Background: an optimization exercise with open tools, aiming at small area and a short achievable clock period. Do not read the settings as production practice.
Where RTL was checked, it was by simulation tests only, not by an equivalence proof against the original.
Not every run is shown, and edits may drop behaviour that the tests do not exercise.
Only the layout flow was run in runs 2 to 11; the RTL was not checked for function there.
Power figures rest on the tool's default switching activity, not on a simulated workload.

Figure 1. Cell density map (run 1).
22 x 22 tiles, from dark purple (low) to yellow (high), 0 to 100% covered.
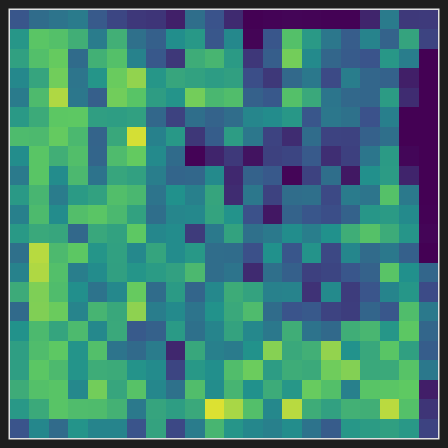
Figure 2. M2 wires (run 1).
Cells faint in the background.
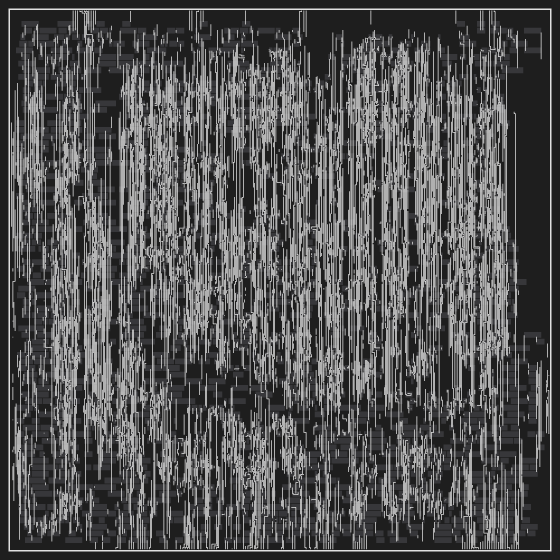
Figure 3. Cells coloured by class (run 1).
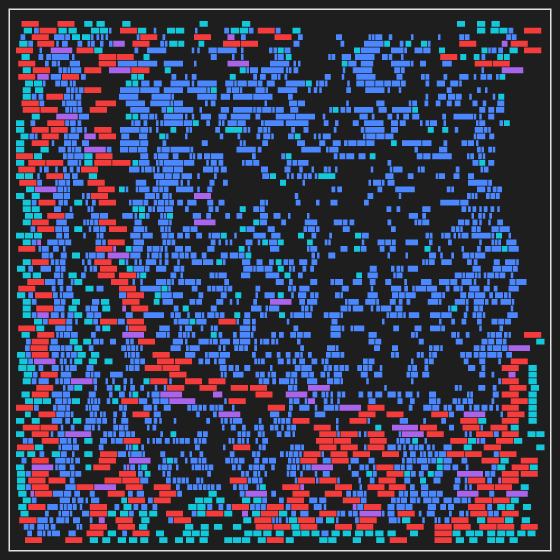
Figure 4. IR drop over the die (run 1).
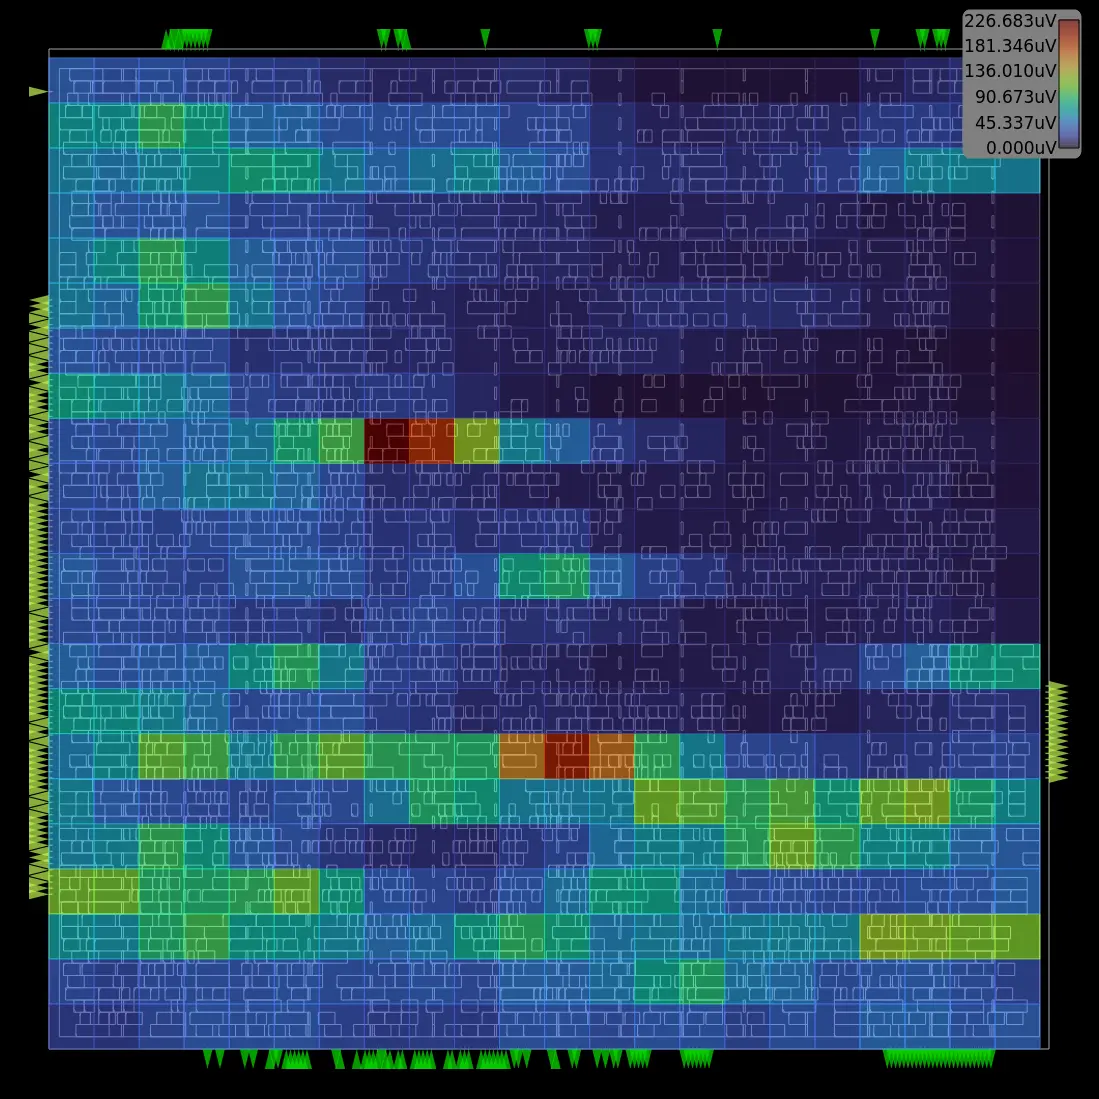
==> flow/run.sh <==
#!/bin/bash
# synth_recipe.tcl (not shown) runs the flow's synth.tcl, then flattens the netlist and writes it again
# the make line also repeats each setting of config.mk as NAME=value (left out here)
make -C /OpenROAD-flow-scripts/flow DESIGN_CONFIG=/design/flow/config.mk WORK_HOME=/design/flow/orfs CLKGATE_MAP_FILE= SYNTH_SCRIPT=/design/flow/synth_recipe.tcl finish
==> flow/config.mk <==
export PLATFORM = sky130hd
export DESIGN_NAME = chronos_ex
export DESIGN_NICKNAME = chronos_ex
export VERILOG_FILES = /design/flow/design.v
export SDC_FILE = /design/flow/constraint.sdc
export NUM_CORES = 4
export LEC_CHECK = 0
export CAP_MARGIN = 20
export CORE_MARGIN = 2
export CORE_UTILIZATION = 40
export SLEW_MARGIN = 20
==> flow/constraint.sdc <==
create_clock -name core_clock -period 5.5 [get_ports {clk}]
set_input_delay 1.1000 -clock core_clock [delete_from_list [all_inputs] [get_ports {clk}]]
set_output_delay 1.1000 -clock core_clock [all_outputs]
set_load 0.01 [all_outputs]
==> flow/design.v <==
module decode_alu(
    op1, op2, alu_sel,
    inst, rs1, rs2);
    output reg [31:0] op1, op2;
    output reg [3:0] alu_sel;
    input [31:0] inst, rs1, rs2;
    wire [6:0] opcode = inst[6:0];
    wire [2:0] funct3 = inst[14:12];
    wire [4:0] shamt = inst[24:20];
    wire [6:0] funct7 = inst[31:25];
    wire [11:0] imm12 = inst[31:20];
    wire [19:0] lui_imm = inst[31:12];
    wire [31:0] sign_ext_imm = imm12[11] ? {20'hFFFFF, imm12} : {20'b0, imm12};
    wire [6:0] imm12hi = inst[31:25];
    wire [4:0] imm12lo = inst[11:7];
    wire [11:0] split_imm12 = {imm12hi, imm12lo};
    always @(*) begin
        op1 = (opcode == 7'b0110111) ? {12'b0, lui_imm} : rs1;
        case (opcode)
            7'b0110011:
                op2 = (funct3 == 3'b000 && funct7[5]) ? -rs2 : rs2;
            7'b0010011:
                case (funct3)
                    3'b000, 3'b010, 3'b011, 3'b100, 3'b110, 3'b111:
                        op2 = sign_ext_imm;
                    3'b001, 3'b101:
                        op2 = shamt;
                    default:
                        op2 = 0;
                endcase
            7'b0100011:
                op2 = {{20{split_imm12[11]}}, split_imm12};
            7'b0000011:
                op2 = sign_ext_imm;
            default:
                op2 = rs2;
        endcase
        case (opcode)
            7'b0110011, 7'b0010011:
                case (funct3)
                    3'b000:  alu_sel = 4'd0;
                    3'b001:  alu_sel = 4'd1;
                    3'b010:  alu_sel = 4'd2;
                    3'b011: alu_sel = 4'd3;
                    3'b100:  alu_sel = 4'd4;
                    3'b101:   alu_sel = inst[30] ? 4'd6 : 4'd5;
                    3'b110:   alu_sel = 4'd7;
                    3'b111:  alu_sel = 4'd8;
                    default:  alu_sel = 4'd10;
                endcase
            7'b0000011, 7'b0100011:
                alu_sel = 4'd0;
            7'b0110111:
                alu_sel = 4'd9;
            7'b1100011:
                case (funct3)
                    3'b000, 3'b001:   alu_sel = 4'd4;
                    3'b100, 3'b101:   alu_sel = 4'd2;
                    3'b110, 3'b111: alu_sel = 4'd3;
                    default: alu_sel = 4'd10;
                endcase
            default:
                alu_sel = 4'd10;
        endcase
    end
endmodule
module alu (
	output reg [31:0] alu_out,
	input [31:0] op1,
	input [31:0] op2,
	input [3:0] alu_sel
);
	always @ (*) begin
		case (alu_sel)
			4'd0:  alu_out = op1 + op2;
			4'd1:  alu_out = op1 << op2[4:0];
			4'd2:  alu_out = $signed(op1) < $signed(op2) ? 1 : 0;
			4'd3: alu_out = op1 < op2 ? 1 : 0;
			4'd4:  alu_out = op1 ^ op2;
			4'd5:  alu_out = op1 >> op2[4:0];
			4'd6:  alu_out = $signed(op1) >>> op2[4:0];
			4'd7:   alu_out = op1 | op2;
			4'd8:  alu_out = op1 & op2;
			4'd9:  alu_out = op1 << 12;
			4'd10: alu_out = 0;
			default:   alu_out = 0;
		endcase
	end
endmodule
module branch_gen(
    branch_target, branch_taken,
    inst, pc, alu_out);
    output [31:0] branch_target;
    output reg branch_taken;
    input [31:0] inst, pc, alu_out;
    wire [6:0] opcode = inst[6:0];
    wire [2:0] funct3 = inst[14:12];
    wire [11:0] branch_split_imm = {inst[31], inst[7], inst[30:25], inst[11:8]};
    wire [31:0] branch_imm = { {20{branch_split_imm[11]}}, branch_split_imm };
    assign branch_target = pc + ($signed(branch_imm) << 1);
    always @(*) begin
        branch_taken = 0;
        if (opcode == 7'b1100011) begin
            case (funct3)
                3'b000:
                    branch_taken = (alu_out == 0);
                3'b001:
                    branch_taken = (alu_out != 0);
                3'b100:
                    branch_taken = (alu_out == 1);
                3'b101:
                    branch_taken = (alu_out != 1);
                3'b110:
                    branch_taken = (alu_out == 1);
                3'b111:
                    branch_taken = (alu_out != 1);
                default:
                    branch_taken = 0;
            endcase
        end
    end
endmodule
module store_format (
	input [31:0] instruction,
	input [31:0] data,	 
	input [31:0] addr,	 
	output reg [31:0] write_data,
	output reg [3:0] write_mask
);
	wire [6:0] opcode = instruction[6:0];
	wire [2:0] funct3 = instruction[14:12];
	reg [31:0] write_data_masked;
	always @ (*) begin
		case (funct3)
			3'b000  : write_data_masked = data & 32'hFF;
			3'b001  : write_data_masked = data & 32'hFFFF;
			3'b010  : write_data_masked = data & 32'hFFFFFFFF;
			default: write_data_masked = 32'h0;
		endcase
	end
	always @ (*) begin
		case (addr[1:0])
			2'b00: write_data = write_data_masked;
			2'b01: write_data = write_data_masked << 8;
			2'b10: write_data = write_data_masked << 16;
			2'b11: write_data = write_data_masked << 24;
			default: write_data = 32'b0;
		endcase
	end
	always @ (*) begin
		if (opcode != 7'b0100011)
			write_mask = 4'b0;
		else case (funct3)
			3'b000  : write_mask =    4'b1 << addr[1:0];
			3'b001  : write_mask =   4'b11 << addr[1:0];
			3'b010  : write_mask = 4'b1111;
			default: write_mask = 0;
		endcase
	end
endmodule
module chronos_ex (
	input clk,
	input rst,               
	input in_valid,
	input [31:0] inst,
	input [31:0] pc,
	input [31:0] rs1_data,
	input [31:0] rs2_data,
	output reg out_valid,
	output reg [31:0] result,
	output reg br_taken,
	output reg [31:0] br_target,
	output reg [31:0] mem_wdata,
	output reg [3:0] mem_wmask
);
	wire [31:0] op1_id, op2_id;
	wire [3:0] alu_sel_id;
	decode_alu alu_decoder(
		.op1(op1_id),
		.op2(op2_id),
		.alu_sel(alu_sel_id),
		.inst(inst),
		.rs1(rs1_data),
		.rs2(rs2_data));
	reg valid_ex;
	reg [31:0] inst_ex, pc_ex, op1_ex, op2_ex, rs2_ex;
	reg [3:0] alu_sel_ex;
	always @(posedge clk) begin
		if (rst == 0) begin
			valid_ex <= 0;
			inst_ex <= 0;
			pc_ex <= 0;
			op1_ex <= 0;
			op2_ex <= 0;
			rs2_ex <= 0;
			alu_sel_ex <= 0;
		end
		else begin
			valid_ex <= in_valid;
			inst_ex <= inst;
			pc_ex <= pc;
			op1_ex <= op1_id;
			op2_ex <= op2_id;
			rs2_ex <= rs2_data;
			alu_sel_ex <= alu_sel_id;
		end
	end
	wire [31:0] alu_out_ex;
	alu _alu(
		.alu_out(alu_out_ex),
		.op1(op1_ex),
		.op2(op2_ex),
		.alu_sel(alu_sel_ex));
	wire [31:0] branch_target_ex;
	wire branch_taken_ex;
	branch_gen _branch_gen(
		.branch_target(branch_target_ex),
		.branch_taken(branch_taken_ex),
		.inst(inst_ex),
		.pc(pc_ex),
		.alu_out(alu_out_ex));
	wire [31:0] write_data_ex;
	wire [3:0] write_mask_ex;
	store_format _store_format(
		.instruction(inst_ex),
		.data(rs2_ex),
		.addr(alu_out_ex),
		.write_data(write_data_ex),
		.write_mask(write_mask_ex));
	always @(posedge clk) begin
		if (rst == 0) begin
			out_valid <= 0;
			result <= 0;
			br_taken <= 0;
			br_target <= 0;
			mem_wdata <= 0;
			mem_wmask <= 0;
		end
		else begin
			out_valid <= valid_ex;
			result <= alu_out_ex;
			br_taken <= branch_taken_ex;
			br_target <= branch_target_ex;
			mem_wdata <= write_data_ex;
			mem_wmask <= write_mask_ex;
		end
	end
endmodule
==> reports/results.ini, run 1 <==
[outcome]
outcome=no timing/DRC/antenna violations

[pwr]
seqPwrFrac_pct=37.0
comb_power_share_pct=26.4
irDropWorstVdd_mv=0.2667
sw_frac_of_total_pct=32.59
p_comb_mw=1.49
p_leak_nw=9.434
power.group.top=registers

[logic_synthesis]
yosys_warnings=5
synth-edff-count=0
netlist.area_leader.share_pct=27.07
yosys-top-cells-count=257 x dfxtp_1, 240 x nor2_1, 172 x nand2_1
yosys.area.top_type=dfxtp_1

[clock_tree]
post_cts_buffers=0
clockBufferDepth=3
cts_buffers=29
cts_hold_buf=0
htree_levels=1
cts_sinks=257
cts_tree=done
post_cts_resize_count=0
path_clk_slew_ns=0.06

[worst_setup_path]
startpoint=op2_ex[1]
worst-path-buf-inv=1
path_depth=12
crit_path_start_kind=flip-flop
regToRegStartpoint=op2_ex[1]
worstPathRequired_ns=5.97
worst_r2r_path_depth=12
endpoint=br_taken
r2r_slack_ns=0.47
end_kind=flip-flop
path_max_fanout=36

[finish]
seq_share_pct=22.15
final_cells=3152
fin_util_pct=49.76
clock_area_share_pct=4.389
largest_class=multi-input gates
multi_input_area_share_pct=54.72
post-route-cell-area_sq_mm=0.02326
antenna_cells=0
signal_buffers=340
drive_gt1_share_pct=10.88
multi_input_gates=1776

[grt]
grt_pass1_wl_mm=132.0
grtUsageTotal_pct=36.25
met2_usage_pct=55.77
grt_pass1_vias=18990
busiest_layer=met2
use_met1_pct=48.20

[die]
io_pins=233
core_sq_mm=0.04675
die_y_um=222.0
start_util_pct=40.65

[sta]
grt_setup_unrepaired=false
slew_viol_final=0
fin_ws_ns=0.4692
finClkSkew_ns=0.02976

[detailed_routing]
final_antenna_net_count=0
dr_wl_met3_mm=9.634
wirelength_mm=92.38
viasPerCell=6.314
avgRoutedWirePerCell_um=29.31
drtIter0Drc=2680
wl_met1_mm=38.12

[placement]
port_buffers=232
placedCellCount=3098
detailedPlace.worstSlack_ns=0.6250

[min_path]
holdPathStages=1
min_to=br_target[0]
worstHoldStart=pc_ex[0]

Back to the opening pictures, Figure 1:
tiles over 75% full: 6.0%
mean over tiles: 46%
nearly empty tiles: 4.8%
emptiest ninth of the die: top right
fullest tile: 95%

Back to the opening pictures, Figure 2:
share of all routed wire: 43%
longest straight run: 112 um
main direction: vertical
wire length on this layer: 39.9 mm
nets with wire on the layer: 2279

Back to the opening pictures, Figure 3:
[red] sequential cells | cells: 257 | share of their area: 23%
[cyan] remaining buffers and delay cells | cells: 340 | share of their area: 14%
[purple] clock drivers and dummy loads | cells: 54 | share of their area: 4.5%
[blue] remaining logic cells | cells: 1894 | share of their area: 59%

Back to the opening pictures, Figure 4:
net switching power: 1.836 mW
Power per Cell Area: 242.2 mW/mm^2
total power: 5.634 mW
Int Power: 3.798 mW

[run 1: placed cells by master (no fill, tap or decap), types with 46 or more instances in the layout]
master           count
dfxtp_1            253
nor2_1             240
clkdlybuf4s50_1    231
nand2_1            172
a21oi_1            161
ha_1               129
inv_1              114
o21ai_0            113
and2_1             110
buf_4              107
mux2i_1             81
mux4_2              55
nor3_1              51
a21o_1              46
[run 1: state kept, by name, indices dropped and copies added (netlist names)]
signal / count
br_taken: 1
br_target: 32
mem_wdata: 32
out_valid: 1
pc_ex: 32
inst_ex: 22
result: 32
op2_ex: 32
mem_wmask: 4
alu_sel_ex: 4
op1_ex: 32
rs2_ex: 32
valid_ex: 1
[run 1: kinds of logic (layout without fill, tap and decap cells)]
kind of cell / Yosys count / in the layout / share of synthesized area (%)
multiplexers: 162 / 162 / 12.50
adder cells (fa/ha/maj): 131 / 131 / 8.704
AND/OR/NAND/NOR: 792 / 792 / 20.77
flip-flops: 257 / 257 / 27.07
AO/OA/AOI/OAI: 648 / 648 / 22.68
buffers and inverters: 294 / 512 / 6.294
XOR/XNOR: 43 / 43 / 1.982
## Run 2: files that changed since run 1, shown whole
==> flow/design.v <==
module decode_alu (
	input [31:0] inst,
	input [31:0] rs1,
	output [31:0] a,
	output [11:0] imm,
	output [9:0] ctl
);
	wire [6:0] opc = inst[6:0];
	wire [2:0] f3 = inst[14:12];
	wire is_op    = opc == 7'b0110011;
	wire is_opimm = opc == 7'b0010011;
	wire is_lui   = opc == 7'b0110111;
	wire is_load  = opc == 7'b0000011;
	wire is_store = opc == 7'b0100011;
	wire is_br    = opc == 7'b1100011;
	assign a = is_lui ? {inst[31:12], 12'b0} : rs1;
	assign imm = is_store ? {inst[31:25], inst[11:7]} : is_lui ? 12'b0 : inst[31:20];
	wire [1:0] k = (is_op | is_opimm) ? 2'd1 :
	               (is_load | is_store | is_lui) ? 2'd2 :
	               is_br ? 2'd3 : 2'd0;
	wire use_imm = is_opimm | is_load | is_store | is_lui;
	wire sub = ((is_op | is_opimm) & (f3 == 3'd2 || f3 == 3'd3)) |
	           (is_op & f3 == 3'd0 & inst[30]) | is_br;
	wire uns = is_br ? f3[1] : f3[0];
	assign ctl = {is_store, k, f3, inst[30], uns, sub, use_imm};
endmodule
module alu (
	input [31:0] a,
	input [31:0] r2,
	input [11:0] imm,
	input [9:0] ctl,
	output [31:0] alu_out,
	output taken
);
	wire use_imm = ctl[0];
	wire sub = ctl[1];
	wire uns = ctl[2];
	wire i30 = ctl[3];
	wire [2:0] f3 = ctl[6:4];
	wire [1:0] k = ctl[8:7];
	wire [31:0] b = use_imm ? {{20{imm[11]}}, imm} : r2;
	wire [31:0] bx = b ^ {32{sub}};
	wire [32:0] s = {1'b0, a} + {1'b0, bx} + {32'b0, sub};
	wire ltu = ~s[32];
	wire lt = uns ? ltu : (ltu ^ a[31] ^ b[31]);
	wire eq = a == b;
	wire left = ~f3[2];
	wire [31:0] ar;
	genvar i;
	generate for (i = 0; i < 32; i = i + 1) begin : g_rev
		assign ar[i] = a[31 - i];
	end endgenerate
	wire [31:0] sx = left ? ar : a;
	wire fill = i30 & a[31] & ~left;
	wire [31:0] sr = $signed({fill, sx}) >>> b[4:0];
	wire [31:0] sl;
	generate for (i = 0; i < 32; i = i + 1) begin : g_rev2
		assign sl[i] = sr[31 - i];
	end endgenerate
	reg [31:0] r;
	always @(*) begin
		r = 32'b0;
		case (k)
			2'd1: case (f3)
				3'd0: r = s[31:0];
				3'd1: r = sl;
				3'd2, 3'd3: r = {31'b0, lt};
				3'd4: r = a ^ b;
				3'd5: r = sr;
				3'd6: r = a | b;
				3'd7: r = a & b;
			endcase
			2'd2: r = s[31:0];
			2'd3: case (f3)
				3'd0, 3'd1: r = a ^ b;
				3'd4, 3'd5, 3'd6, 3'd7: r = {31'b0, lt};
				default: r = 32'b0;
			endcase
			default: r = 32'b0;
		endcase
	end
	assign alu_out = r;
	assign taken = (k == 2'd3) & (f3[2] ? (lt ^ f3[0]) : (~f3[1] & (eq ^ f3[0])));
endmodule
module branch_gen (
	input [31:0] inst,
	input [31:0] pc,
	output [31:0] branch_target
);
	wire [12:0] bimm = {inst[31], inst[7], inst[30:25], inst[11:8], 1'b0};
	assign branch_target = pc + {{19{bimm[12]}}, bimm};
endmodule
module store_mask (
	input [2:0] f3,
	input is_store,
	input [31:0] data,
	output [31:0] d,
	output [1:0] kind       
);
	assign d = f3 == 3'd0 ? {24'b0, data[7:0]} :
	           f3 == 3'd1 ? {16'b0, data[15:0]} :
	           f3 == 3'd2 ? data : 32'b0;
	assign kind = (is_store & f3[2:1] == 2'b00) ? (f3[0] ? 2'd2 : 2'd1) :
	              (is_store & f3 == 3'd2) ? 2'd3 : 2'd0;
endmodule
module store_format (
	input [31:0] d,
	input [1:0] kind,
	input [1:0] lane,
	output [31:0] write_data,
	output [3:0] write_mask
);
	assign write_data = d << {lane, 3'b000};
	wire [3:0] m = kind == 2'd1 ? 4'b0001 : kind == 2'd2 ? 4'b0011 : kind == 2'd3 ? 4'b1111 : 4'b0000;
	assign write_mask = kind == 2'd3 ? 4'b1111 : m << lane;
endmodule
module chronos_ex (
	input clk,
	input rst,               
	input in_valid,
	input [31:0] inst,
	input [31:0] pc,
	input [31:0] rs1_data,
	input [31:0] rs2_data,
	output reg out_valid,
	output reg [31:0] result,
	output reg br_taken,
	output reg [31:0] br_target,
	output [31:0] mem_wdata,
	output [3:0] mem_wmask
);
	wire [31:0] a_id, b_id;
	wire [11:0] imm_id;
	wire [9:0] ctl_id;
	decode_alu dec (
		.inst(inst), .rs1(rs1_data), .a(a_id), .imm(imm_id), .ctl(ctl_id));
	wire [31:0] tgt_id;
	branch_gen bgen (.inst(inst), .pc(pc), .branch_target(tgt_id));
	reg v1;
	reg [31:0] a1, r2_1, tgt1;
	reg [11:0] imm1;
	reg [9:0] ctl1;
	always @(posedge clk) begin
		v1 <= rst & in_valid;
		a1 <= a_id;
		r2_1 <= rs2_data;
		imm1 <= imm_id;
		tgt1 <= tgt_id;
		ctl1 <= ctl_id;
	end
	wire [31:0] alu_out;
	wire taken;
	alu _alu (.a(a1), .r2(r2_1), .imm(imm1), .ctl(ctl1), .alu_out(alu_out), .taken(taken));
	wire [31:0] d2;
	wire [1:0] sk2;
	store_mask sm (.f3(ctl1[6:4]), .is_store(ctl1[9]), .data(r2_1), .d(d2), .kind(sk2));
	reg [31:0] d_q;
	reg [1:0] sk_q;
	always @(posedge clk) begin
		out_valid <= rst & v1;
		result <= alu_out;
		br_taken <= taken;
		br_target <= tgt1;
		d_q <= d2;
		sk_q <= sk2;
	end
	store_format sf (.d(d_q), .kind(sk_q), .lane(result[1:0]),
		.write_data(mem_wdata), .write_mask(mem_wmask));
endmodule
Figure 5. IR drop over the die (run 2).
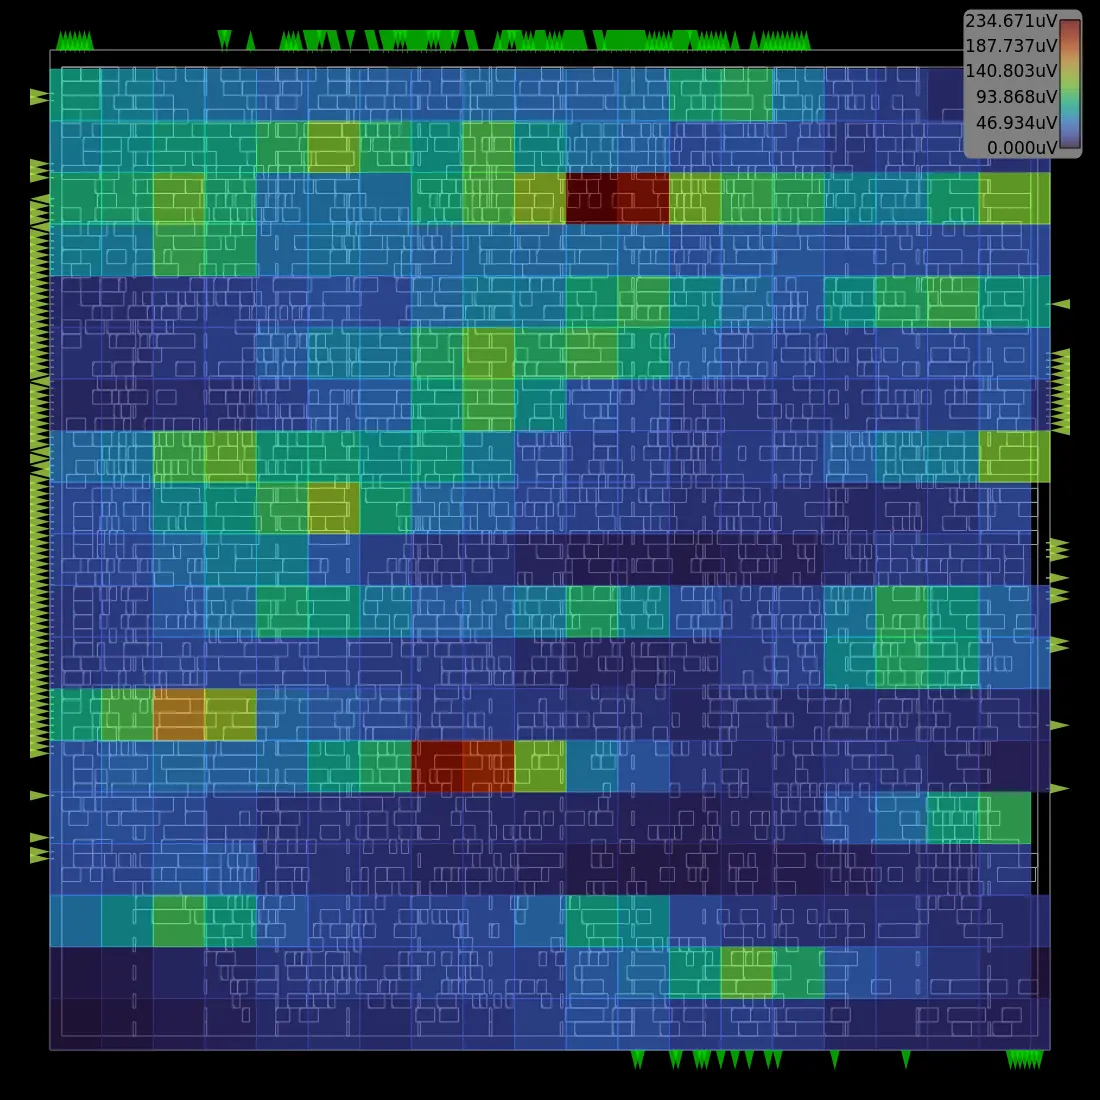
net switching power: 1.597 mW
total power: 5.000 mW
Int Power: 3.404 mW
Power per Cell Area: 276.5 mW/mm^2

Figure 6. Selected gate families (run 2).
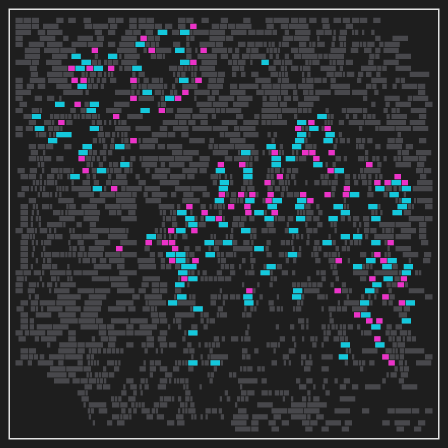
[magenta] xor and xnor cells | cells: 86 | most used: xnor2_1
[cyan] fa/ha/maj cells | cells: 128 | most used: ha_1

==> reports/results.ini, run 2 <==
[logic_synthesis]
synthFlopType=dfxtp_1
synth_top_family_by_area=compound AO/OA/AOI/OAI gates
muxShareOfSynthArea_pct=12.14
synth.yosys.seq_area_share_pct=30.45
synthesis.area_sq_mm=0.01440
yosys_warnings=2
synth_simple_gate_area_share_pct=15.36
yosys.area.top_type=dfxtp_1
yosys.cell_count.top_type=dfxtp_1
synth_xor_area_share_pct=5.232
ys_seq_elements=219
synth_fa_ha_area_share_pct=11.21
synthTopCellsByArea=dfxtp_1 30%, ha_1 11%, mux2i_1 6.4%
syn_area_per_cell_sq_um=8.560
async_reset_ff_share_pct=0
syn_inst=1682
synth.net_count=1940
yosys-top-cells-count=219 x dfxtp_1, 183 x nand2_1, 125 x ha_1
netlist.area_leader.share_pct=30.45
synth_compound_area_share_pct=20.55
synth-edff-count=0
ys_types=72

[worst_setup_path]
cp_cell_sequence=buf_4 -> mux2i_4 -> buf_4 -> nand2_1 -> o21ai_0 -> fa_1 -> a211oi_1 -> o211ai_1 -> a41oi_1 -> o31a_1 -> o2bb2ai_1 -> a41oi_1 -> mux2i_1 -> nor3_1 -> nor4_1
regToRegStartpoint=ctl1[0]
crit_path_start_kind=flip-flop
worst_path_max_delay_cell=o2bb2ai_1
worstPathRequired_ns=5.95
end_kind=flip-flop
worst-setup-path-type=reg -> reg
startpoint=ctl1[0]
slowest_delay_ns=0.49
path_max_fanout=23
crit_arrival_ns=4.75

[sta]
timing.setup.tns_ns=0
hold_violations=0
grt_setup_unrepaired=false
setup_viol=0
period_minus_slack_ns=4.298
tightest_slew_ns=1.113
fmax_ghz=0.2327
finClkSkew_ns=0.03211
period_share_pct=78.14
slew_viol_final=0
relSlewSlack_pct=25.72

[clock_tree]
clk_latency_ns=0.57
post_cts_resize_count=0
cts_tree=done
cts-root-buf=clkbuf_16
post_cts_buffers=0
path_clk_slew_ns=0.06
htree_levels=1
cts_hold_buf=0
cts_buffers=27
cts_sinks=219
clockBufferDepth=3

[detailed_routing]
met2_length_mm=25.05
dr_wl_met3_mm=4.559
drtIter0Drc=1346
viasPerCell=5.754
drc=0
final_antenna_net_count=0
drt-pass1-iter-count=5
avgRoutedWirePerCell_um=23.90
wl_met1_mm=24.64
routed.top_layer=met4

[finish]
seq_area_sq_mm=0.004389
multi_input_area_sq_mm=0.009328
bufAreaShareNonClock_pct=14.04
seq_share_pct=24.27
antenna_cells=2
n_fill_cell=3388
largest_class=multi-input gates
final_cells=2365
inv_count=94
nClkBuffers=34
seq_cell_count=219
drive_gt1_share_pct=7.413
final_common_cell=clkdlybuf4s50_1
multi_input_area_share_pct=51.57
clock_area_share_pct=4.953
layout_common_cells=232 x clkdlybuf4s50_1, 215 x dfxtp_1, 183 x nand2_1
nNetsFinal=2141
multi_input_gates=1280
fin_util_pct=50.98
area_growth_pct=25.63
signal_buffers=261

[die]
io_pins=233
die-area_sq_mm=0.03753
rows=69
n_tap_cell=461
die_y_um=193.7
start_util_pct=40.58
dieWidth_um=193.7
core_sq_mm=0.03548

[placement]
place.gp.congestion=0.9767
placedCellCount=2315
dp_hpwl_mm=44.95
port_buffers=232

[min_path]
worstHoldStart=tgt1[12]
hold_class=reg -> reg

[pwr]
irDropWorstVdd_mv=0.2540
p_leak_nw=7.579

[grt]
grt_overflow=0
grtUsageTotal_pct=29.39
grt_pass1_wl_mm=83.97
grt_pass1_vias=13283
grt_max_degree=46
busiest_layer=met2
antenna_found_initial=2
use_met1_pct=39.86
grtUsageMet3_pct=5.827

[job]
cap_violations=0

[outcome]
outcome=no timing/DRC/antenna violations

Figure 7. M2 wires (run 2).
Cells faint in the background.
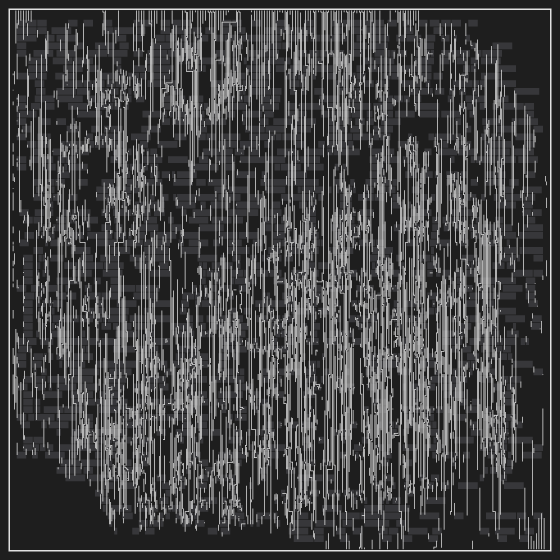
met2 GRT Util: 45.90%
via count: 13609
Routed WL: 56.52 mm

==> run 2: power breakdown <==
group	internal [mW]	total (mW)	switching [mW]
Combinational	0.610	1.38	0.765
Sequential	1.74	1.85	0.109
Clock	1.06	1.78	0.722
Total	3.40	5.00	1.60
==> run 2: per-stage QoR <==
stage / instance area [sq um] / hold WS, ns / setup WS, ns
final: 18090 / 0.3184 / 1.202
after global routing: 18080 / 0.3185 / 0.9131
after CTS: 18080 / 0.3219 / 1.225
after detailed placement: 17190 / 0.3121 / 1.217
after global placement: 17190 / 0.3100 / 1.324
after floorplan: 14400 / 0.3096 / 1.410
==> run 2: worst max-delay path, delay by kind of cell, from the launching register on <==
| family | cells | cell delay [ns] |
|---|---|---|
| adders and majority gates | 1 | 0.28 |
| and+or+nand+nor | 3 | 0.50 |
| AOI/OAI and AO/OA | 7 | 1.95 |
| muxes | 2 | 0.50 |
| buffers and inverters | 2 | 0.63 |
| DFF | 1 | 0.31 |
==> run 2: worst paths after layout <==
kind / to / slack (ns) / cells past startpoint
setup / recovery: result[30] / 1.20 / 15
hold / removal: br_target[12] / 0.32 / 0
hold reg to reg: br_target[12] / 0.32 / 0
setup reg to reg: result[30] / 1.20 / 15
## Run 3: files that changed since run 2, shown whole
==> flow/design.v <==
module decode_alu (
	input [31:0] inst,
	input [31:0] rs1,
	input [31:0] rs2,
	output [31:0] a,
	output [11:0] imm,
	output [11:0] ctl
);
	wire [6:0] opc = inst[6:0];
	wire [2:0] f3 = inst[14:12];
	wire is_op    = opc == 7'b0110011;
	wire is_opimm = opc == 7'b0010011;
	wire is_lui   = opc == 7'b0110111;
	wire is_load  = opc == 7'b0000011;
	wire is_store = opc == 7'b0100011;
	wire is_br    = opc == 7'b1100011;
	wire is_alu   = is_op | is_opimm;
	wire is_sh    = is_alu & (f3[1:0] == 2'b01);
	wire [4:0] shamt = inst[5] ? rs2[4:0] : inst[24:20];
	wire left = ~f3[2];
	wire [31:0] ar;
	genvar i;
	generate for (i = 0; i < 32; i = i + 1) begin : g_rev
		assign ar[i] = rs1[31 - i];
	end endgenerate
	wire [31:0] sx = left ? ar : rs1;
	wire fill = inst[30] & rs1[31] & ~left;
	wire [31:0] sr = $signed({fill, sx}) >>> shamt;
	wire [31:0] sl;
	generate for (i = 0; i < 32; i = i + 1) begin : g_rev2
		assign sl[i] = sr[31 - i];
	end endgenerate
	wire [31:0] a_ns = is_lui ? {inst[31:12], 12'b0} : rs1;
	assign a = is_sh ? (left ? sl : sr) : a_ns;
	assign imm = is_store ? {inst[31:25], inst[11:7]} : (is_lui | is_sh) ? 12'b0 : inst[31:20];
	wire is_slt = is_alu & (f3[2:1] == 2'b01);
	wire do_sub = is_op & (f3 == 3'd0) & inst[30];
	wire do_add = (is_alu & (f3 == 3'd0)) | is_load | is_store | is_lui;
	wire use_imm = is_opimm | is_load | is_store | is_lui | is_sh;
	wire sub = do_sub | is_slt | (is_br & f3[2]);
	wire is_xor = is_alu & (f3 == 3'd4);
	wire is_or  = is_alu & (f3 == 3'd6);
	wire is_and = is_alu & (f3 == 3'd7);
	wire br_x = is_br & (f3[2:1] == 2'b00);
	wire kp = do_add | is_sh | is_xor | is_or | br_x;
	wire kg = is_or | is_and;
	wire en_lt = is_slt | (is_br & f3[2]);
	wire uns = is_br ? f3[1] : f3[0];
	wire ten = is_br & (f3[2:1] != 2'b01);
	wire inv = f3[0];
	wire [1:0] dk = (f3 == 3'd0) ? 2'd1 : (f3 == 3'd1) ? 2'd2 : (f3 == 3'd2) ? 2'd3 : 2'd0;
	assign ctl = {is_store, dk, inv, ten, uns, en_lt, do_add, kg, kp, sub, use_imm};
endmodule
module alu (
	input [31:0] a,
	input [31:0] r2,
	input [11:0] imm,
	input [8:0] ctl,
	output [31:0] alu_out,
	output taken
);
	wire use_imm = ctl[0];
	wire sub = ctl[1];
	wire kp = ctl[2];
	wire kg = ctl[3];
	wire ce = ctl[4];
	wire en_lt = ctl[5];
	wire uns = ctl[6];
	wire ten = ctl[7];
	wire inv = ctl[8];
	wire [31:0] b = use_imm ? {{20{imm[11]}}, imm} : r2;
	wire [31:0] bx = b ^ {32{sub}};
	wire [31:0] p = a ^ bx;
	wire [31:0] g = a & bx;
	wire [32:0] c;
	prefix_carry #(.W(32)) pc0 (.p(p), .g(g), .ci(sub), .c(c));
	wire ltu = ~c[32];
	wire lt = uns ? ltu : (ltu ^ a[31] ^ b[31]);
	wire eq = ~|p;
	wire [31:0] l = (p & {32{kp}}) | (g & {32{kg}});
	wire [31:0] r = l ^ (c[31:0] & {32{ce}});
	assign alu_out = {r[31:1], r[0] | (lt & en_lt)};
	assign taken = ten & ((en_lt ? lt : eq) ^ inv);
endmodule
module prefix_carry #(parameter W = 32) (
	input [W-1:0] p,
	input [W-1:0] g,
	input ci,
	output [W:0] c
);
	localparam L = $clog2(W);
	wire [W-1:0] gg [0:L];
	wire [W-1:0] pp [0:L];
	assign gg[0] = {g[W-1:1], g[0] | (p[0] & ci)};
	assign pp[0] = {p[W-1:1], 1'b0};
	genvar l, i;
	generate for (l = 0; l < L; l = l + 1) begin : g_lev
		for (i = 0; i < W; i = i + 1) begin : g_bit
			if ((i >> l) & 1) begin : g_op
				localparam integer J = ((i >> l) << l) - 1;
				assign gg[l+1][i] = gg[l][i] | (pp[l][i] & gg[l][J]);
				assign pp[l+1][i] = pp[l][i] & pp[l][J];
			end else begin : g_pass
				assign gg[l+1][i] = gg[l][i];
				assign pp[l+1][i] = pp[l][i];
			end
		end
	end endgenerate
	assign c = {gg[L], ci};
endmodule
module branch_gen (
	input [31:0] inst,
	input [31:0] pc,
	output [31:0] branch_target
);
	wire [11:0] bimm = {inst[31], inst[7], inst[30:25], inst[11:8]};
	wire [12:0] lo = {1'b0, pc[12:1]} + {1'b0, bimm};
	wire cy = lo[12];
	wire sg = bimm[11];
	wire [18:0] hi = pc[31:13];
	wire [18:0] inc, dec;
	genvar i;
	generate for (i = 0; i < 19; i = i + 1) begin : g_id
		if (i == 0) begin : g0
			assign inc[i] = ~hi[i];
			assign dec[i] = ~hi[i];
		end else begin : gn
			assign inc[i] = hi[i] ^ (&hi[i-1:0]);
			assign dec[i] = hi[i] ^ ~(|hi[i-1:0]);
		end
	end endgenerate
	wire [18:0] hi_t = (cy == sg) ? hi : (cy ? inc : dec);
	assign branch_target = {hi_t, lo[11:0], pc[0]};
endmodule
module store_mask (
	input [1:0] dk,         
	input is_store,
	input [31:0] data,
	output [31:0] d,
	output [1:0] kind       
);
	assign d = {data[31:16] & {16{dk == 2'd3}}, data[15:8] & {8{dk[1]}}, data[7:0] & {8{dk != 2'd0}}};
	assign kind = is_store ? dk : 2'd0;
endmodule
module store_format (
	input [31:0] d,
	input [1:0] kind,
	input [1:0] lane,
	output [31:0] write_data,
	output [3:0] write_mask
);
	assign write_data = d << {lane, 3'b000};
	wire [3:0] m = kind == 2'd1 ? 4'b0001 : kind == 2'd2 ? 4'b0011 : kind == 2'd3 ? 4'b1111 : 4'b0000;
	assign write_mask = kind == 2'd3 ? 4'b1111 : m << lane;
endmodule
module chronos_ex (
	input clk,
	input rst,               
	input in_valid,
	input [31:0] inst,
	input [31:0] pc,
	input [31:0] rs1_data,
	input [31:0] rs2_data,
	output reg out_valid,
	output reg [31:0] result,
	output reg br_taken,
	output reg [31:0] br_target,
	output [31:0] mem_wdata,
	output [3:0] mem_wmask
);
	wire [31:0] a_id;
	wire [11:0] imm_id;
	wire [11:0] ctl_id;
	decode_alu dec (
		.inst(inst), .rs1(rs1_data), .rs2(rs2_data), .a(a_id), .imm(imm_id), .ctl(ctl_id));
	wire [31:0] tgt_id;
	branch_gen bgen (.inst(inst), .pc(pc), .branch_target(tgt_id));
	reg v1;
	reg [31:0] a1, r2_1, tgt1;
	reg [11:0] imm1;
	reg [11:0] ctl1;
	always @(posedge clk) begin
		v1 <= rst & in_valid;
		a1 <= a_id;
		r2_1 <= rs2_data;
		imm1 <= imm_id;
		tgt1 <= tgt_id;
		ctl1 <= ctl_id;
	end
	wire [31:0] alu_out;
	wire taken;
	alu _alu (.a(a1), .r2(r2_1), .imm(imm1), .ctl(ctl1[8:0]), .alu_out(alu_out), .taken(taken));
	wire [31:0] d2;
	wire [1:0] sk2;
	store_mask sm (.dk(ctl1[10:9]), .is_store(ctl1[11]), .data(r2_1), .d(d2), .kind(sk2));
	reg [31:0] d_q;
	reg [1:0] sk_q;
	always @(posedge clk) begin
		out_valid <= rst & v1;
		result <= alu_out;
		br_taken <= taken;
		br_target <= tgt1;
		d_q <= d2;
		sk_q <= sk2;
	end
	store_format sf (.d(d_q), .kind(sk_q), .lane(result[1:0]),
		.write_data(mem_wdata), .write_mask(mem_wmask));
endmodule
Figure 8. Cells coloured by class (run 3).
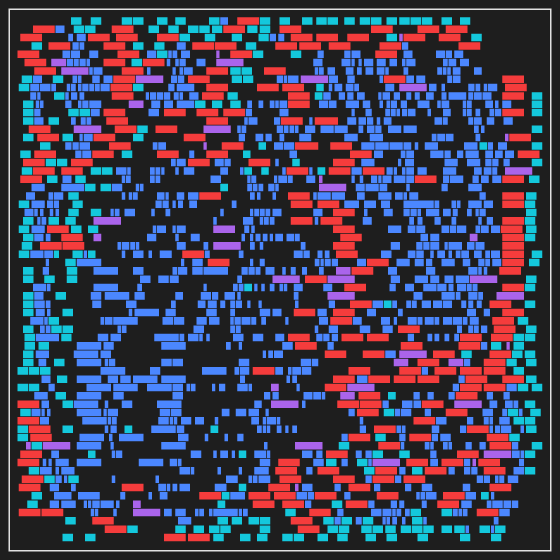
Finished Cell Area: 0.01534 sq mm
final core utilization: 52.18%
core area: 0.02940 sq mm

Figure 9. Cell density map (run 3).
18 x 18 tiles, from dark purple (low) to yellow (high), 0 to 100% covered.
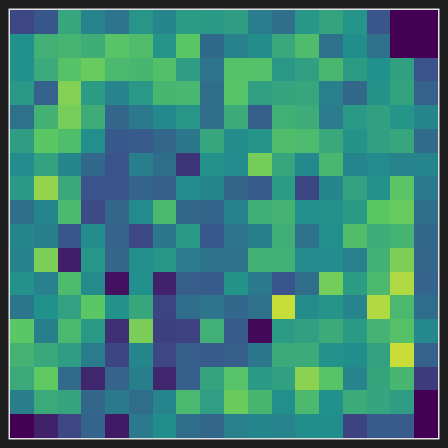
Initial Util: 40.38%

==> reports/results.ini, run 3 <==
[sta]
period_minus_slack_ns=4.239
grt_setup_unrepaired=false
fmax_ghz=0.2359
fin_ws_ns=1.261
hold_violations=0
relSlewSlack_pct=32.65
finClkSkew_ns=0.01287
timing.setup.tns_ns=0
tightest_slew_ns=1.007
setup_viol=0
slew_viol_final=0
period_share_pct=77.08

[worst_setup_path]
critPathTopFamily=compound AO/OA/AOI/OAI gates
end_kind=flip-flop
endpoint=br_taken
path_depth=12
regToRegStartpoint=ctl1[0]
worstPathRequired_ns=5.97
worst_r2r_path_depth=12
r2r_slack_ns=1.26
startpoint=ctl1[0]
worst-path-buf-inv=0
worst-setup-path-type=reg -> reg
crit_arrival_ns=4.71
cp_cell_sequence=and2_1 -> a21oi_1 -> xnor2_1 -> ha_1 -> o21ai_0 -> o21bai_1 -> a211oi_1 -> o21ai_4 -> a2111oi_4 -> o2111ai_1 -> nand3_1 -> mux2i_1
r2r_end=br_taken
worst_path_max_delay_cell=dfxtp_1
path_max_fanout=21
crit_path_start_kind=flip-flop
slowest_delay_ns=0.84

[die]
die-area_sq_mm=0.03108
die_y_um=176.3
dieWidth_um=176.3
io_pins=233
n_tap_cell=390
rows=63

[finish]
multi_input_area_sq_mm=0.007089
inv_count=16
final_common_cell=clkdlybuf4s50_1
largest_class=multi-input gates
bufAreaShareNonClock_pct=16.18
drive_gt1_share_pct=8.233
seq_cell_count=221
seq_share_pct=28.85
nClkBuffers=39
nNetsFinal=1652
area_growth_pct=29.22
multi_input_gates=958
clock_area_share_pct=5.170
signal_buffers=254
seq_area_sq_mm=0.004427
antenna_cells=1
multi_input_area_share_pct=46.21
n_fill_cell=2719
layout_common_cells=231 x clkdlybuf4s50_1, 219 x dfxtp_1, 119 x nand2_1

[min_path]
hold_class=reg -> reg
min_to=br_target[12]
worstHoldStart=tgt1[12]
holdPathStages=0

[logic_synthesis]
synth_compound_area_share_pct=17.40
ys_seq_elements=221
synthesis.area_sq_mm=0.01187
synth_top_family_by_area=compound AO/OA/AOI/OAI gates
yosys_warnings=2
netlist.area_leader.share_pct=37.26
yosys.cell_count.top_type=dfxtp_1
yosys-top-cells-count=221 x dfxtp_1, 119 x nand2_1, 83 x mux2i_1
synth_simple_gate_area_share_pct=16.15
synth-edff-count=0
syn_area_per_cell_sq_um=9.334
syn_inst=1272
synth_xor_area_share_pct=7.082
async_reset_ff_share_pct=0
synth_fa_ha_area_share_pct=4.890
synthFlopType=dfxtp_1
synthTopCellsByArea=dfxtp_1 37%, mux2i_1 7.0%, mux4_2 5.9%
ys_types=79
synth.yosys.seq_area_share_pct=37.26
synth.net_count=1448
yosys.area.top_type=dfxtp_1
muxShareOfSynthArea_pct=14.06

[detailed_routing]
drc=0
drtIter0Drc=911
drt-pass1-iter-count=6
avgRoutedWirePerCell_um=22.64
final_antenna_net_count=0
routed-via-count=10597
viasPerCell=5.622
wirelength_mm=42.67

[placement]
place.gp.congestion=0.9651
detailedPlace.worstSlack_ns=0.9934
port_buffers=232
dp_hpwl_mm=33.18

[clock_tree]
cts_sinks=221
post_cts_resize_count=0
htree_levels=1
cts_tree=done
clk_latency_ns=0.54
cts-root-buf=clkbuf_16
clockBufferDepth=3
post_cts_buffers=0
cts_buffers=25
cts_hold_buf=0
path_clk_slew_ns=0.06

[pwr]
seqPwrFrac_pct=40.9
clockPowerShare_pct=36.7
power_clock_mw=1.59
comb_power_share_pct=22.4
p_int_mw=3.083
p_leak_nw=5.898
power.switching_mw=1.247
seq_power_mw=1.77
irDropWorstVdd_mv=0.2351
p_comb_mw=0.971
power.group.top=registers
powerDensity_mw_per_mm2=282.2
sw_frac_of_total_pct=28.79

[grt]
grt_pass1_wl_mm=64.58
grt_pass1_vias=10555
grt_max_degree=40
grtUsageTotal_pct=27.30
antenna_found_initial=0
grt_overflow=0

[outcome]
outcome=no timing/DRC/antenna violations

[job]
cap_violations=0

Figure 10. M2 wires (run 3).
Cells faint in the background.
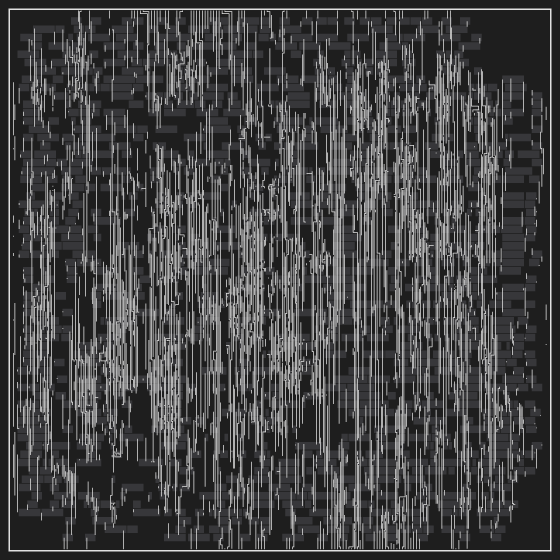
share of all routed wire: 48%
wire length on this layer: 20.5 mm
nets with wire on the layer: 1396
longest straight run: 89.4 um

-- run 3: cell types whose count changed after synthesis, moves of 16 or more --
cell,before,now
nor2_1,109,82
a21oi_1,123,76
a211oi_1,30,14
xor2_1,21,39
and2_1,62,28
nand2_1,183,119
ha_1,125,44
o21ai_0,95,43
and3_1,14,34
inv_1,90,14
-- run 3: stage by stage --
step	power (mW)	std cells	hold slack [ns]	utilization, %	instance area (sq um)
floorplan	2.331	1272	0.3096	-	11870
global placement	2.771	1839	0.3101	49.47	14550
detailed placement	2.764	1839	0.3121	49.47	14550
CTS	4.369	1884	0.3257	52.17	15340
global route	4.521	1884	0.3276	52.17	15340
finish	4.330	1885	0.3192	52.18	15340
-- run 3: metal layers --
| metal | global-route usage [%] | up-vias | routed length, um |
|---|---|---|---|
| li1 | - | 5045 | - |
| met1 | 34.62 | 5052 | 17790 |
| met2 | 46.70 | 420 | 20510 |
| met3 | 4.630 | 80 | 2752 |
| met4 | 9.883 | 0 | 1620 |
| met5 | 0 | - | 0 |
## Run 4: what changed since run 3
--- a/flow/design.v
+++ b/flow/design.v
@@ -116,19 +116,16 @@
 	wire [11:0] bimm = {inst[31], inst[7], inst[30:25], inst[11:8]};
-	wire [12:0] lo = {1'b0, pc[12:1]} + {1'b0, bimm};
-	wire cy = lo[12];
+	wire [11:0] pl = pc[12:1];
+	wire [11:0] lp = pl ^ bimm;
+	wire [12:0] lc;
+	prefix_carry #(.W(12)) lo_c (.p(lp), .g(pl & bimm), .ci(1'b0), .c(lc));
+	wire cy = lc[12];
 	wire sg = bimm[11];
 	wire [18:0] hi = pc[31:13];
-	wire [18:0] inc, dec;
-	genvar i;
-	generate for (i = 0; i < 19; i = i + 1) begin : g_id
-		if (i == 0) begin : g0
-			assign inc[i] = ~hi[i];
-			assign dec[i] = ~hi[i];
-		end else begin : gn
-			assign inc[i] = hi[i] ^ (&hi[i-1:0]);
-			assign dec[i] = hi[i] ^ ~(|hi[i-1:0]);
-		end
-	end endgenerate
-	wire [18:0] hi_t = (cy == sg) ? hi : (cy ? inc : dec);
-	assign branch_target = {hi_t, lo[11:0], pc[0]};
+	wire [19:0] ic, dc;    
+	prefix_carry #(.W(19)) inc_c (.p(hi), .g(19'b0), .ci(1'b1), .c(ic));
+	prefix_carry #(.W(19)) dec_c (.p(~hi), .g(19'b0), .ci(1'b1), .c(dc));
+	wire up = cy & ~sg;
+	wire dn = ~cy & sg;
+	wire [18:0] hi_t = hi ^ ((ic[18:0] & {19{up}}) | (dc[18:0] & {19{dn}}));
+	assign branch_target = {hi_t, lp ^ lc[11:0], pc[0]};
 endmodule
--- a/flow/config.mk
+++ b/flow/config.mk
@@ -10,2 +10,3 @@
 export CORE_UTILIZATION = 40
+export SETUP_SLACK_MARGIN = 2.0
 export SLEW_MARGIN = 20
Figure 11. M2 wires (run 4).
Cells faint in the background.
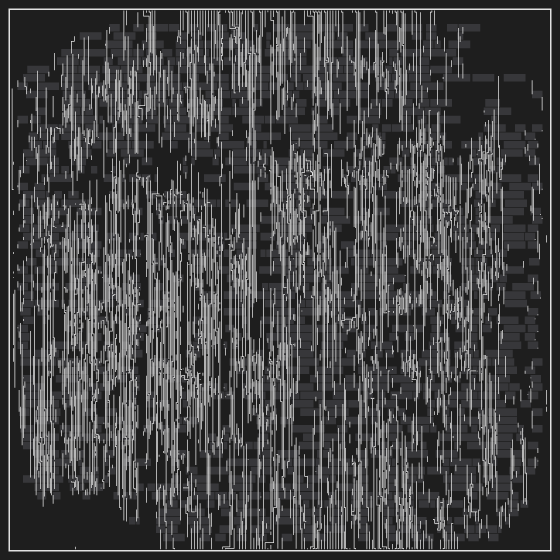
longest straight run: 117 um
main direction: vertical
share of all routed wire: 49%
wire length on this layer: 20.8 mm
nets with wire on the layer: 1462

Figure 12. Cells coloured by class (run 4).
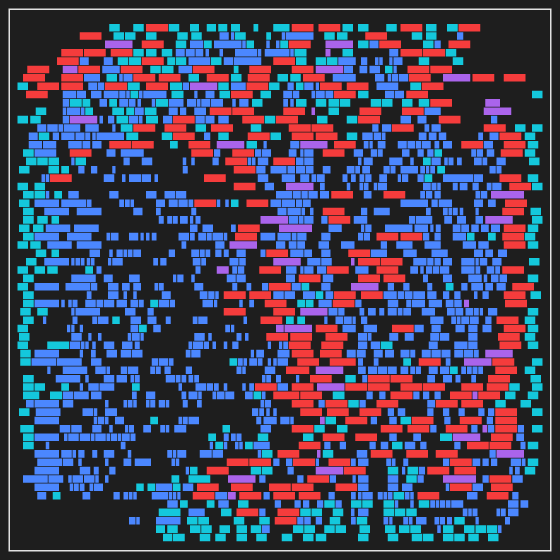
final core utilization: 56.04%
core area: 0.02886 sq mm
sequential cell area share: 27.41%
row cnt: 62
Finished Cell Area: 0.01617 sq mm

==> reports/results.ini, run 4 <==
[outcome]
outcome=no timing/DRC/antenna violations

[worst_setup_path]
worst-path-buf-inv=3
critPathTopFamily=simple AND/OR/NAND/NOR gates
crit_arrival_ns=4.80
worst-setup-path-type=in -> reg
end_kind=flip-flop
crit_path_start_kind=input pin
path_max_fanout=4
worst_path_max_delay_cell=or4b_4
cp_cell_sequence=buf_8 -> ha_4 -> inv_2 -> fa_2 -> nor2b_4 -> o21ai_2 -> a21boi_1 -> o21ai_2 -> a21oi_2 -> o2111ai_2 -> a31oi_2 -> nor2_1 -> ha_2 -> or4b_4 -> nor4_4 -> nand4bb_1 -> or3_1 -> or2_4 -> buf_4 -> o21ai_2 -> xor2_1
worstPathRequired_ns=5.94

[pwr]
p_int_mw=3.185
finalPower_mw=4.437
clockPowerShare_pct=37.1
comb_power_share_pct=23.1
powerDensity_mw_per_mm2=274.3
seqPwrFrac_pct=39.8
power.switching_mw=1.252
sw_frac_of_total_pct=28.21
irDropWorstVdd_mv=0.2060
p_leak_nw=6.298

[detailed_routing]
drt-pass1-iter-count=5
drtIter0Drc=743
routed-via-count=10792
dr_wl_met3_mm=1.987
met2_length_mm=20.82
routed.top_layer=met4
viasPerCell=5.618

[sta]
finClkSkew_ns=0.009498
grt_setup_unrepaired=true
relSlewSlack_pct=45.06
period_minus_slack_ns=4.362
period_share_pct=79.31
slew_viol_final=0
fin_ws_ns=1.138
hold_violations=0
timing.setup.tns_ns=0
tightest_slew_ns=0.8211
fmax_ghz=0.2293

[finish]
final_common_cell=clkdlybuf4s50_1
drive_gt1_share_pct=16.53
bufAreaShareNonClock_pct=18.45
antenna_cells=0
seq_cell_count=221
inv_count=32
final_cells=1921
layout_common_cells=219 x clkdlybuf4s50_1, 218 x dfxtp_1, 96 x nand2_1
multi_input_gates=936
nNetsFinal=1702
area_growth_pct=37.06
nClkBuffers=30
seq_area_sq_mm=0.004433
signal_buffers=307
multi_input_area_share_pct=45.35
multi_input_area_sq_mm=0.007335
n_fill_cell=2595
largest_class=multi-input gates
clock_area_share_pct=4.982

[logic_synthesis]
muxShareOfSynthArea_pct=13.21
synth.yosys.seq_area_share_pct=37.49
synth_simple_gate_area_share_pct=15.78
synth-edff-count=0
yosys.cell_count.top_type=dfxtp_1
synthTopCellsByArea=dfxtp_1 37%, mux2i_1 6.5%, mux4_2 5.7%
synth.net_count=1444
synthesis.area_sq_mm=0.01180
ys_seq_elements=221
syn_area_per_cell_sq_um=9.335
yosys-top-cells-count=221 x dfxtp_1, 97 x nand2_1, 83 x nor2_1
syn_inst=1264
netlist.area_leader.share_pct=37.49
synth_fa_ha_area_share_pct=5.535
yosys.area.top_type=dfxtp_1
synth_xor_area_share_pct=6.680

[grt]
grtUsageMet3_pct=2.273
busiest_layer=met2
antenna_found_initial=0
grt_overflow=0
grt_max_degree=41
use_met1_pct=33.95
grtUsageTotal_pct=26.80
grt_pass1_vias=10674
grt_pass1_wl_mm=63.67
met2_usage_pct=46.85

[die]
die_y_um=175.8
io_pins=233
dieWidth_um=175.8
n_tap_cell=384

[clock_tree]
post_cts_resize_count=97
post_cts_buffers=31
cts_buffers=24
path_clk_slew_ns=0.06
cts_hold_buf=0
clockBufferDepth=3
cts-root-buf=clkbuf_16
cts_sinks=221

[placement]
placedCellCount=1833
detailedPlace.worstSlack_ns=-0.02741
dp_hpwl_mm=32.07
place.gp.congestion=0.9986
place_area_sq_mm=0.01453

Figure 13. Cell density map (run 4).
18 x 18 tiles, from dark purple (low) to yellow (high), 0 to 100% covered.
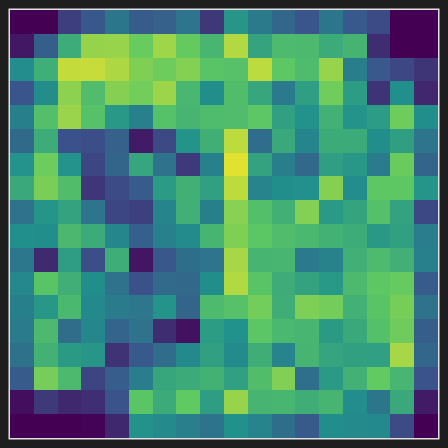
mean over tiles: 51%
emptiest ninth of the die: bottom left
nearly empty tiles: 3.4%
tiles over 75% full: 14%
fullest tile: 96%
Initial Util: 40.89%

[run 4: cell count changes after synthesis, sizes merged, moves of 6 or more]
| cell | previous run | this run |
|---|---|---|
| a21oi | 76 | 82 |
| mux2i | 86 | 78 |
| nand2 | 119 | 97 |
| inv | 16 | 30 |
| a211o | 1 | 7 |
| nand3 | 27 | 18 |
| buf | 19 | 28 |
| a31oi | 6 | 13 |
| clkbuf | 58 | 51 |
| nand2b | 7 | 1 |
| nor3 | 16 | 23 |
| xor2 | 39 | 29 |
[run 4: power groups by stage]
stage	Sequential, mW	Combinational, mW	Clock (mW)
2_1_floorplan	1.79	0.503	0
3_3_place_gp	1.80	0.934	0
3_5_place_dp	1.80	0.932	0
4_1_cts	1.76	0.984	1.67
5_1_grt	1.77	1.09	1.74
6_report	1.76	1.03	1.65
[run 4: final timing paths]
check,slack (ns),start,endpoint,depth (start not counted)
max,1.14,inst[8],tgt1[27],21
min,0.32,tgt1[21],br_target[21],0
max reg2reg,2.06,ctl1[0],result[31],13
min reg2reg,0.32,tgt1[21],br_target[21],0
## Run 5: what changed since run 4
--- a/flow/config.mk
+++ b/flow/config.mk
@@ -10,3 +10,3 @@
 export CORE_UTILIZATION = 40
-export SETUP_SLACK_MARGIN = 2.0
+export SETUP_SLACK_MARGIN = 3.0
 export SLEW_MARGIN = 20
Figure 14. M2 wires (run 5).
Cells faint in the background.
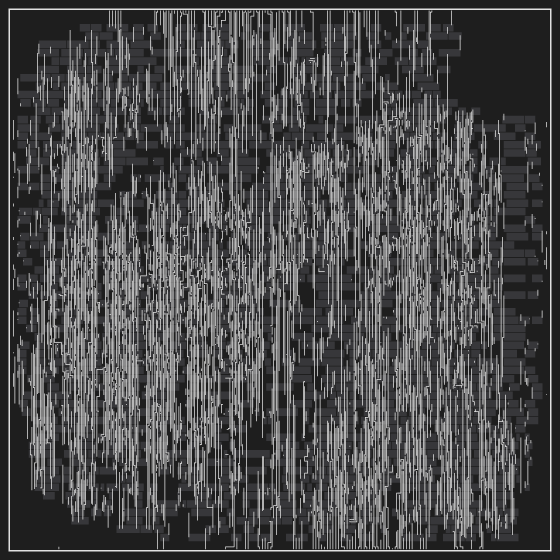
met2 GRT Util: 50.90%
Routed WL: 48.74 mm

Figure 15. IR drop over the die (run 5).
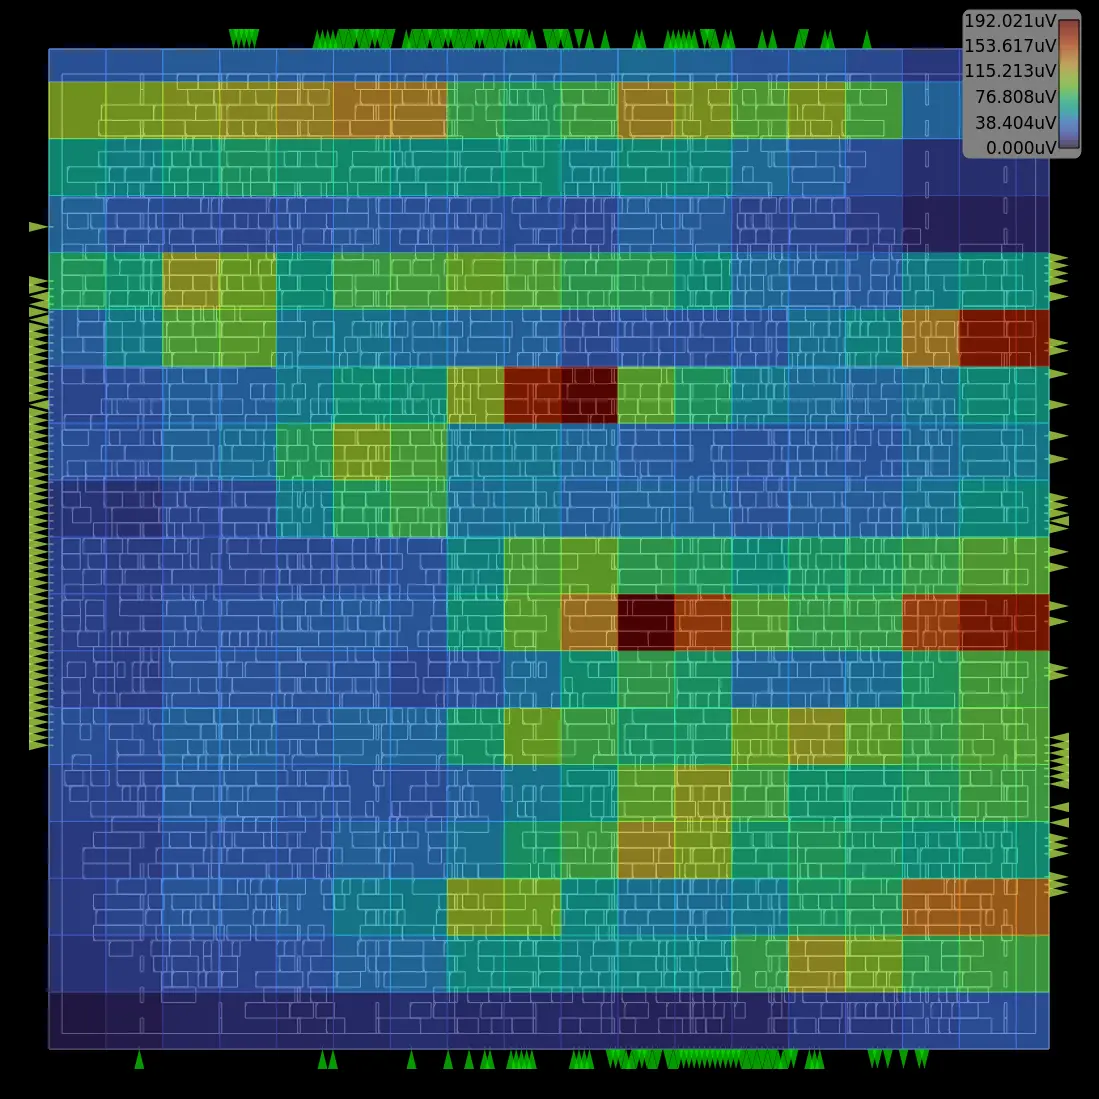
Int Power: 3.502 mW
Power per Cell Area: 248.4 mW/mm^2
total power: 4.998 mW

==> reports/results.ini, run 5 <==
[clock_tree]
cts_buffers=25
cts_sinks=221
htree_levels=1
cts-root-buf=clkbuf_16
cts_hold_buf=0
clockBufferDepth=3
path_clk_slew_ns=0.06
cts_tree=done
post_cts_buffers=171
clk_latency_ns=0.52
post_cts_resize_count=610

[logic_synthesis]
synth.net_count=1444
ys_types=74
netlist.area_leader.share_pct=37.49
yosys.cell_count.top_type=dfxtp_1
synth-edff-count=0
synth.yosys.seq_area_share_pct=37.49
synthTopCellsByArea=dfxtp_1 37%, mux2i_1 6.5%, mux4_2 5.7%
synthFlopType=dfxtp_1
yosys-top-cells-count=221 x dfxtp_1, 97 x nand2_1, 83 x nor2_1
syn_inst=1264
syn_area_per_cell_sq_um=9.335
synthesis.area_sq_mm=0.01180
ys_seq_elements=221
async_reset_ff_share_pct=0
yosys_warnings=4
yosys.area.top_type=dfxtp_1

[pwr]
p_comb_mw=1.51
comb_power_share_pct=30.3
power.switching_mw=1.496
seq_power_mw=1.77
power_clock_mw=1.71
p_leak_nw=8.339
irDropWorstVdd_mv=0.2749
clockPowerShare_pct=34.2
sw_frac_of_total_pct=29.93
seqPwrFrac_pct=35.5
power.group.top=registers

[sta]
whs_ns=0.3239
hold_violations=0
period_minus_slack_ns=4.357
period_share_pct=79.22
timing.setup.tns_ns=0
fin_ws_ns=1.143
setup_viol=0
relSlewSlack_pct=47.10
grt_setup_unrepaired=true
finClkSkew_ns=0.02091
fmax_ghz=0.2295
slew_viol_final=0
tightest_slew_ns=0.7924

[die]
die_y_um=175.8
rows=62
die-area_sq_mm=0.03089
dieWidth_um=175.8
n_tap_cell=384
io_pins=233
start_util_pct=40.89
core_sq_mm=0.02886

[worst_setup_path]
crit_path_start_kind=input pin
r2r_slack_ns=2.14
path_max_fanout=5
end_kind=flip-flop
regToRegStartpoint=ctl1[0]
crit_arrival_ns=4.77
r2r_end=result[31]
worstPathRequired_ns=5.91
worst_r2r_path_depth=14
endpoint=tgt1[29]
startpoint=inst[8]
worst-setup-path-type=in -> reg

[finish]
seq_share_pct=22.06
seq_cell_count=221
multi_input_area_sq_mm=0.009145
post-route-cell-area_sq_mm=0.02012
n_fill_cell=2127
inv_count=32
fin_util_pct=69.73
signal_buffers=515
largest_class=multi-input gates
multi_input_gates=942
seq_area_sq_mm=0.004439
area_growth_pct=70.53
bufAreaShareNonClock_pct=25.11
clock_area_share_pct=4.272
nNetsFinal=1917
drive_gt1_share_pct=43.13
antenna_cells=1
nClkBuffers=31
layout_common_cells=217 x dfxtp_1, 160 x buf_4, 104 x clkdlybuf4s50_1

[detailed_routing]
viasPerCell=5.745
final_antenna_net_count=0
routed-via-count=12294
drtIter0Drc=1184
avgRoutedWirePerCell_um=22.78
drc=0
drt-pass1-iter-count=7

[grt]
grt_pass1_wl_mm=70.02
grt_overflow=0
grt_max_degree=41
antenna_found_initial=1
grt_pass1_vias=11850
grtUsageTotal_pct=29.38

[placement]
place.gp.congestion=0.9693
place_area_sq_mm=0.01471
detailedPlace.worstSlack_ns=0.07956
port_buffers=232
dp_hpwl_mm=32.08
placedCellCount=1825

[job]
cap_violations=0

[outcome]
outcome=no timing/DRC/antenna violations

[min_path]
holdPathStages=0
hold_class=reg -> reg
worstHoldStart=tgt1[17]
min_to=br_target[17]

Figure 16. Selected gate families (run 5).
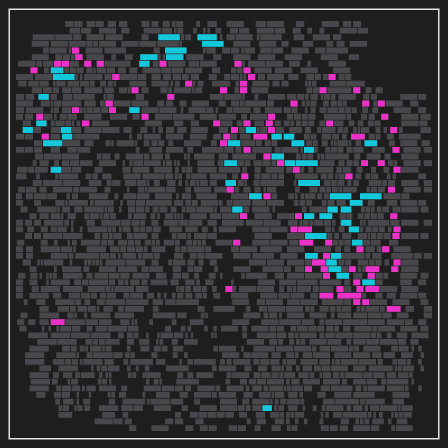
[cyan] fa/ha/maj cells | cells: 50 | most used: ha_1
[magenta] xor and xnor cells | cells: 90 | most used: xnor2_1
multi-input gate share of the layout cell area: 45.45%
post-route insts no fill: 2140
commonest non-fill, non-tap cell in the layout: dfxtp_1

-- run 5: metal layers --
layer  vias to the layer above  wire length, um  GRT usage [%]
li1                       5596                -              -
met5                         -                0              0
met3                       146             3386          3.398
met2                       637            23990          50.90
met4                         0             2558          13.12
met1                      5915            18810          36.78
-- run 5: cell families after synthesis --
logic type	share of synthesized area, %
AND/OR/NAND/NOR	15.78
AO/OA/AOI/OAI	17.40
XOR/XNOR	6.680
buffers and inverters	3.902
flip-flops	37.49
multiplexers	13.21
adder cells (fa/ha/maj)	5.535
-- run 5: worst max-delay path, cell delays in order --
cell and delay (ns):
buf_6 0.10, ha_4 0.14, inv_2 0.04, fa_2 0.22, nor2b_4 0.05, o21ai_2 0.15
a21boi_2 0.08, o21ai_2 0.18, a21oi_2 0.10, o2111ai_2 0.28, a31oi_2 0.14, nor2_1 0.12
ha_2 0.18, or4b_4 0.48, nor4_4 0.16, nand4bb_1 0.22, or3_4 0.38, or2_4 0.28
nor4_4 0.15, a41oi_2 0.06, xnor2_1 0.15
--- run 6 (changed files replaced; the others as in run 5) ---
==> flow/design.v <==
module decode_alu (
	input [31:0] inst,
	input [31:0] rs1,
	input [31:0] rs2,
	output [31:0] a,
	output [31:0] b,
	output [31:0] d,
	output [12:0] ctl
);
	wire [6:0] opc = inst[6:0];
	wire [2:0] f3 = inst[14:12];
	wire is_op    = opc == 7'b0110011;
	wire is_opimm = opc == 7'b0010011;
	wire is_lui   = opc == 7'b0110111;
	wire is_load  = opc == 7'b0000011;
	wire is_store = opc == 7'b0100011;
	wire is_br    = opc == 7'b1100011;
	wire is_alu   = is_op | is_opimm;
	wire is_sll   = is_alu & (f3 == 3'd1);
	wire is_sr    = is_alu & (f3 == 3'd5);
	wire is_slt   = is_alu & (f3[2:1] == 2'b01);
	wire do_sub   = is_op & (f3 == 3'd0) & inst[30];
	wire do_add   = (is_alu & (f3 == 3'd0)) | is_load | is_store | is_lui;
	wire sub = do_sub | is_slt | (is_br & f3[2]);
	wire [31:0] ar;
	genvar i;
	generate for (i = 0; i < 32; i = i + 1) begin : g_rev
		assign ar[i] = rs1[31 - i];
	end endgenerate
	assign a = is_sll ? ar : (rs1 & {32{~is_lui}});
	wire [31:0] iimm = {{20{inst[31]}}, inst[31:20]};
	wire [31:0] simm = {{20{inst[31]}}, inst[31:25], inst[11:7]};
	wire [31:0] bsel = is_lui ? {inst[31:12], 12'b0} :
	                   is_store ? simm :
	                   (is_opimm | is_load) ? iimm : rs2;
	assign b = bsel ^ {32{sub}};
	assign d = {rs2[31:16] & {16{f3 == 3'd2}}, rs2[15:8] & {8{f3 == 3'd1 || f3 == 3'd2}},
	            rs2[7:0] & {8{f3[2] == 1'b0 && f3[1:0] != 2'b11}}};
	wire is_xor = is_alu & (f3 == 3'd4);
	wire is_or  = is_alu & (f3 == 3'd6);
	wire is_and = is_alu & (f3 == 3'd7);
	wire br_x = is_br & (f3[2:1] == 2'b00);
	wire kp = do_add | is_xor | is_or | br_x;
	wire kg = is_or | is_and;
	wire en_lt = is_slt | (is_br & f3[2]);
	wire uns = is_br ? f3[1] : f3[0];
	wire ten = is_br & (f3[2:1] != 2'b01);
	wire inv = f3[0];
	wire arith = inst[30];
	wire [1:0] wk = ~is_store ? 2'd0 : (f3 == 3'd0) ? 2'd1 : (f3 == 3'd1) ? 2'd2 : (f3 == 3'd2) ? 2'd3 : 2'd0;
	assign ctl = {wk, arith, is_sr, is_sll, inv, ten, uns, en_lt, do_add, kg, kp, sub};
endmodule
module alu (
	input [31:0] a,
	input [31:0] b,
	input [10:0] ctl,
	output [31:0] alu_out,
	output taken
);
	wire sub = ctl[0];
	wire kp = ctl[1];
	wire kg = ctl[2];
	wire ce = ctl[3];
	wire en_lt = ctl[4];
	wire uns = ctl[5];
	wire ten = ctl[6];
	wire inv = ctl[7];
	wire kl = ctl[8];
	wire kr = ctl[9];
	wire arith = ctl[10];
	wire [31:0] p = a ^ b;
	wire [31:0] g = a & b;
	wire [32:0] c;
	prefix_carry #(.W(32)) pc0 (.p(p), .g(g), .ci(sub), .c(c));
	wire ltu = ~c[32];
	wire lt = uns ? ltu : (ltu ^ a[31] ^ ~b[31]);
	wire eq = ~|p;
	wire fill = arith & kr & a[31];
	wire [31:0] sr = $signed({fill, a}) >>> b[4:0];
	wire [31:0] sh;
	genvar i;
	generate for (i = 0; i < 32; i = i + 1) begin : g_sh
		assign sh[i] = (sr[i] & kr) | (sr[31 - i] & kl);
	end endgenerate
	wire [31:0] l = (p & {32{kp}}) | (g & {32{kg}});
	wire [31:0] r = (l ^ (c[31:0] & {32{ce}})) | sh;
	assign alu_out = {r[31:1], r[0] | (lt & en_lt)};
	assign taken = ten & ((en_lt ? lt : eq) ^ inv);
endmodule
module prefix_carry #(parameter W = 32) (
	input [W-1:0] p,
	input [W-1:0] g,
	input ci,
	output [W:0] c
);
	localparam L = $clog2(W);
	wire [W-1:0] gg [0:L];
	wire [W-1:0] pp [0:L];
	assign gg[0] = {g[W-1:1], g[0] | (p[0] & ci)};
	assign pp[0] = {p[W-1:1], 1'b0};
	genvar l, i;
	generate for (l = 0; l < L; l = l + 1) begin : g_lev
		for (i = 0; i < W; i = i + 1) begin : g_bit
			if ((i >> l) & 1) begin : g_op
				localparam integer J = ((i >> l) << l) - 1;
				assign gg[l+1][i] = gg[l][i] | (pp[l][i] & gg[l][J]);
				assign pp[l+1][i] = pp[l][i] & pp[l][J];
			end else begin : g_pass
				assign gg[l+1][i] = gg[l][i];
				assign pp[l+1][i] = pp[l][i];
			end
		end
	end endgenerate
	assign c = {gg[L], ci};
endmodule
module branch_gen (
	input [31:0] inst,
	input [31:0] pc,
	output [33:0] branch_lo      
);
	wire [11:0] bimm = {inst[31], inst[7], inst[30:25], inst[11:8]};
	wire [12:0] lo = {1'b0, pc[12:1]} + {1'b0, bimm};
	assign branch_lo = {bimm[11], lo[12], pc[31:13], lo[11:0], pc[0]};
endmodule
module branch_hi (
	input [33:0] branch_lo,
	output [31:0] branch_target
);
	wire sg = branch_lo[33];
	wire cy = branch_lo[32];
	wire [18:0] hi = branch_lo[31:13];
	wire [18:0] inc, dec;
	genvar i;
	generate for (i = 0; i < 19; i = i + 1) begin : g_id
		if (i == 0) begin : g0
			assign inc[i] = ~hi[i];
			assign dec[i] = ~hi[i];
		end else begin : gn
			assign inc[i] = hi[i] ^ (&hi[i-1:0]);
			assign dec[i] = hi[i] ^ ~(|hi[i-1:0]);
		end
	end endgenerate
	wire [18:0] hi_t = (cy == sg) ? hi : (cy ? inc : dec);
	assign branch_target = {hi_t, branch_lo[12:0]};
endmodule
module store_format (
	input [31:0] d,
	input [1:0] kind,       
	input [1:0] lane,
	output [31:0] write_data,
	output [3:0] write_mask
);
	assign write_data = d << {lane, 3'b000};
	wire [3:0] m = kind == 2'd1 ? 4'b0001 : kind == 2'd2 ? 4'b0011 : kind == 2'd3 ? 4'b1111 : 4'b0000;
	assign write_mask = kind == 2'd3 ? 4'b1111 : m << lane;
endmodule
module chronos_ex (
	input clk,
	input rst,               
	input in_valid,
	input [31:0] inst,
	input [31:0] pc,
	input [31:0] rs1_data,
	input [31:0] rs2_data,
	output reg out_valid,
	output reg [31:0] result,
	output reg br_taken,
	output reg [31:0] br_target,
	output [31:0] mem_wdata,
	output [3:0] mem_wmask
);
	wire [31:0] a_id, b_id, d_id;
	wire [12:0] ctl_id;
	decode_alu dec (
		.inst(inst), .rs1(rs1_data), .rs2(rs2_data),
		.a(a_id), .b(b_id), .d(d_id), .ctl(ctl_id));
	wire [33:0] tgt_id;
	branch_gen bgen (.inst(inst), .pc(pc), .branch_lo(tgt_id));
	reg v1;
	reg [31:0] a1, b1, d1;
	reg [33:0] tgt1;
	reg [12:0] ctl1;
	always @(posedge clk) begin
		v1 <= rst & in_valid;
		a1 <= a_id;
		b1 <= b_id;
		d1 <= d_id;
		tgt1 <= tgt_id;
		ctl1 <= ctl_id;
	end
	wire [31:0] alu_out;
	wire taken;
	alu _alu (.a(a1), .b(b1), .ctl(ctl1[10:0]), .alu_out(alu_out), .taken(taken));
	wire [31:0] tgt2;
	branch_hi bhi (.branch_lo(tgt1), .branch_target(tgt2));
	reg [31:0] d_q;
	reg [1:0] sk_q;
	always @(posedge clk) begin
		out_valid <= rst & v1;
		result <= alu_out;
		br_taken <= taken;
		br_target <= tgt2;
		d_q <= d1;
		sk_q <= ctl1[12:11];
	end
	store_format sf (.d(d_q), .kind(sk_q), .lane(result[1:0]),
		.write_data(mem_wdata), .write_mask(mem_wmask));
endmodule
==> flow/config.mk <==
export PLATFORM = sky130hd
export DESIGN_NAME = chronos_ex
export DESIGN_NICKNAME = chronos_ex
export VERILOG_FILES = /design/flow/design.v
export SDC_FILE = /design/flow/constraint.sdc
export NUM_CORES = 4
export LEC_CHECK = 0
export CAP_MARGIN = 20
export CORE_MARGIN = 2
export CORE_UTILIZATION = 40
export SETUP_SLACK_MARGIN = 2.5
export SLEW_MARGIN = 20
Figure 17. IR drop over the die (run 6).
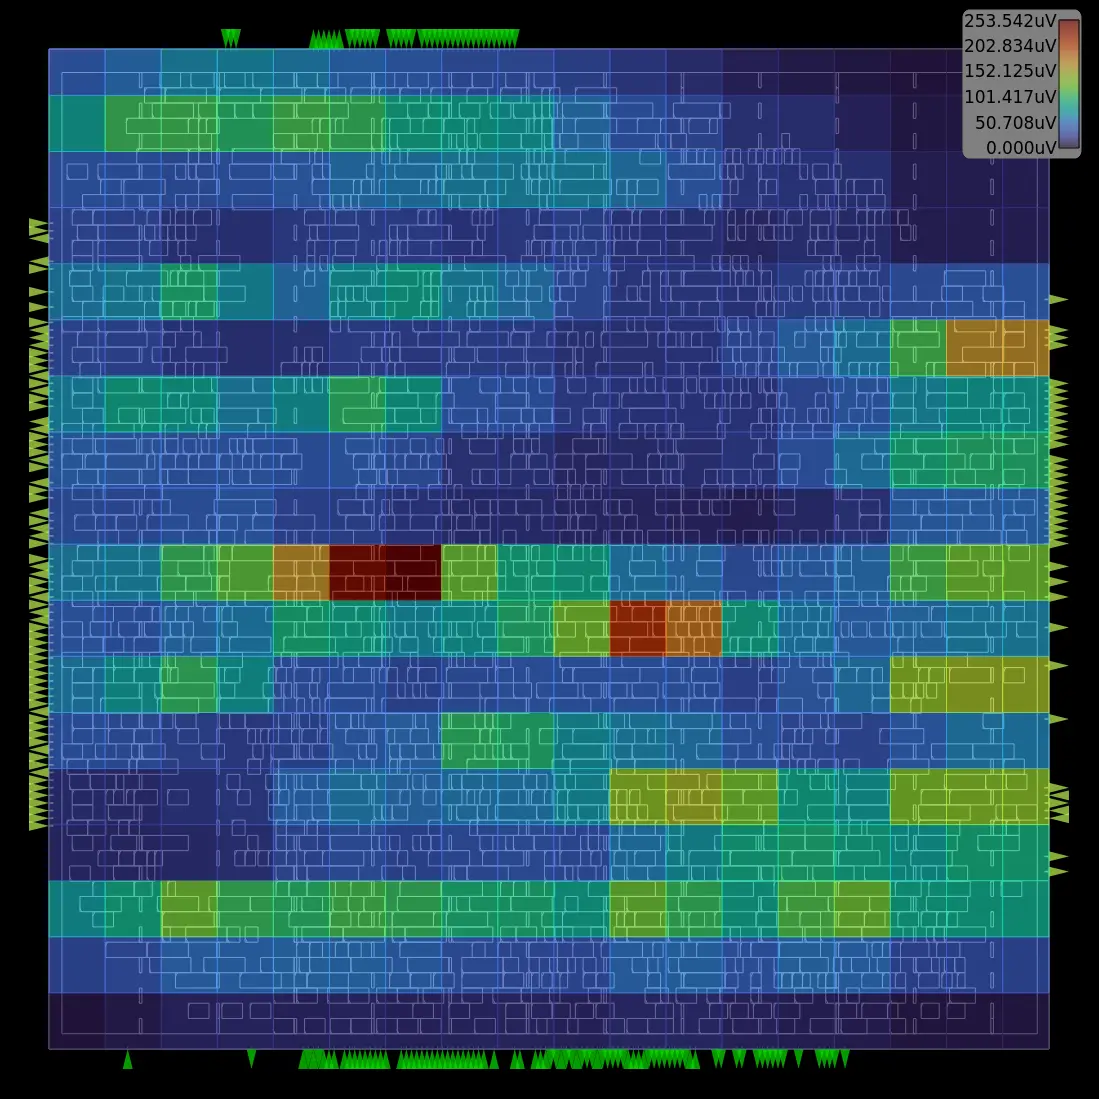
total power: 4.682 mW
Int Power: 3.425 mW
net switching power: 1.256 mW
Power per Cell Area: 289.3 mW/mm^2

Figure 18. M2 wires (run 6).
Cells faint in the background.
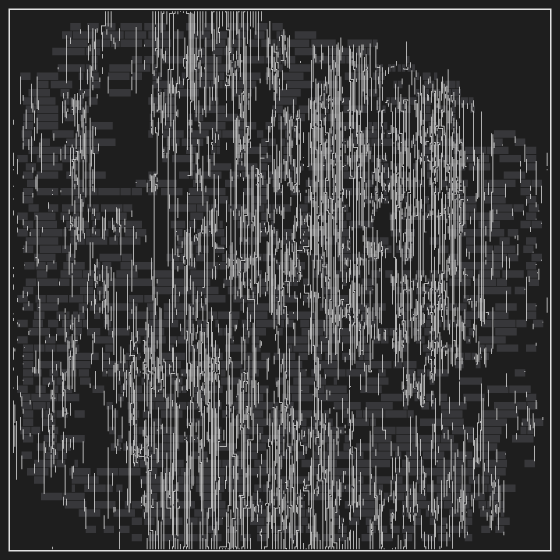
Routed WL: 39.20 mm
via count: 11005
met2 GRT Util: 38.15%

==> reports/results.ini, run 6 <==
[placement]
dp_hpwl_mm=29.75
place.gp.congestion=0.9416
place_area_sq_mm=0.01477
port_buffers=232

[logic_synthesis]
synth_fa_ha_area_share_pct=4.779
yosys_warnings=2
synth.net_count=1552
synth_compound_area_share_pct=19.94
synth.yosys.seq_area_share_pct=40.21
synthesis.area_sq_mm=0.01215
synth-edff-count=0
yosys.cell_count.top_type=dfxtp_1
yosys.area.top_type=dfxtp_1
yosys-top-cells-count=244 x dfxtp_1, 203 x nand2_1, 103 x a21oi_1
ys_seq_elements=244
synth_xor_area_share_pct=6.489
synth_top_family_by_area=compound AO/OA/AOI/OAI gates
synth_simple_gate_area_share_pct=17.04
ys_types=74
synthTopCellsByArea=dfxtp_1 40%, nand2_1 6.3%, ha_1 4.5%
syn_area_per_cell_sq_um=8.828

[sta]
relSlewSlack_pct=25.29
hold_violations=0
setup_viol=0
finClkSkew_ns=0.01086
tightest_slew_ns=1.119
slew_viol_final=0
period_share_pct=54.71
period_minus_slack_ns=3.009
timing.setup.tns_ns=0
grt_setup_unrepaired=true

[die]
io_pins=233
start_util_pct=40.77
n_tap_cell=390
core_sq_mm=0.02980

[finish]
seq_cell_count=244
drive_gt1_share_pct=10.20
nClkBuffers=38
layout_common_cells=240 x dfxtp_1, 202 x nand2_1, 197 x clkdlybuf4s50_1
multi_input_gates=1026
seq_area_sq_mm=0.004892
seq_share_pct=30.23
n_fill_cell=2767
final_common_cell=dfxtp_1
bufAreaShareNonClock_pct=17.02
signal_buffers=273
antenna_cells=0
multi_input_area_sq_mm=0.007014
clock_area_share_pct=5.783
largest_register=tgt1
post-route-cell-area_sq_mm=0.01618

[detailed_routing]
viasPerCell=5.483
met2_length_mm=17.42
final_antenna_net_count=0
drt-pass1-iter-count=5
drc=0
routed.top_layer=met4
avgRoutedWirePerCell_um=19.53
dr_wl_met3_mm=2.489

[pwr]
seq_power_mw=1.96
comb_power_share_pct=18.3
clockPowerShare_pct=39.7
p_comb_mw=0.857
seqPwrFrac_pct=41.9
sw_frac_of_total_pct=26.84
p_leak_nw=6.556
power.group.top=registers

[worst_setup_path]
end_kind=output port
worst-setup-path-type=reg -> out
slowest_delay_ns=0.36
path_depth=5
r2r_slack_ns=2.60
worst-path-buf-inv=3
worstPathRequired_ns=4.40
worst_path_max_delay_cell=dfxtp_4
cp_cell_sequence=buf_4 -> bufbuf_16 -> a211oi_1 -> a21oi_1 -> dlygate4sd2_1
crit_path_start_kind=flip-flop
worst_r2r_path_depth=11
critPathTopFamily=buffers and inverters

[min_path]
holdPathStages=0
hold_class=reg -> reg

[grt]
antenna_found_initial=0
grtUsageMet3_pct=3.559
use_met1_pct=34.17
grt_pass1_wl_mm=59.05
grt_pass1_vias=10330
grtUsageTotal_pct=24.18

[clock_tree]
post_cts_resize_count=55
clk_latency_ns=0.55
path_clk_slew_ns=0.06
htree_levels=1
cts-root-buf=clkbuf_16
post_cts_buffers=6
cts_hold_buf=0
cts_buffers=27
clockBufferDepth=3
cts_sinks=244

[job]
cap_violations=0

[outcome]
outcome=no timing/DRC/antenna violations

Figure 19. Selected gate families (run 6).
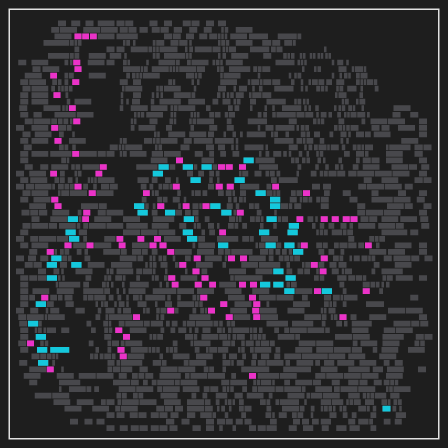
[magenta] xor and xnor cells | cells: 90 | most used: xnor2_1
[cyan] fa/ha/maj cells | cells: 46 | most used: ha_1

[run 6: cell types whose count changed after synthesis, moves of 23 or more]
cell | before | now
mux2i_1 | 77 | 43
o21ai_1 | 1 | 25
and3_1 | 32 | 9
nand2_1 | 97 | 203
nor2_1 | 83 | 57
o21ai_0 | 67 | 99
a221o_1 | 3 | 26
dfxtp_1 | 221 | 244
[run 6: through the flow]
| step | util [%] | instances | worst slack (ns) | hold WS, ns | power [mW] |
|---|---|---|---|---|---|
| final | 54.31 | 2007 | 2.491 | 0.3208 | 4.682 |
| after CTS | 53.58 | 1993 | 2.309 | 0.3220 | 4.696 |
| after global placement | 49.58 | 1935 | 1.790 | 0.3099 | 2.824 |
| after detailed placement | 49.58 | 1935 | 1.701 | 0.3121 | 2.828 |
| after floorplan | - | 1376 | 2.665 | 0.3096 | 2.458 |
| after global routing | 54.31 | 2007 | 2.398 | 0.3249 | 4.880 |
[run 6: worst paths after layout]
check	start	endpoint
hold reg to reg	d1[18]	d_q[18]
setup / recovery	result[0]	mem_wdata[29]
hold / removal	d1[18]	d_q[18]
setup reg to reg	b1[0]	result[19]
## Run 7: what changed since run 6
--- a/flow/config.mk
+++ b/flow/config.mk
@@ -10,3 +10,3 @@
 export CORE_UTILIZATION = 40
-export SETUP_SLACK_MARGIN = 2.5
+export SETUP_SLACK_MARGIN = 3.2
 export SLEW_MARGIN = 20
Figure 20. Sequential cells coloured by netlist name (run 7).
Scale bar: 50 um. Other sequential cells in the stronger grey, the rest of the logic in the fainter grey.
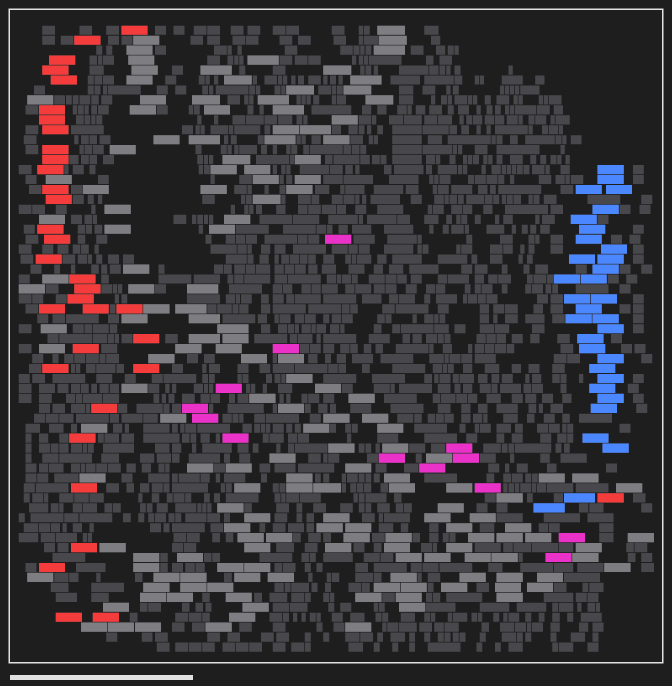
[red] tgt1 | sequential cells: 34 | where: a vertical strip on the left
[magenta] ctl1 | sequential cells: 13
[blue] result | sequential cells: 32 | where: right middle
not coloured: 165

Figure 21. IR drop over the die (run 7).
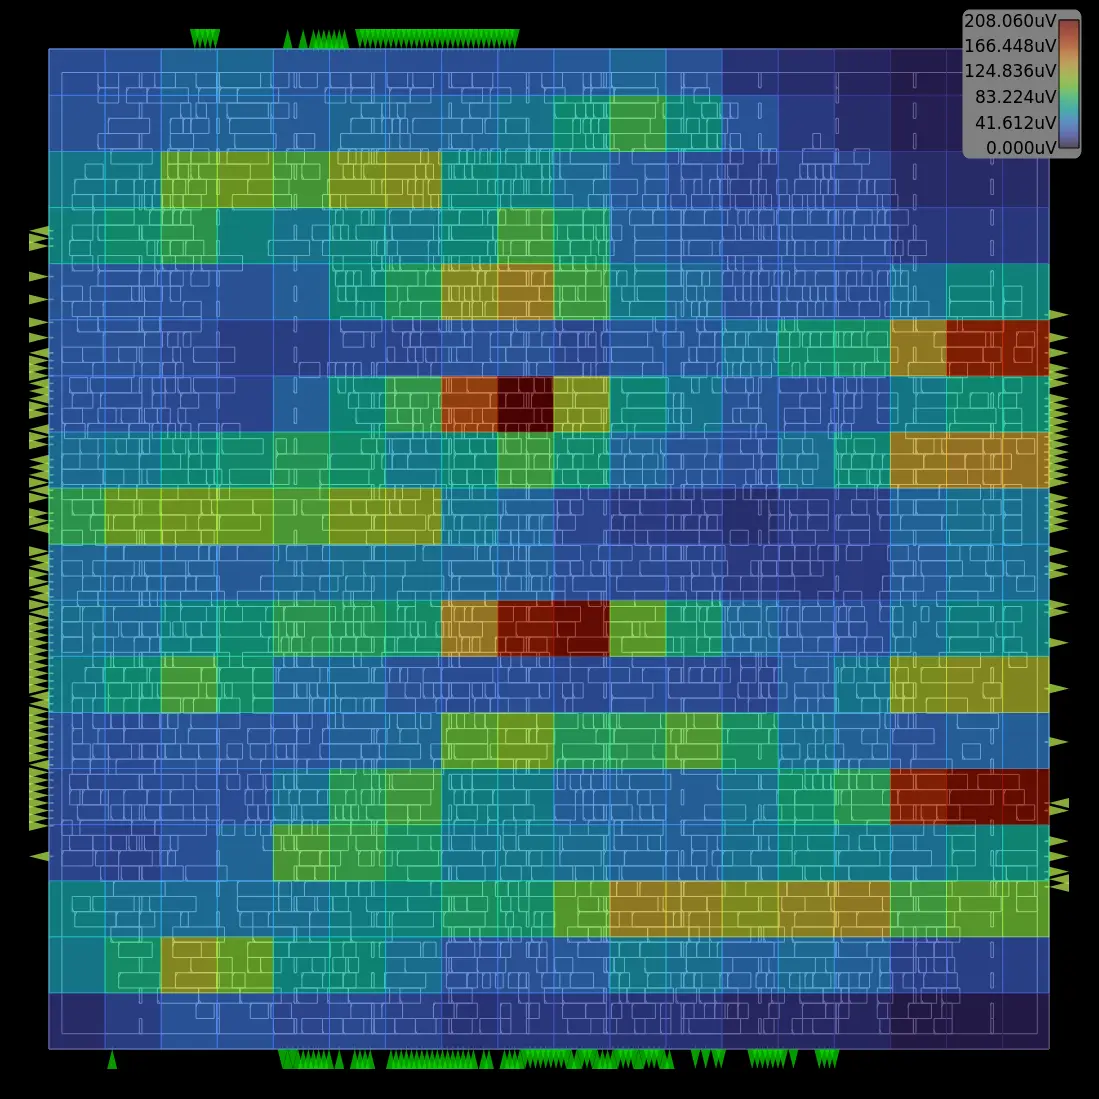
Int Power: 3.436 mW
net switching power: 1.374 mW
total power: 4.809 mW
Power per Cell Area: 263.1 mW/mm^2

==> reports/results.ini, run 7 <==
[pwr]
comb_power_share_pct=23.1
power.group.top=registers
seq_power_mw=1.98
clockPowerShare_pct=35.8
p_comb_mw=1.11
power_clock_mw=1.72
irDropWorstVdd_mv=0.2026
p_leak_nw=7.500

[worst_setup_path]
worst-path-buf-inv=3
end_kind=output port
r2r_slack_ns=2.96
regToRegStartpoint=b1[2]
critPathTopFamily=flip-flops
worst-setup-path-type=reg -> out
path_max_fanout=7
cp_common_cell=buf_12
startpoint=result[0]
worstPathRequired_ns=4.40
cp_cell_sequence=buf_12 -> buf_12 -> mux2i_1 -> o21ai_1 -> buf_2

[sta]
hold_violations=0
grt_setup_unrepaired=true
period_minus_slack_ns=2.804
fmax_ghz=0.3566
setup_viol=0
slew_viol_final=0
finClkSkew_ns=0.01686
relSlewSlack_pct=26.33

[detailed_routing]
wirelength_mm=44.54
viasPerCell=5.685
drtIter0Drc=1118
drt-pass1-iter-count=6
wl_met1_mm=18.82
avgRoutedWirePerCell_um=21.19
drc=0
dr_wl_met3_mm=3.512
final_antenna_net_count=0
met2_length_mm=20.54

[min_path]
worstHoldStart=tgt1[10]
holdPathStages=0
min_to=br_target[10]

[logic_synthesis]
muxShareOfSynthArea_pct=7.807
synth.net_count=1552
synthesis.area_sq_mm=0.01215
yosys_warnings=2
syn_area_per_cell_sq_um=8.828
netlist.area_leader.share_pct=40.21
syn_inst=1376
synth_xor_area_share_pct=6.489
synth.yosys.seq_area_share_pct=40.21
synthFlopType=dfxtp_1
synth_simple_gate_area_share_pct=17.04
ys_seq_elements=244

[finish]
largest_reg_flops=34
n_fill_cell=2534
drive_gt1_share_pct=28.91
area_growth_pct=50.46
largest_register=tgt1
post-route-cell-area_sq_mm=0.01828

[placement]
place.gp.congestion=0.9443
port_buffers=232
place_area_sq_mm=0.01490

[grt]
grt_pass1_vias=11196
met2_usage_pct=43.14
busiest_layer=met2
grtUsageTotal_pct=26.75
grt_pass1_wl_mm=65.32
antenna_found_initial=0

[clock_tree]
post_cts_buffers=78
clockBufferDepth=3
post_cts_resize_count=504
htree_levels=1
cts-root-buf=clkbuf_16
path_clk_slew_ns=0.06
clk_latency_ns=0.56

[job]
cap_violations=0

[die]
die_y_um=178.3
die-area_sq_mm=0.03178
io_pins=233
rows=63
start_util_pct=40.77

[outcome]
outcome=no timing/DRC/antenna violations

Figure 22. Cells coloured by class (run 7).
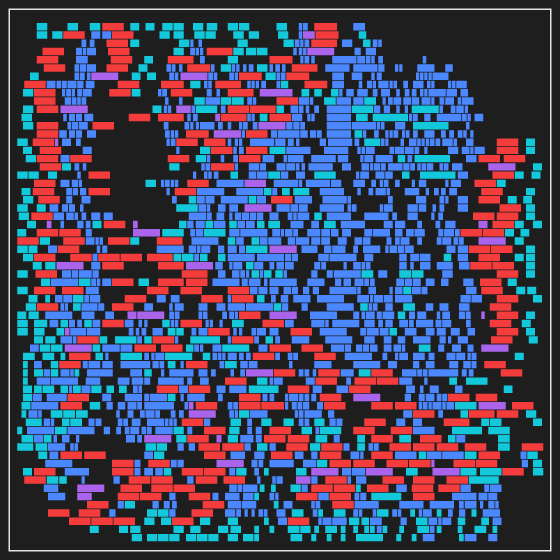
sequential cell area share: 27.13%
core area: 0.02980 sq mm

## run 7: cell counts after synthesis
Identical to the previous run, type by type.
## run 7: area by class of cell
class,instances,area (sq um),area share [%]
clock inverters,11,108.9,0.5956
well taps,390,488.0,2.670
inverters,26,121.4,0.6640
multi-input cells,1028,8164,44.67
clock buffers,33,728.2,3.984
flip-flops and latches,244,4959,27.13
repair inverters,1,8.758,0.04792
repair buffers,369,3700,20.24
## run 7: worst max-delay path by stage
stage / to / cells past startpoint / slack [ns]
final: mem_wdata[19] / 5 / 2.70
after global routing: mem_wdata[31] / 6 / 2.64
after CTS: mem_wdata[27] / 6 / 2.69
after detailed placement: b1[14] / 7 / 1.58
after global placement: b1[14] / 7 / 1.64
after floorplan: tgt1[11] / 12 / 2.81
## run 7: through the flow
| step | instances | utilization, % | hold WS, ns |
|---|---|---|---|
| floorplan | 1376 | - | 0.3096 |
| global placement | 1932 | 50.00 | 0.3101 |
| detailed placement | 1932 | 50.00 | 0.3121 |
| CTS | 2068 | 58.25 | 0.3220 |
| global route | 2102 | 61.34 | 0.3266 |
| finish | 2102 | 61.34 | 0.3188 |
## Run 8: what changed since run 7
==> flow/flow/run.sh (new file) <==
#!/bin/bash
# Own layout flow: the standard layout (standard.sh, standard synthesis
# unchanged), except that buffer_ports gives every port a buf_1 buffer.
# make's full output goes to standard.log; each ORFS step logs under orfs/logs/.
set -euo pipefail
export BUFFER_PORTS_ARGS="-buffer_cell sky130_fd_sc_hd__buf_1"
bash standard.sh > standard.log 2>&1
==> flow/standard.sh (new file) <==
#!/bin/bash
# synth_recipe.tcl (not shown) runs the flow's synth.tcl, then flattens the netlist and writes it again
# the make line also repeats each setting of config.mk as NAME=value (left out here)
make -C /OpenROAD-flow-scripts/flow DESIGN_CONFIG=/design/flow/config.mk WORK_HOME=/design/flow/orfs CLKGATE_MAP_FILE= SYNTH_SCRIPT=/design/flow/synth_recipe.tcl "${@:-finish}"
--- a/flow/config.mk
+++ b/flow/config.mk
@@ -10,3 +10,3 @@
 export CORE_UTILIZATION = 40
-export SETUP_SLACK_MARGIN = 3.2
+export SETUP_SLACK_MARGIN = 2.5
 export SLEW_MARGIN = 20
removed: flow/run.sh
Figure 23. Cells coloured by class (run 8).
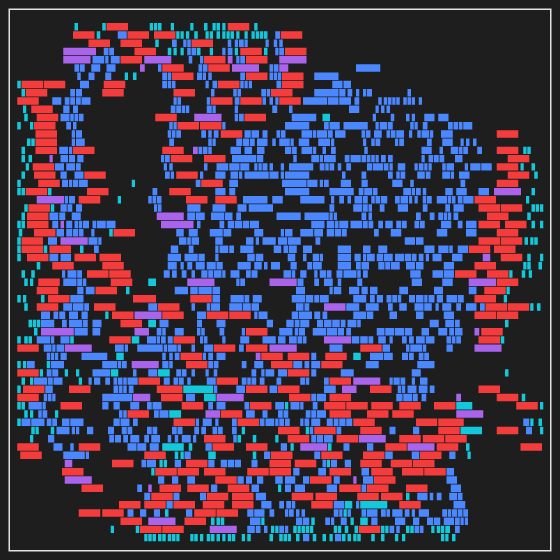
[red] sequential cells | cells: 244 | share of their area: 35%
[cyan] remaining buffers and delay cells | cells: 250 | share of their area: 7.8%
[blue] remaining logic cells | cells: 1052 | share of their area: 50%
[purple] clock drivers and dummy loads | cells: 48 | share of their area: 6.6%

Figure 24. Sequential cells coloured by netlist name (run 8).
Scale bar: 50 um. Other sequential cells in the stronger grey, the rest of the logic in the fainter grey.
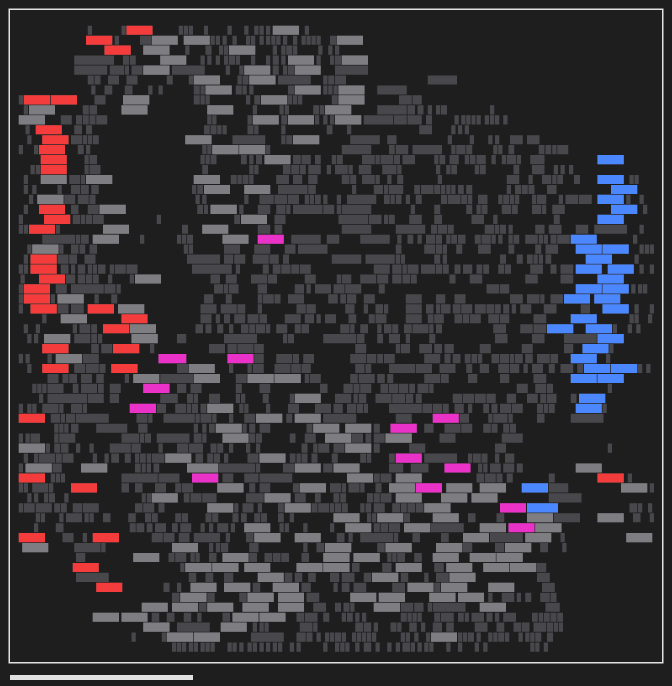
[magenta] ctl1 | sequential cells: 13
[blue] result | sequential cells: 32 | where: right middle
[red] tgt1 | sequential cells: 34 | where: a vertical strip on the left
not coloured: 165
sequential cell area share: 34.05%
sequential power: 1.97 mW
register area: 0.004893 sq mm

==> reports/results.ini, run 8 <==
[pwr]
p_leak_nw=5.546
p_int_mw=3.264
p_comb_mw=0.728
finalPower_mw=4.525
power.switching_mw=1.261
irDropWorstVdd_mv=0.2292
power.group.top=registers
seqPwrFrac_pct=43.5
powerDensity_mw_per_mm2=314.9
comb_power_share_pct=16.1
clockPowerShare_pct=40.4
power_clock_mw=1.83

[finish]
largest_reg_flops=34
post-route-cell-area_sq_mm=0.01437
inv_count=26
nNetsFinal=1751
final_cells=1984
signal_buffers=250
multi_input_area_sq_mm=0.006888
drive_gt1_share_pct=7.215
fin_util_pct=48.23
seq_cell_count=244
antenna_cells=0
layout_common_cells=241 x dfxtp_1, 231 x buf_1, 202 x nand2_1
clock_area_share_pct=6.347
multi_input_gates=1026
multi_input_area_share_pct=47.93
nClkBuffers=34
final_common_cell=dfxtp_1
n_fill_cell=2885

[die]
io_pins=233
n_tap_cell=390
rows=63
die-area_sq_mm=0.03178
dieWidth_um=178.3
core_sq_mm=0.02980

[detailed_routing]
dr_wl_met3_mm=3.418
met2_length_mm=16.67
final_antenna_net_count=0
viasPerCell=5.506
drc=0
drt-pass1-iter-count=5
routed.top_layer=met4
drtIter0Drc=1189
wl_met1_mm=16.67

[clock_tree]
clk_latency_ns=0.55
cts_buffers=27
cts-root-buf=clkbuf_16
clockBufferDepth=3
path_clk_slew_ns=0.06
htree_levels=1
cts_sinks=244

[logic_synthesis]
async_reset_ff_share_pct=0
yosys-top-cells-count=244 x dfxtp_1, 203 x nand2_1, 103 x a21oi_1
syn_area_per_cell_sq_um=8.828
netlist.area_leader.share_pct=40.21
yosys.cell_count.top_type=dfxtp_1
ys_types=74
synth.net_count=1552
synthFlopType=dfxtp_1
synth.yosys.seq_area_share_pct=40.21
synth-edff-count=0
ys_seq_elements=244
syn_inst=1376
yosys_warnings=2
yosys.area.top_type=dfxtp_1
synthesis.area_sq_mm=0.01215
synthTopCellsByArea=dfxtp_1 40%, nand2_1 6.3%, ha_1 4.5%

[worst_setup_path]
worst-path-buf-inv=2
slowest_delay_ns=0.37
worstPathRequired_ns=4.40
worst-setup-path-type=reg -> out
critPathTopFamily=buffers and inverters
cp_cell_sequence=buf_8 -> nor2_2 -> maj3_1 -> buf_1
path_max_fanout=38
worst_r2r_path_depth=11
end_kind=output port
crit_path_start_kind=flip-flop
crit_arrival_ns=1.81
path_depth=4

[sta]
fin_ws_ns=2.585
hold_violations=0
fmax_ghz=0.3431
finClkSkew_ns=0.01250
period_minus_slack_ns=2.915
tightest_slew_ns=1.103
whs_ns=0.3193
slew_viol_final=0
grt_setup_unrepaired=true
period_share_pct=53.00

[grt]
grtUsageMet3_pct=5.179
grtUsageTotal_pct=22.98
grt_pass1_vias=9927
use_met1_pct=31.97
grt_overflow=0
busiest_layer=met2
antenna_found_initial=0
grt_pass1_wl_mm=56.25
grt_max_degree=65

[placement]
dp_hpwl_mm=28.66
detailedPlace.worstSlack_ns=1.455
port_buffers=232
place_area_sq_mm=0.01331
place.gp.congestion=0.9548
placedCellCount=1933

[min_path]
hold_class=reg -> reg
holdPathStages=0

[job]
cap_violations=0

[outcome]
outcome=no timing/DRC/antenna violations

Figure 25. M2 wires (run 8).
Cells faint in the background.
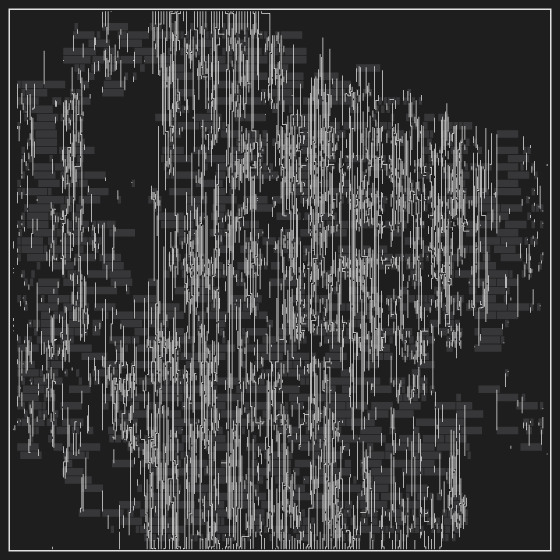
wire length on this layer: 16700 um
longest straight run: 70.9 um
main direction: vertical
share of all routed wire: 44%
nets with wire on the layer: 1423
met2 GRT Util: 35.43%
via count: 10923
Routed WL: 37.91 mm

-- run 8: cell count changes in the layout (fill, tap and decap cells not counted), moves of 30 or more --
cell	change
buf_1	+231
clkdlybuf4s50_1	-108
ha_1	+31
ha_4	-30
buf_6	-40
buf_4	-65
dlygate4sd2_1	-66
buf_2	-35
-- run 8: kinds of logic (layout without fill, tap and decap cells) --
group / after synthesis / count (layout) / share of synthesized area, %
simple gates: 436 / 437 / 17.04
xor+xnor: 90 / 90 / 6.489
fa+ha+maj: 46 / 46 / 4.779
mux: 70 / 70 / 7.807
flops: 244 / 244 / 40.21
compound gates: 383 / 383 / 19.94
buf+inv: 107 / 324 / 3.739
-- run 8: path summary, 6_finish.rpt --
kind                         to      start  slack (ns)
setup / recovery   mem_wmask[0]  result[0]        2.59
hold / removal    br_target[12]   tgt1[12]        0.32
setup reg to reg     result[27]      b1[0]        2.62
hold reg to reg   br_target[12]   tgt1[12]        0.32
-- run 8: what timing repair did --
action | in CTS | in global routing
gates resized for setup | 8 | 18
hold endpoints to repair | 0 | 0
gates cloned | 0 | 2
pin swaps | 0 | 1
setup buffers | 0 | 1
setup endpoints to repair | 95 | 93
## Run 9: what changed since run 8
--- a/flow/config.mk
+++ b/flow/config.mk
@@ -10,3 +10,3 @@
 export CORE_UTILIZATION = 40
-export SETUP_SLACK_MARGIN = 2.5
+export SETUP_SLACK_MARGIN = 2.8
 export SLEW_MARGIN = 20
Figure 26. Sequential cells coloured by netlist name (run 9).
Scale bar: 50 um. Other sequential cells in the stronger grey, the rest of the logic in the fainter grey.
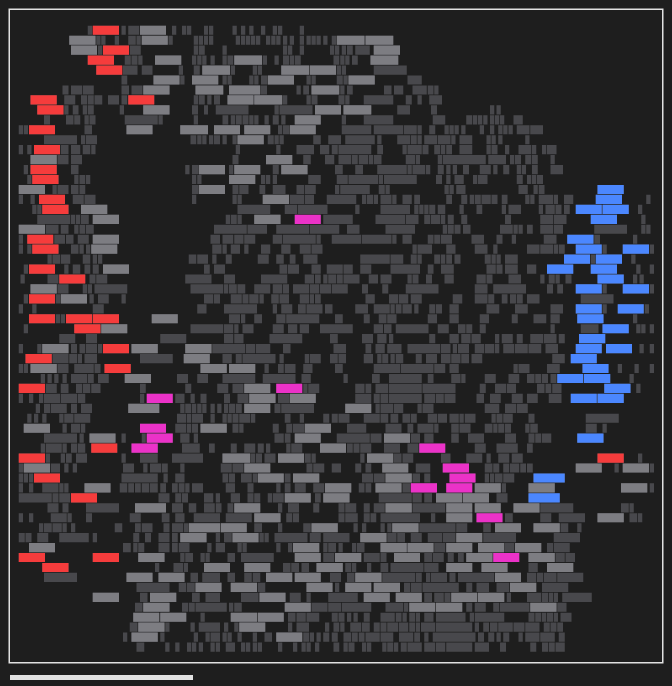
[magenta] ctl1 | sequential cells: 13
[blue] result | sequential cells: 32 | where: right middle
[red] tgt1 | sequential cells: 34 | where: a vertical strip on the left
sequential power: 1.98 mW
final core utilization: 51.98%
register area: 0.004922 sq mm
sequential cell area share: 31.78%

Figure 27. Selected gate families (run 9).
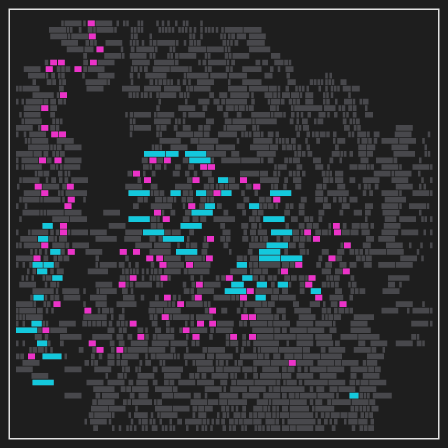
[cyan] fa/ha/maj cells | cells: 46 | most used: ha_1
[magenta] xor and xnor cells | cells: 90 | most used: xnor2_1

==> reports/results.ini, run 9 <==
[outcome]
outcome=no timing/DRC/antenna violations

[min_path]
min_to=br_target[10]
hold_class=reg -> reg
worstHoldStart=tgt1[10]
holdPathStages=0

[worst_setup_path]
cp_common_cell=buf_12
cp_cell_sequence=buf_12 -> clkinvlp_4 -> buf_12 -> nor2_4 -> nand2_1 -> o21ai_1 -> buf_2
r2r_slack_ns=2.88
path_depth=7
end_kind=output port
worstPathRequired_ns=4.40
crit_arrival_ns=1.79
worst-setup-path-type=reg -> out
regToRegStartpoint=a1[22]
critPathTopFamily=buffers and inverters
r2r_end=result[30]
worst_r2r_path_depth=8
crit_path_start_kind=flip-flop
worst-path-buf-inv=4
worst_path_max_delay_cell=dfxtp_4
slowest_delay_ns=0.36
path_max_fanout=5

[placement]
port_buffers=232
place.gp.congestion=0.9635
placedCellCount=1935
dp_hpwl_mm=29.17
place_area_sq_mm=0.01336
detailedPlace.worstSlack_ns=1.489

[die]
rows=63
dieWidth_um=178.3
core_sq_mm=0.02980
start_util_pct=40.77
io_pins=233
die_y_um=178.3
die-area_sq_mm=0.03178

[logic_synthesis]
yosys.cell_count.top_type=dfxtp_1
synthFlopType=dfxtp_1
syn_inst=1376
async_reset_ff_share_pct=0
ys_types=74
yosys-top-cells-count=244 x dfxtp_1, 203 x nand2_1, 103 x a21oi_1
synth.net_count=1552
synthesis.area_sq_mm=0.01215
synth.yosys.seq_area_share_pct=40.21
synth-edff-count=0
netlist.area_leader.share_pct=40.21
synthTopCellsByArea=dfxtp_1 40%, nand2_1 6.3%, ha_1 4.5%
yosys.area.top_type=dfxtp_1
yosys_warnings=2
ys_seq_elements=244
syn_area_per_cell_sq_um=8.828

[clock_tree]
htree_levels=1
clk_latency_ns=0.55
clockBufferDepth=3
cts_hold_buf=0
cts_tree=done
cts-root-buf=clkbuf_16
cts_sinks=244
post_cts_resize_count=105
path_clk_slew_ns=0.06
post_cts_buffers=12
cts_buffers=27

[pwr]
powerDensity_mw_per_mm2=293.1
irDropWorstVdd_mv=0.2312
finalPower_mw=4.539
p_leak_nw=5.992

[finish]
post-route-cell-area_sq_mm=0.01549
final_cells=2024
nNetsFinal=1790
n_fill_cell=2769
area_growth_pct=27.49
final_common_cell=dfxtp_1
drive_gt1_share_pct=16.96
largest_register=tgt1
layout_common_cells=226 x dfxtp_1, 201 x nand2_1, 196 x buf_1
multi_input_area_sq_mm=0.007397
largest_reg_flops=34

[detailed_routing]
met2_length_mm=18.31
dr_wl_met3_mm=3.072
wl_met1_mm=17.71
wirelength_mm=40.54
final_antenna_net_count=0
viasPerCell=5.557
drt-pass1-iter-count=5
drc=0
routed-via-count=11247
avgRoutedWirePerCell_um=20.03
drtIter0Drc=1066
routed.top_layer=met4

[sta]
period_share_pct=52.52
setup_viol=0
tightest_slew_ns=1.104
grt_setup_unrepaired=true
slew_viol_final=0
fmax_ghz=0.3462
timing.setup.tns_ns=0
fin_ws_ns=2.611
period_minus_slack_ns=2.889
hold_violations=0
relSlewSlack_pct=26.29
whs_ns=0.3241
finClkSkew_ns=0.007752

[grt]
busiest_layer=met2
antenna_found_initial=2
grt_pass1_vias=10359
grt_overflow=0
grt_pass1_wl_mm=59.55
grtUsageMet3_pct=3.943
grt_max_degree=65
met2_usage_pct=39.07
use_met1_pct=34.03
grtUsageTotal_pct=24.48

[job]
cap_violations=0

Figure 28. Cells coloured by class (run 9).
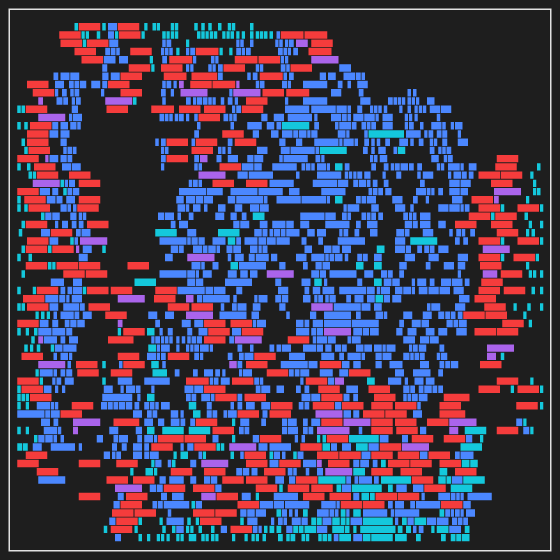
[cyan] remaining buffers and delay cells | cells: 288 | share of their area: 11%
[red] sequential cells | cells: 244 | share of their area: 33%
[blue] remaining logic cells | cells: 1053 | share of their area: 50%
[purple] clock drivers and dummy loads | cells: 48 | share of their area: 5.7%

==> run 9: final cells by class <==
class	instances	share of cell area (%)
clock inverter	16	0.9371
timing repair buffer	288	11.08
antenna	1	0.01616
multi-input combinational	1027	47.76
inverter	26	0.6544
sequential	244	31.78
clock buffer	32	4.613
tap	390	3.151
==> run 9: logic make-up (layout without fill, tap and decap cells) <==
family	Yosys count	in the layout	share of synthesized area (%)
buffers and inverters	107	362	3.739
xor gates and xnor gates	90	90	6.489
other	0	1	0
and+or+nand+nor	436	438	17.04
AOI/OAI and AO/OA	383	383	19.94
DFF	244	244	40.21
adders and majority gates	46	46	4.779
muxes	70	70	7.807
==> run 9: worst max path at each step <==
stage | from | end | slack, ns
global route | result[1] | mem_wdata[20] | 2.57
detailed placement | inst[3] | b1[14] | 1.49
CTS | result[1] | mem_wmask[2] | 2.66
finish | result[1] | mem_wdata[20] | 2.61
floorplan | inst[8] | tgt1[11] | 2.75
global placement | inst[3] | b1[14] | 1.55
==> run 9: report_power, final <==
part           internal [mW]  switching, mW
Clock                  0.985          0.739
Combinational          0.368          0.469
Sequential              1.88         0.0933
## Run 10: what changed since run 9
--- a/flow/config.mk
+++ b/flow/config.mk
@@ -10,3 +10,3 @@
 export CORE_UTILIZATION = 40
-export SETUP_SLACK_MARGIN = 2.8
+export SETUP_SLACK_MARGIN = 2.0
 export SLEW_MARGIN = 20
Figure 29. Cells coloured by class (run 10).
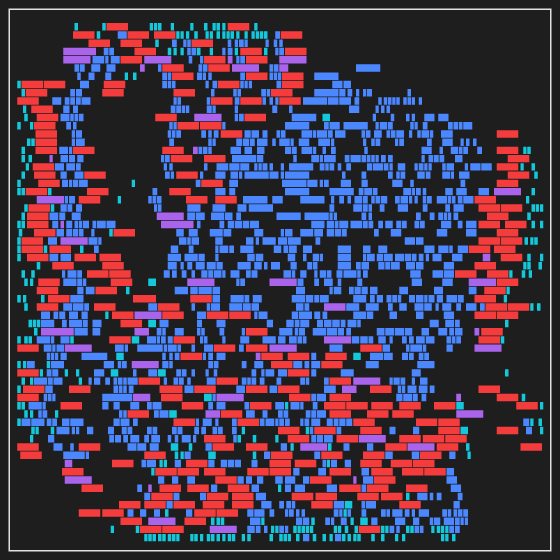
row cnt: 63
final core utilization: 47.75%
sequential cell area share: 34.35%
Finished Cell Area: 0.01423 sq mm

Figure 30. Selected gate families (run 10).
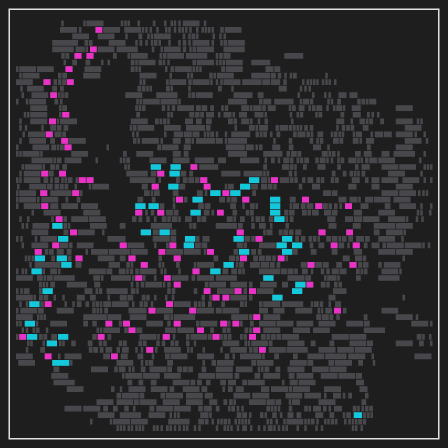
[magenta] xor and xnor cells | cells: 90 | most used: xnor2_1
[cyan] fa/ha/maj cells | cells: 46 | most used: ha_1

==> reports/results.ini, run 10 <==
[finish]
nNetsFinal=1748
inv_count=26
seq_cell_count=244
nClkBuffers=34
n_fill_cell=2903
multi_input_area_sq_mm=0.006853
largest_reg_flops=34
largest_class=multi-input gates
multi_input_area_share_pct=48.16
seq_area_sq_mm=0.004887
drive_gt1_share_pct=6.600
antenna_cells=0
signal_buffers=248
multi_input_gates=1025
largest_register=tgt1
layout_common_cells=242 x dfxtp_1, 232 x buf_1, 203 x nand2_1
bufAreaShareNonClock_pct=6.964
final_common_cell=dfxtp_1

[logic_synthesis]
yosys.cell_count.top_type=dfxtp_1
async_reset_ff_share_pct=0
synthTopCellsByArea=dfxtp_1 40%, nand2_1 6.3%, ha_1 4.5%
yosys_warnings=2
yosys.area.top_type=dfxtp_1
synthFlopType=dfxtp_1
syn_inst=1376
synth-edff-count=0
synth.net_count=1552
ys_types=74
synthesis.area_sq_mm=0.01215

[worst_setup_path]
worst-setup-path-type=reg -> reg
end_kind=flip-flop
critPathTopFamily=flip-flops
crit_arrival_ns=3.64
cp_cell_sequence=buf_4 -> mux4_2 -> nand2_1 -> o21ai_1 -> o21ai_0 -> mux2i_1 -> a22o_1 -> nor3_1 -> a211oi_1
crit_path_start_kind=flip-flop
worst-path-buf-inv=1
slowest_delay_ns=0.97
worstPathRequired_ns=5.92
worst_path_max_delay_cell=dfxtp_2
r2r_end=result[31]
worst_r2r_path_depth=9
r2r_slack_ns=2.29
path_max_fanout=38

[detailed_routing]
routed-via-count=10846
final_antenna_net_count=0
routed.top_layer=met4
drc=0
drtIter0Drc=1110
avgRoutedWirePerCell_um=18.92
drt-pass1-iter-count=6
wl_met1_mm=16.50
dr_wl_met3_mm=3.431
viasPerCell=5.475

[min_path]
worstHoldStart=tgt1[12]
min_to=br_target[12]
hold_class=reg -> reg
holdPathStages=0

[outcome]
outcome=no timing/DRC/antenna violations

[grt]
grt_overflow=0
grt_max_degree=65
grt_pass1_vias=9928
grt_pass1_wl_mm=56.24
grtUsageMet3_pct=5.179
antenna_found_initial=0
use_met1_pct=31.95
grtUsageTotal_pct=22.97

[pwr]
irDropWorstVdd_mv=0.2292
power_clock_mw=1.83
comb_power_share_pct=15.8
clockPowerShare_pct=40.5
sw_frac_of_total_pct=27.81
seqPwrFrac_pct=43.7
p_leak_nw=5.494
power.switching_mw=1.254
seq_power_mw=1.97
powerDensity_mw_per_mm2=317.0
power.group.top=registers

[die]
n_tap_cell=390
die_y_um=178.3
core_sq_mm=0.02980
die-area_sq_mm=0.03178
io_pins=233
start_util_pct=40.77

[clock_tree]
post_cts_resize_count=0
clockBufferDepth=3
post_cts_buffers=0
cts_tree=done
path_clk_slew_ns=0.06
cts_hold_buf=0
htree_levels=1
clk_latency_ns=0.55
cts-root-buf=clkbuf_16

[sta]
relSlewSlack_pct=25.64
tightest_slew_ns=1.114
fmax_ghz=0.3111
slew_viol_final=0
grt_setup_unrepaired=false
timing.setup.tns_ns=0
finClkSkew_ns=0.01194
whs_ns=0.3200
period_minus_slack_ns=3.215
period_share_pct=58.45
setup_viol=0
hold_violations=0

[job]
cap_violations=0

[placement]
port_buffers=232
dp_hpwl_mm=28.66

Figure 31. M2 wires (run 10).
Cells faint in the background.
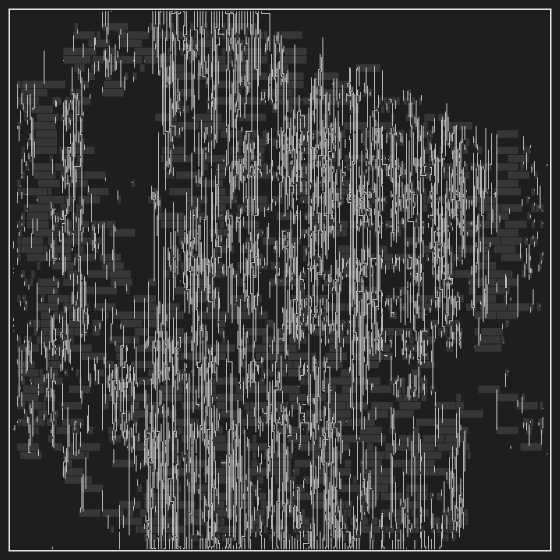
longest straight run: 81.3 um
nets with wire on the layer: 1411
main direction: vertical
share of all routed wire: 44%
wire length on this layer: 16500 um

-- run 10: cell counts after synthesis --
Identical to the previous run, type by type.
-- run 10: metrics by stage --
step           utilization, %  setup WS, ns  std cells  total power [mW]  area, sq um
2_1_floorplan               -         2.665       1376             2.458        12150
3_3_place_gp            44.66         1.496       1933             2.699        13310
3_5_place_dp            44.67         1.455       1933             2.705        13310
4_1_cts                 47.73         2.003       1981             4.540        14220
5_1_grt                 47.75         2.097       1981             4.695        14230
6_report                47.75         2.285       1981             4.511        14230
-- run 10: worst max-delay path by stage --
| stage | from | to | slack [ns] | depth (start not counted) |
|---|---|---|---|---|
| floorplan | inst[8] | tgt1[11] | 2.66 | 12 |
| global placement | inst[3] | b1[14] | 1.50 | 7 |
| detailed placement | inst[3] | b1[14] | 1.45 | 7 |
| CTS | inst[3] | b1[14] | 2.00 | 7 |
| global route | b1[1] | result[31] | 2.10 | 9 |
| finish | b1[1] | result[31] | 2.29 | 9 |
-- run 10: kinds of logic after synthesis --
logic type / after synthesis / synth area share (%)
simple gates: 436 / 17.04
flops: 244 / 40.21
fa+ha+maj: 46 / 4.779
xor+xnor: 90 / 6.489
mux: 70 / 7.807
buf+inv: 107 / 3.739
compound gates: 383 / 19.94
## Run 11: what changed since run 10
--- a/flow/config.mk
+++ b/flow/config.mk
@@ -9,4 +9,6 @@
 export CORE_MARGIN = 2
-export CORE_UTILIZATION = 40
-export SETUP_SLACK_MARGIN = 2.0
+export CORE_UTILIZATION = 55
+export CTS_CLUSTER_DIAMETER = 80
+export CTS_CLUSTER_SIZE = 30
+export SETUP_SLACK_MARGIN = 2.5
 export SLEW_MARGIN = 20
Figure 32. M2 wires (run 11).
Cells faint in the background.
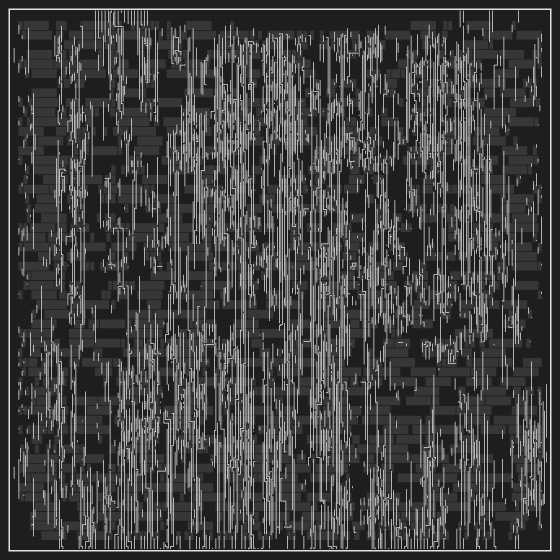
wire length on this layer: 15600 um
main direction: vertical
share of all routed wire: 43%
longest straight run: 49.3 um

Figure 33. Selected gate families (run 11).
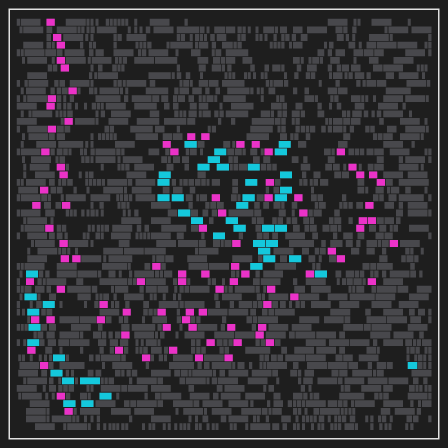
[magenta] xor and xnor cells | cells: 90 | most used: xnor2_1
[cyan] fa/ha/maj cells | cells: 46 | most used: ha_1

==> reports/results.ini, run 11 <==
[outcome]
outcome=no timing/DRC/antenna violations

[worst_setup_path]
r2r_slack_ns=2.66
worstPathRequired_ns=4.40
startpoint=result[0]
endpoint=mem_wmask[0]
crit_arrival_ns=1.81
worst-setup-path-type=reg -> out
regToRegStartpoint=b1[1]
crit_path_start_kind=flip-flop
path_max_fanout=37

[finish]
antenna_cells=0
area_growth_pct=12.73
largest_register=tgt1
nNetsFinal=1736
seq_cell_count=244
largest_reg_flops=34
n_fill_cell=1962
multi_input_gates=1025
multi_input_area_sq_mm=0.006880
nClkBuffers=14
final_cells=1844
multi_input_area_share_pct=50.24

[logic_synthesis]
ys_seq_elements=244
syn_inst=1376
synthFlopType=dfxtp_1
syn_area_per_cell_sq_um=8.828
yosys_warnings=2
synth_xor_area_share_pct=6.489
synthTopCellsByArea=dfxtp_1 40%, nand2_1 6.3%, ha_1 4.5%
yosys.area.top_type=dfxtp_1
synth.yosys.seq_area_share_pct=40.21
async_reset_ff_share_pct=0
yosys.cell_count.top_type=dfxtp_1
netlist.area_leader.share_pct=40.21
synth_top_family_by_area=compound AO/OA/AOI/OAI gates
synth_compound_area_share_pct=19.94

[placement]
dp_hpwl_mm=27.34
placedCellCount=1821

[detailed_routing]
wl_met1_mm=15.81
wirelength_mm=35.88
viasPerCell=5.859
routed-via-count=10804
met2_length_mm=15.56
avgRoutedWirePerCell_um=19.46
final_antenna_net_count=0

[grt]
grtUsageMet3_pct=5.802
met2_usage_pct=44.97
grt_overflow=0
use_met1_pct=42.78
antenna_found_initial=0
grt_pass1_wl_mm=55.21

[die]
start_util_pct=55.84
dieWidth_um=152.6

[sta]
hold_violations=0
tightest_slew_ns=0.8196
period_minus_slack_ns=2.908
finClkSkew_ns=0.03241
whs_ns=0.3337
relSlewSlack_pct=45.36
setup_viol=0
fin_ws_ns=2.592
slew_viol_final=0

[pwr]
powerDensity_mw_per_mm2=273.3
finalPower_mw=3.743

[clock_tree]
htree_levels=1
clockBufferDepth=3
cts_hold_buf=0
clk_latency_ns=0.49
cts-root-buf=clkbuf_16

[job]
cap_violations=0

Figure 34. Cells coloured by class (run 11).
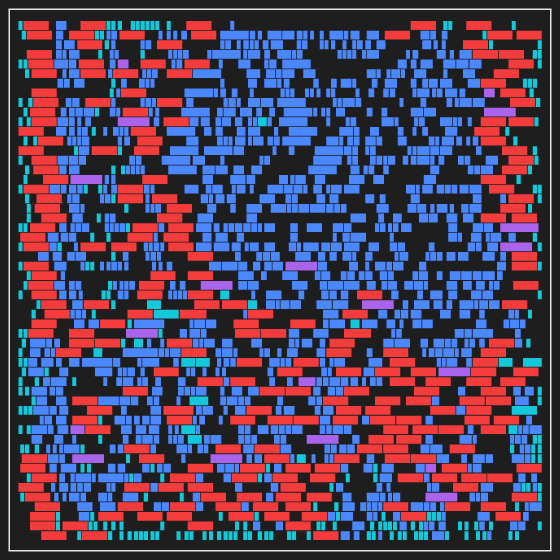
[cyan] remaining buffers and delay cells | cells: 250 | share of their area: 8.0%
[red] sequential cells | cells: 244 | share of their area: 37%
[purple] clock drivers and dummy loads | cells: 19 | share of their area: 3.0%
[blue] remaining logic cells | cells: 1051 | share of their area: 52%
core area: 0.02176 sq mm
final core utilization: 62.95%
row cnt: 54

[run 11: cell counts after synthesis]
No cell type changed its count.
[run 11: how the worst min path moves through the flow]
stage,from,slack [ns],depth (start not counted),endpoint
after floorplan,tgt1[0],0.31,0,br_target[0]
after global placement,d1[7],0.31,0,d_q[7]
after detailed placement,tgt1[10],0.31,0,br_target[10]
after CTS,d1[7],0.34,0,d_q[7]
after global routing,tgt1[1],0.34,0,br_target[1]
final,tgt1[1],0.33,0,br_target[1]
[run 11: worst max-delay path, stage by stage (launching register included)]
cell and delay [ns]:
dfxtp_1 0.34, buf_6 0.32, nor2_2 0.15, maj3_1 0.37, buf_1 0.13
[run 11: power by group]
| group | leakage, nW | total, mW | internal (mW) | switching, mW |
|---|---|---|---|---|
| clock | 0.198 | 1.05 | 0.470 | 0.585 |
| combinational | 3.05 | 0.727 | 0.289 | 0.438 |
| sequential | 2.03 | 1.96 | 1.88 | 0.0811 |
| total | 5.28 | 3.74 | 2.64 | 1.10 |
[run 11: what timing repair did]
item | in CTS | in global routing
pin swaps | 0 | 1
endpoints found under the hold margin | 0 | 0
buffers inserted | 1 | 3
gates resized for setup | 7 | 13
setup endpoints to repair | 87 | 81

==> afterwards: timing with drivers on the ports <==
How much do the figures lean on ideal ports? The routed layouts below were timed once more, with nothing changed but the port constraints. Step 1 (the two cells are an assumption about what drives the block):
set clk [get_ports {clk}]
set_driving_cell -lib_cell sky130_fd_sc_hd__clkbuf_16 $clk
set_driving_cell -lib_cell sky130_fd_sc_hd__buf_2 [delete_from_list [all_inputs] $clk]
Step 2 adds t to the input delays and takes it off the output delays; t is the mean of the earliest and latest rising clock arrival at the registers after step 1. Input paths then give back, and output paths get back, about the clock's delay inside the block. Slacks: ideal / step 1 / step 2; pairs: ideal / step 1.
| run | t, ns | setup slack, ns | worst data-port slew with drivers (ns) |
|---|---|---|---|
| run 1 | 0.654 | 0.469 / 0.469 / 0.469 | 0.08 |
| run 2 | 0.616 | 1.202 / 1.202 / 1.166 | 0.07 |
| run 3 | 0.590 | 1.261 / 1.261 / 0.779 | 0.05 |
| run 4 | 0.563 | 1.138 / 1.151 / 0.588 | 0.06 |
| run 5 | 0.562 | 1.143 / 1.160 / 0.598 | 0.08 |
| run 6 | 0.589 | 2.491 / 2.443 / 2.020 | 0.07 |
| run 7 | 0.600 | 2.696 / 2.644 / 2.534 | 0.07 |
| run 8 | 0.595 | 2.585 / 2.537 / 2.143 | 0.06 |
| run 9 | 0.597 | 2.611 / 2.560 / 2.296 | 0.05 |
| run 10 | 0.596 | 2.285 / 2.274 / 1.907 | 0.06 |
| run 11 | 0.522 | 2.592 / 2.543 / 2.150 | 0.06 |
After both steps setup and hold are still met in every run listed. The setup slack of run 4, which loses most, moves by +0.013 ns with the drivers and by -0.550 ns with both steps.
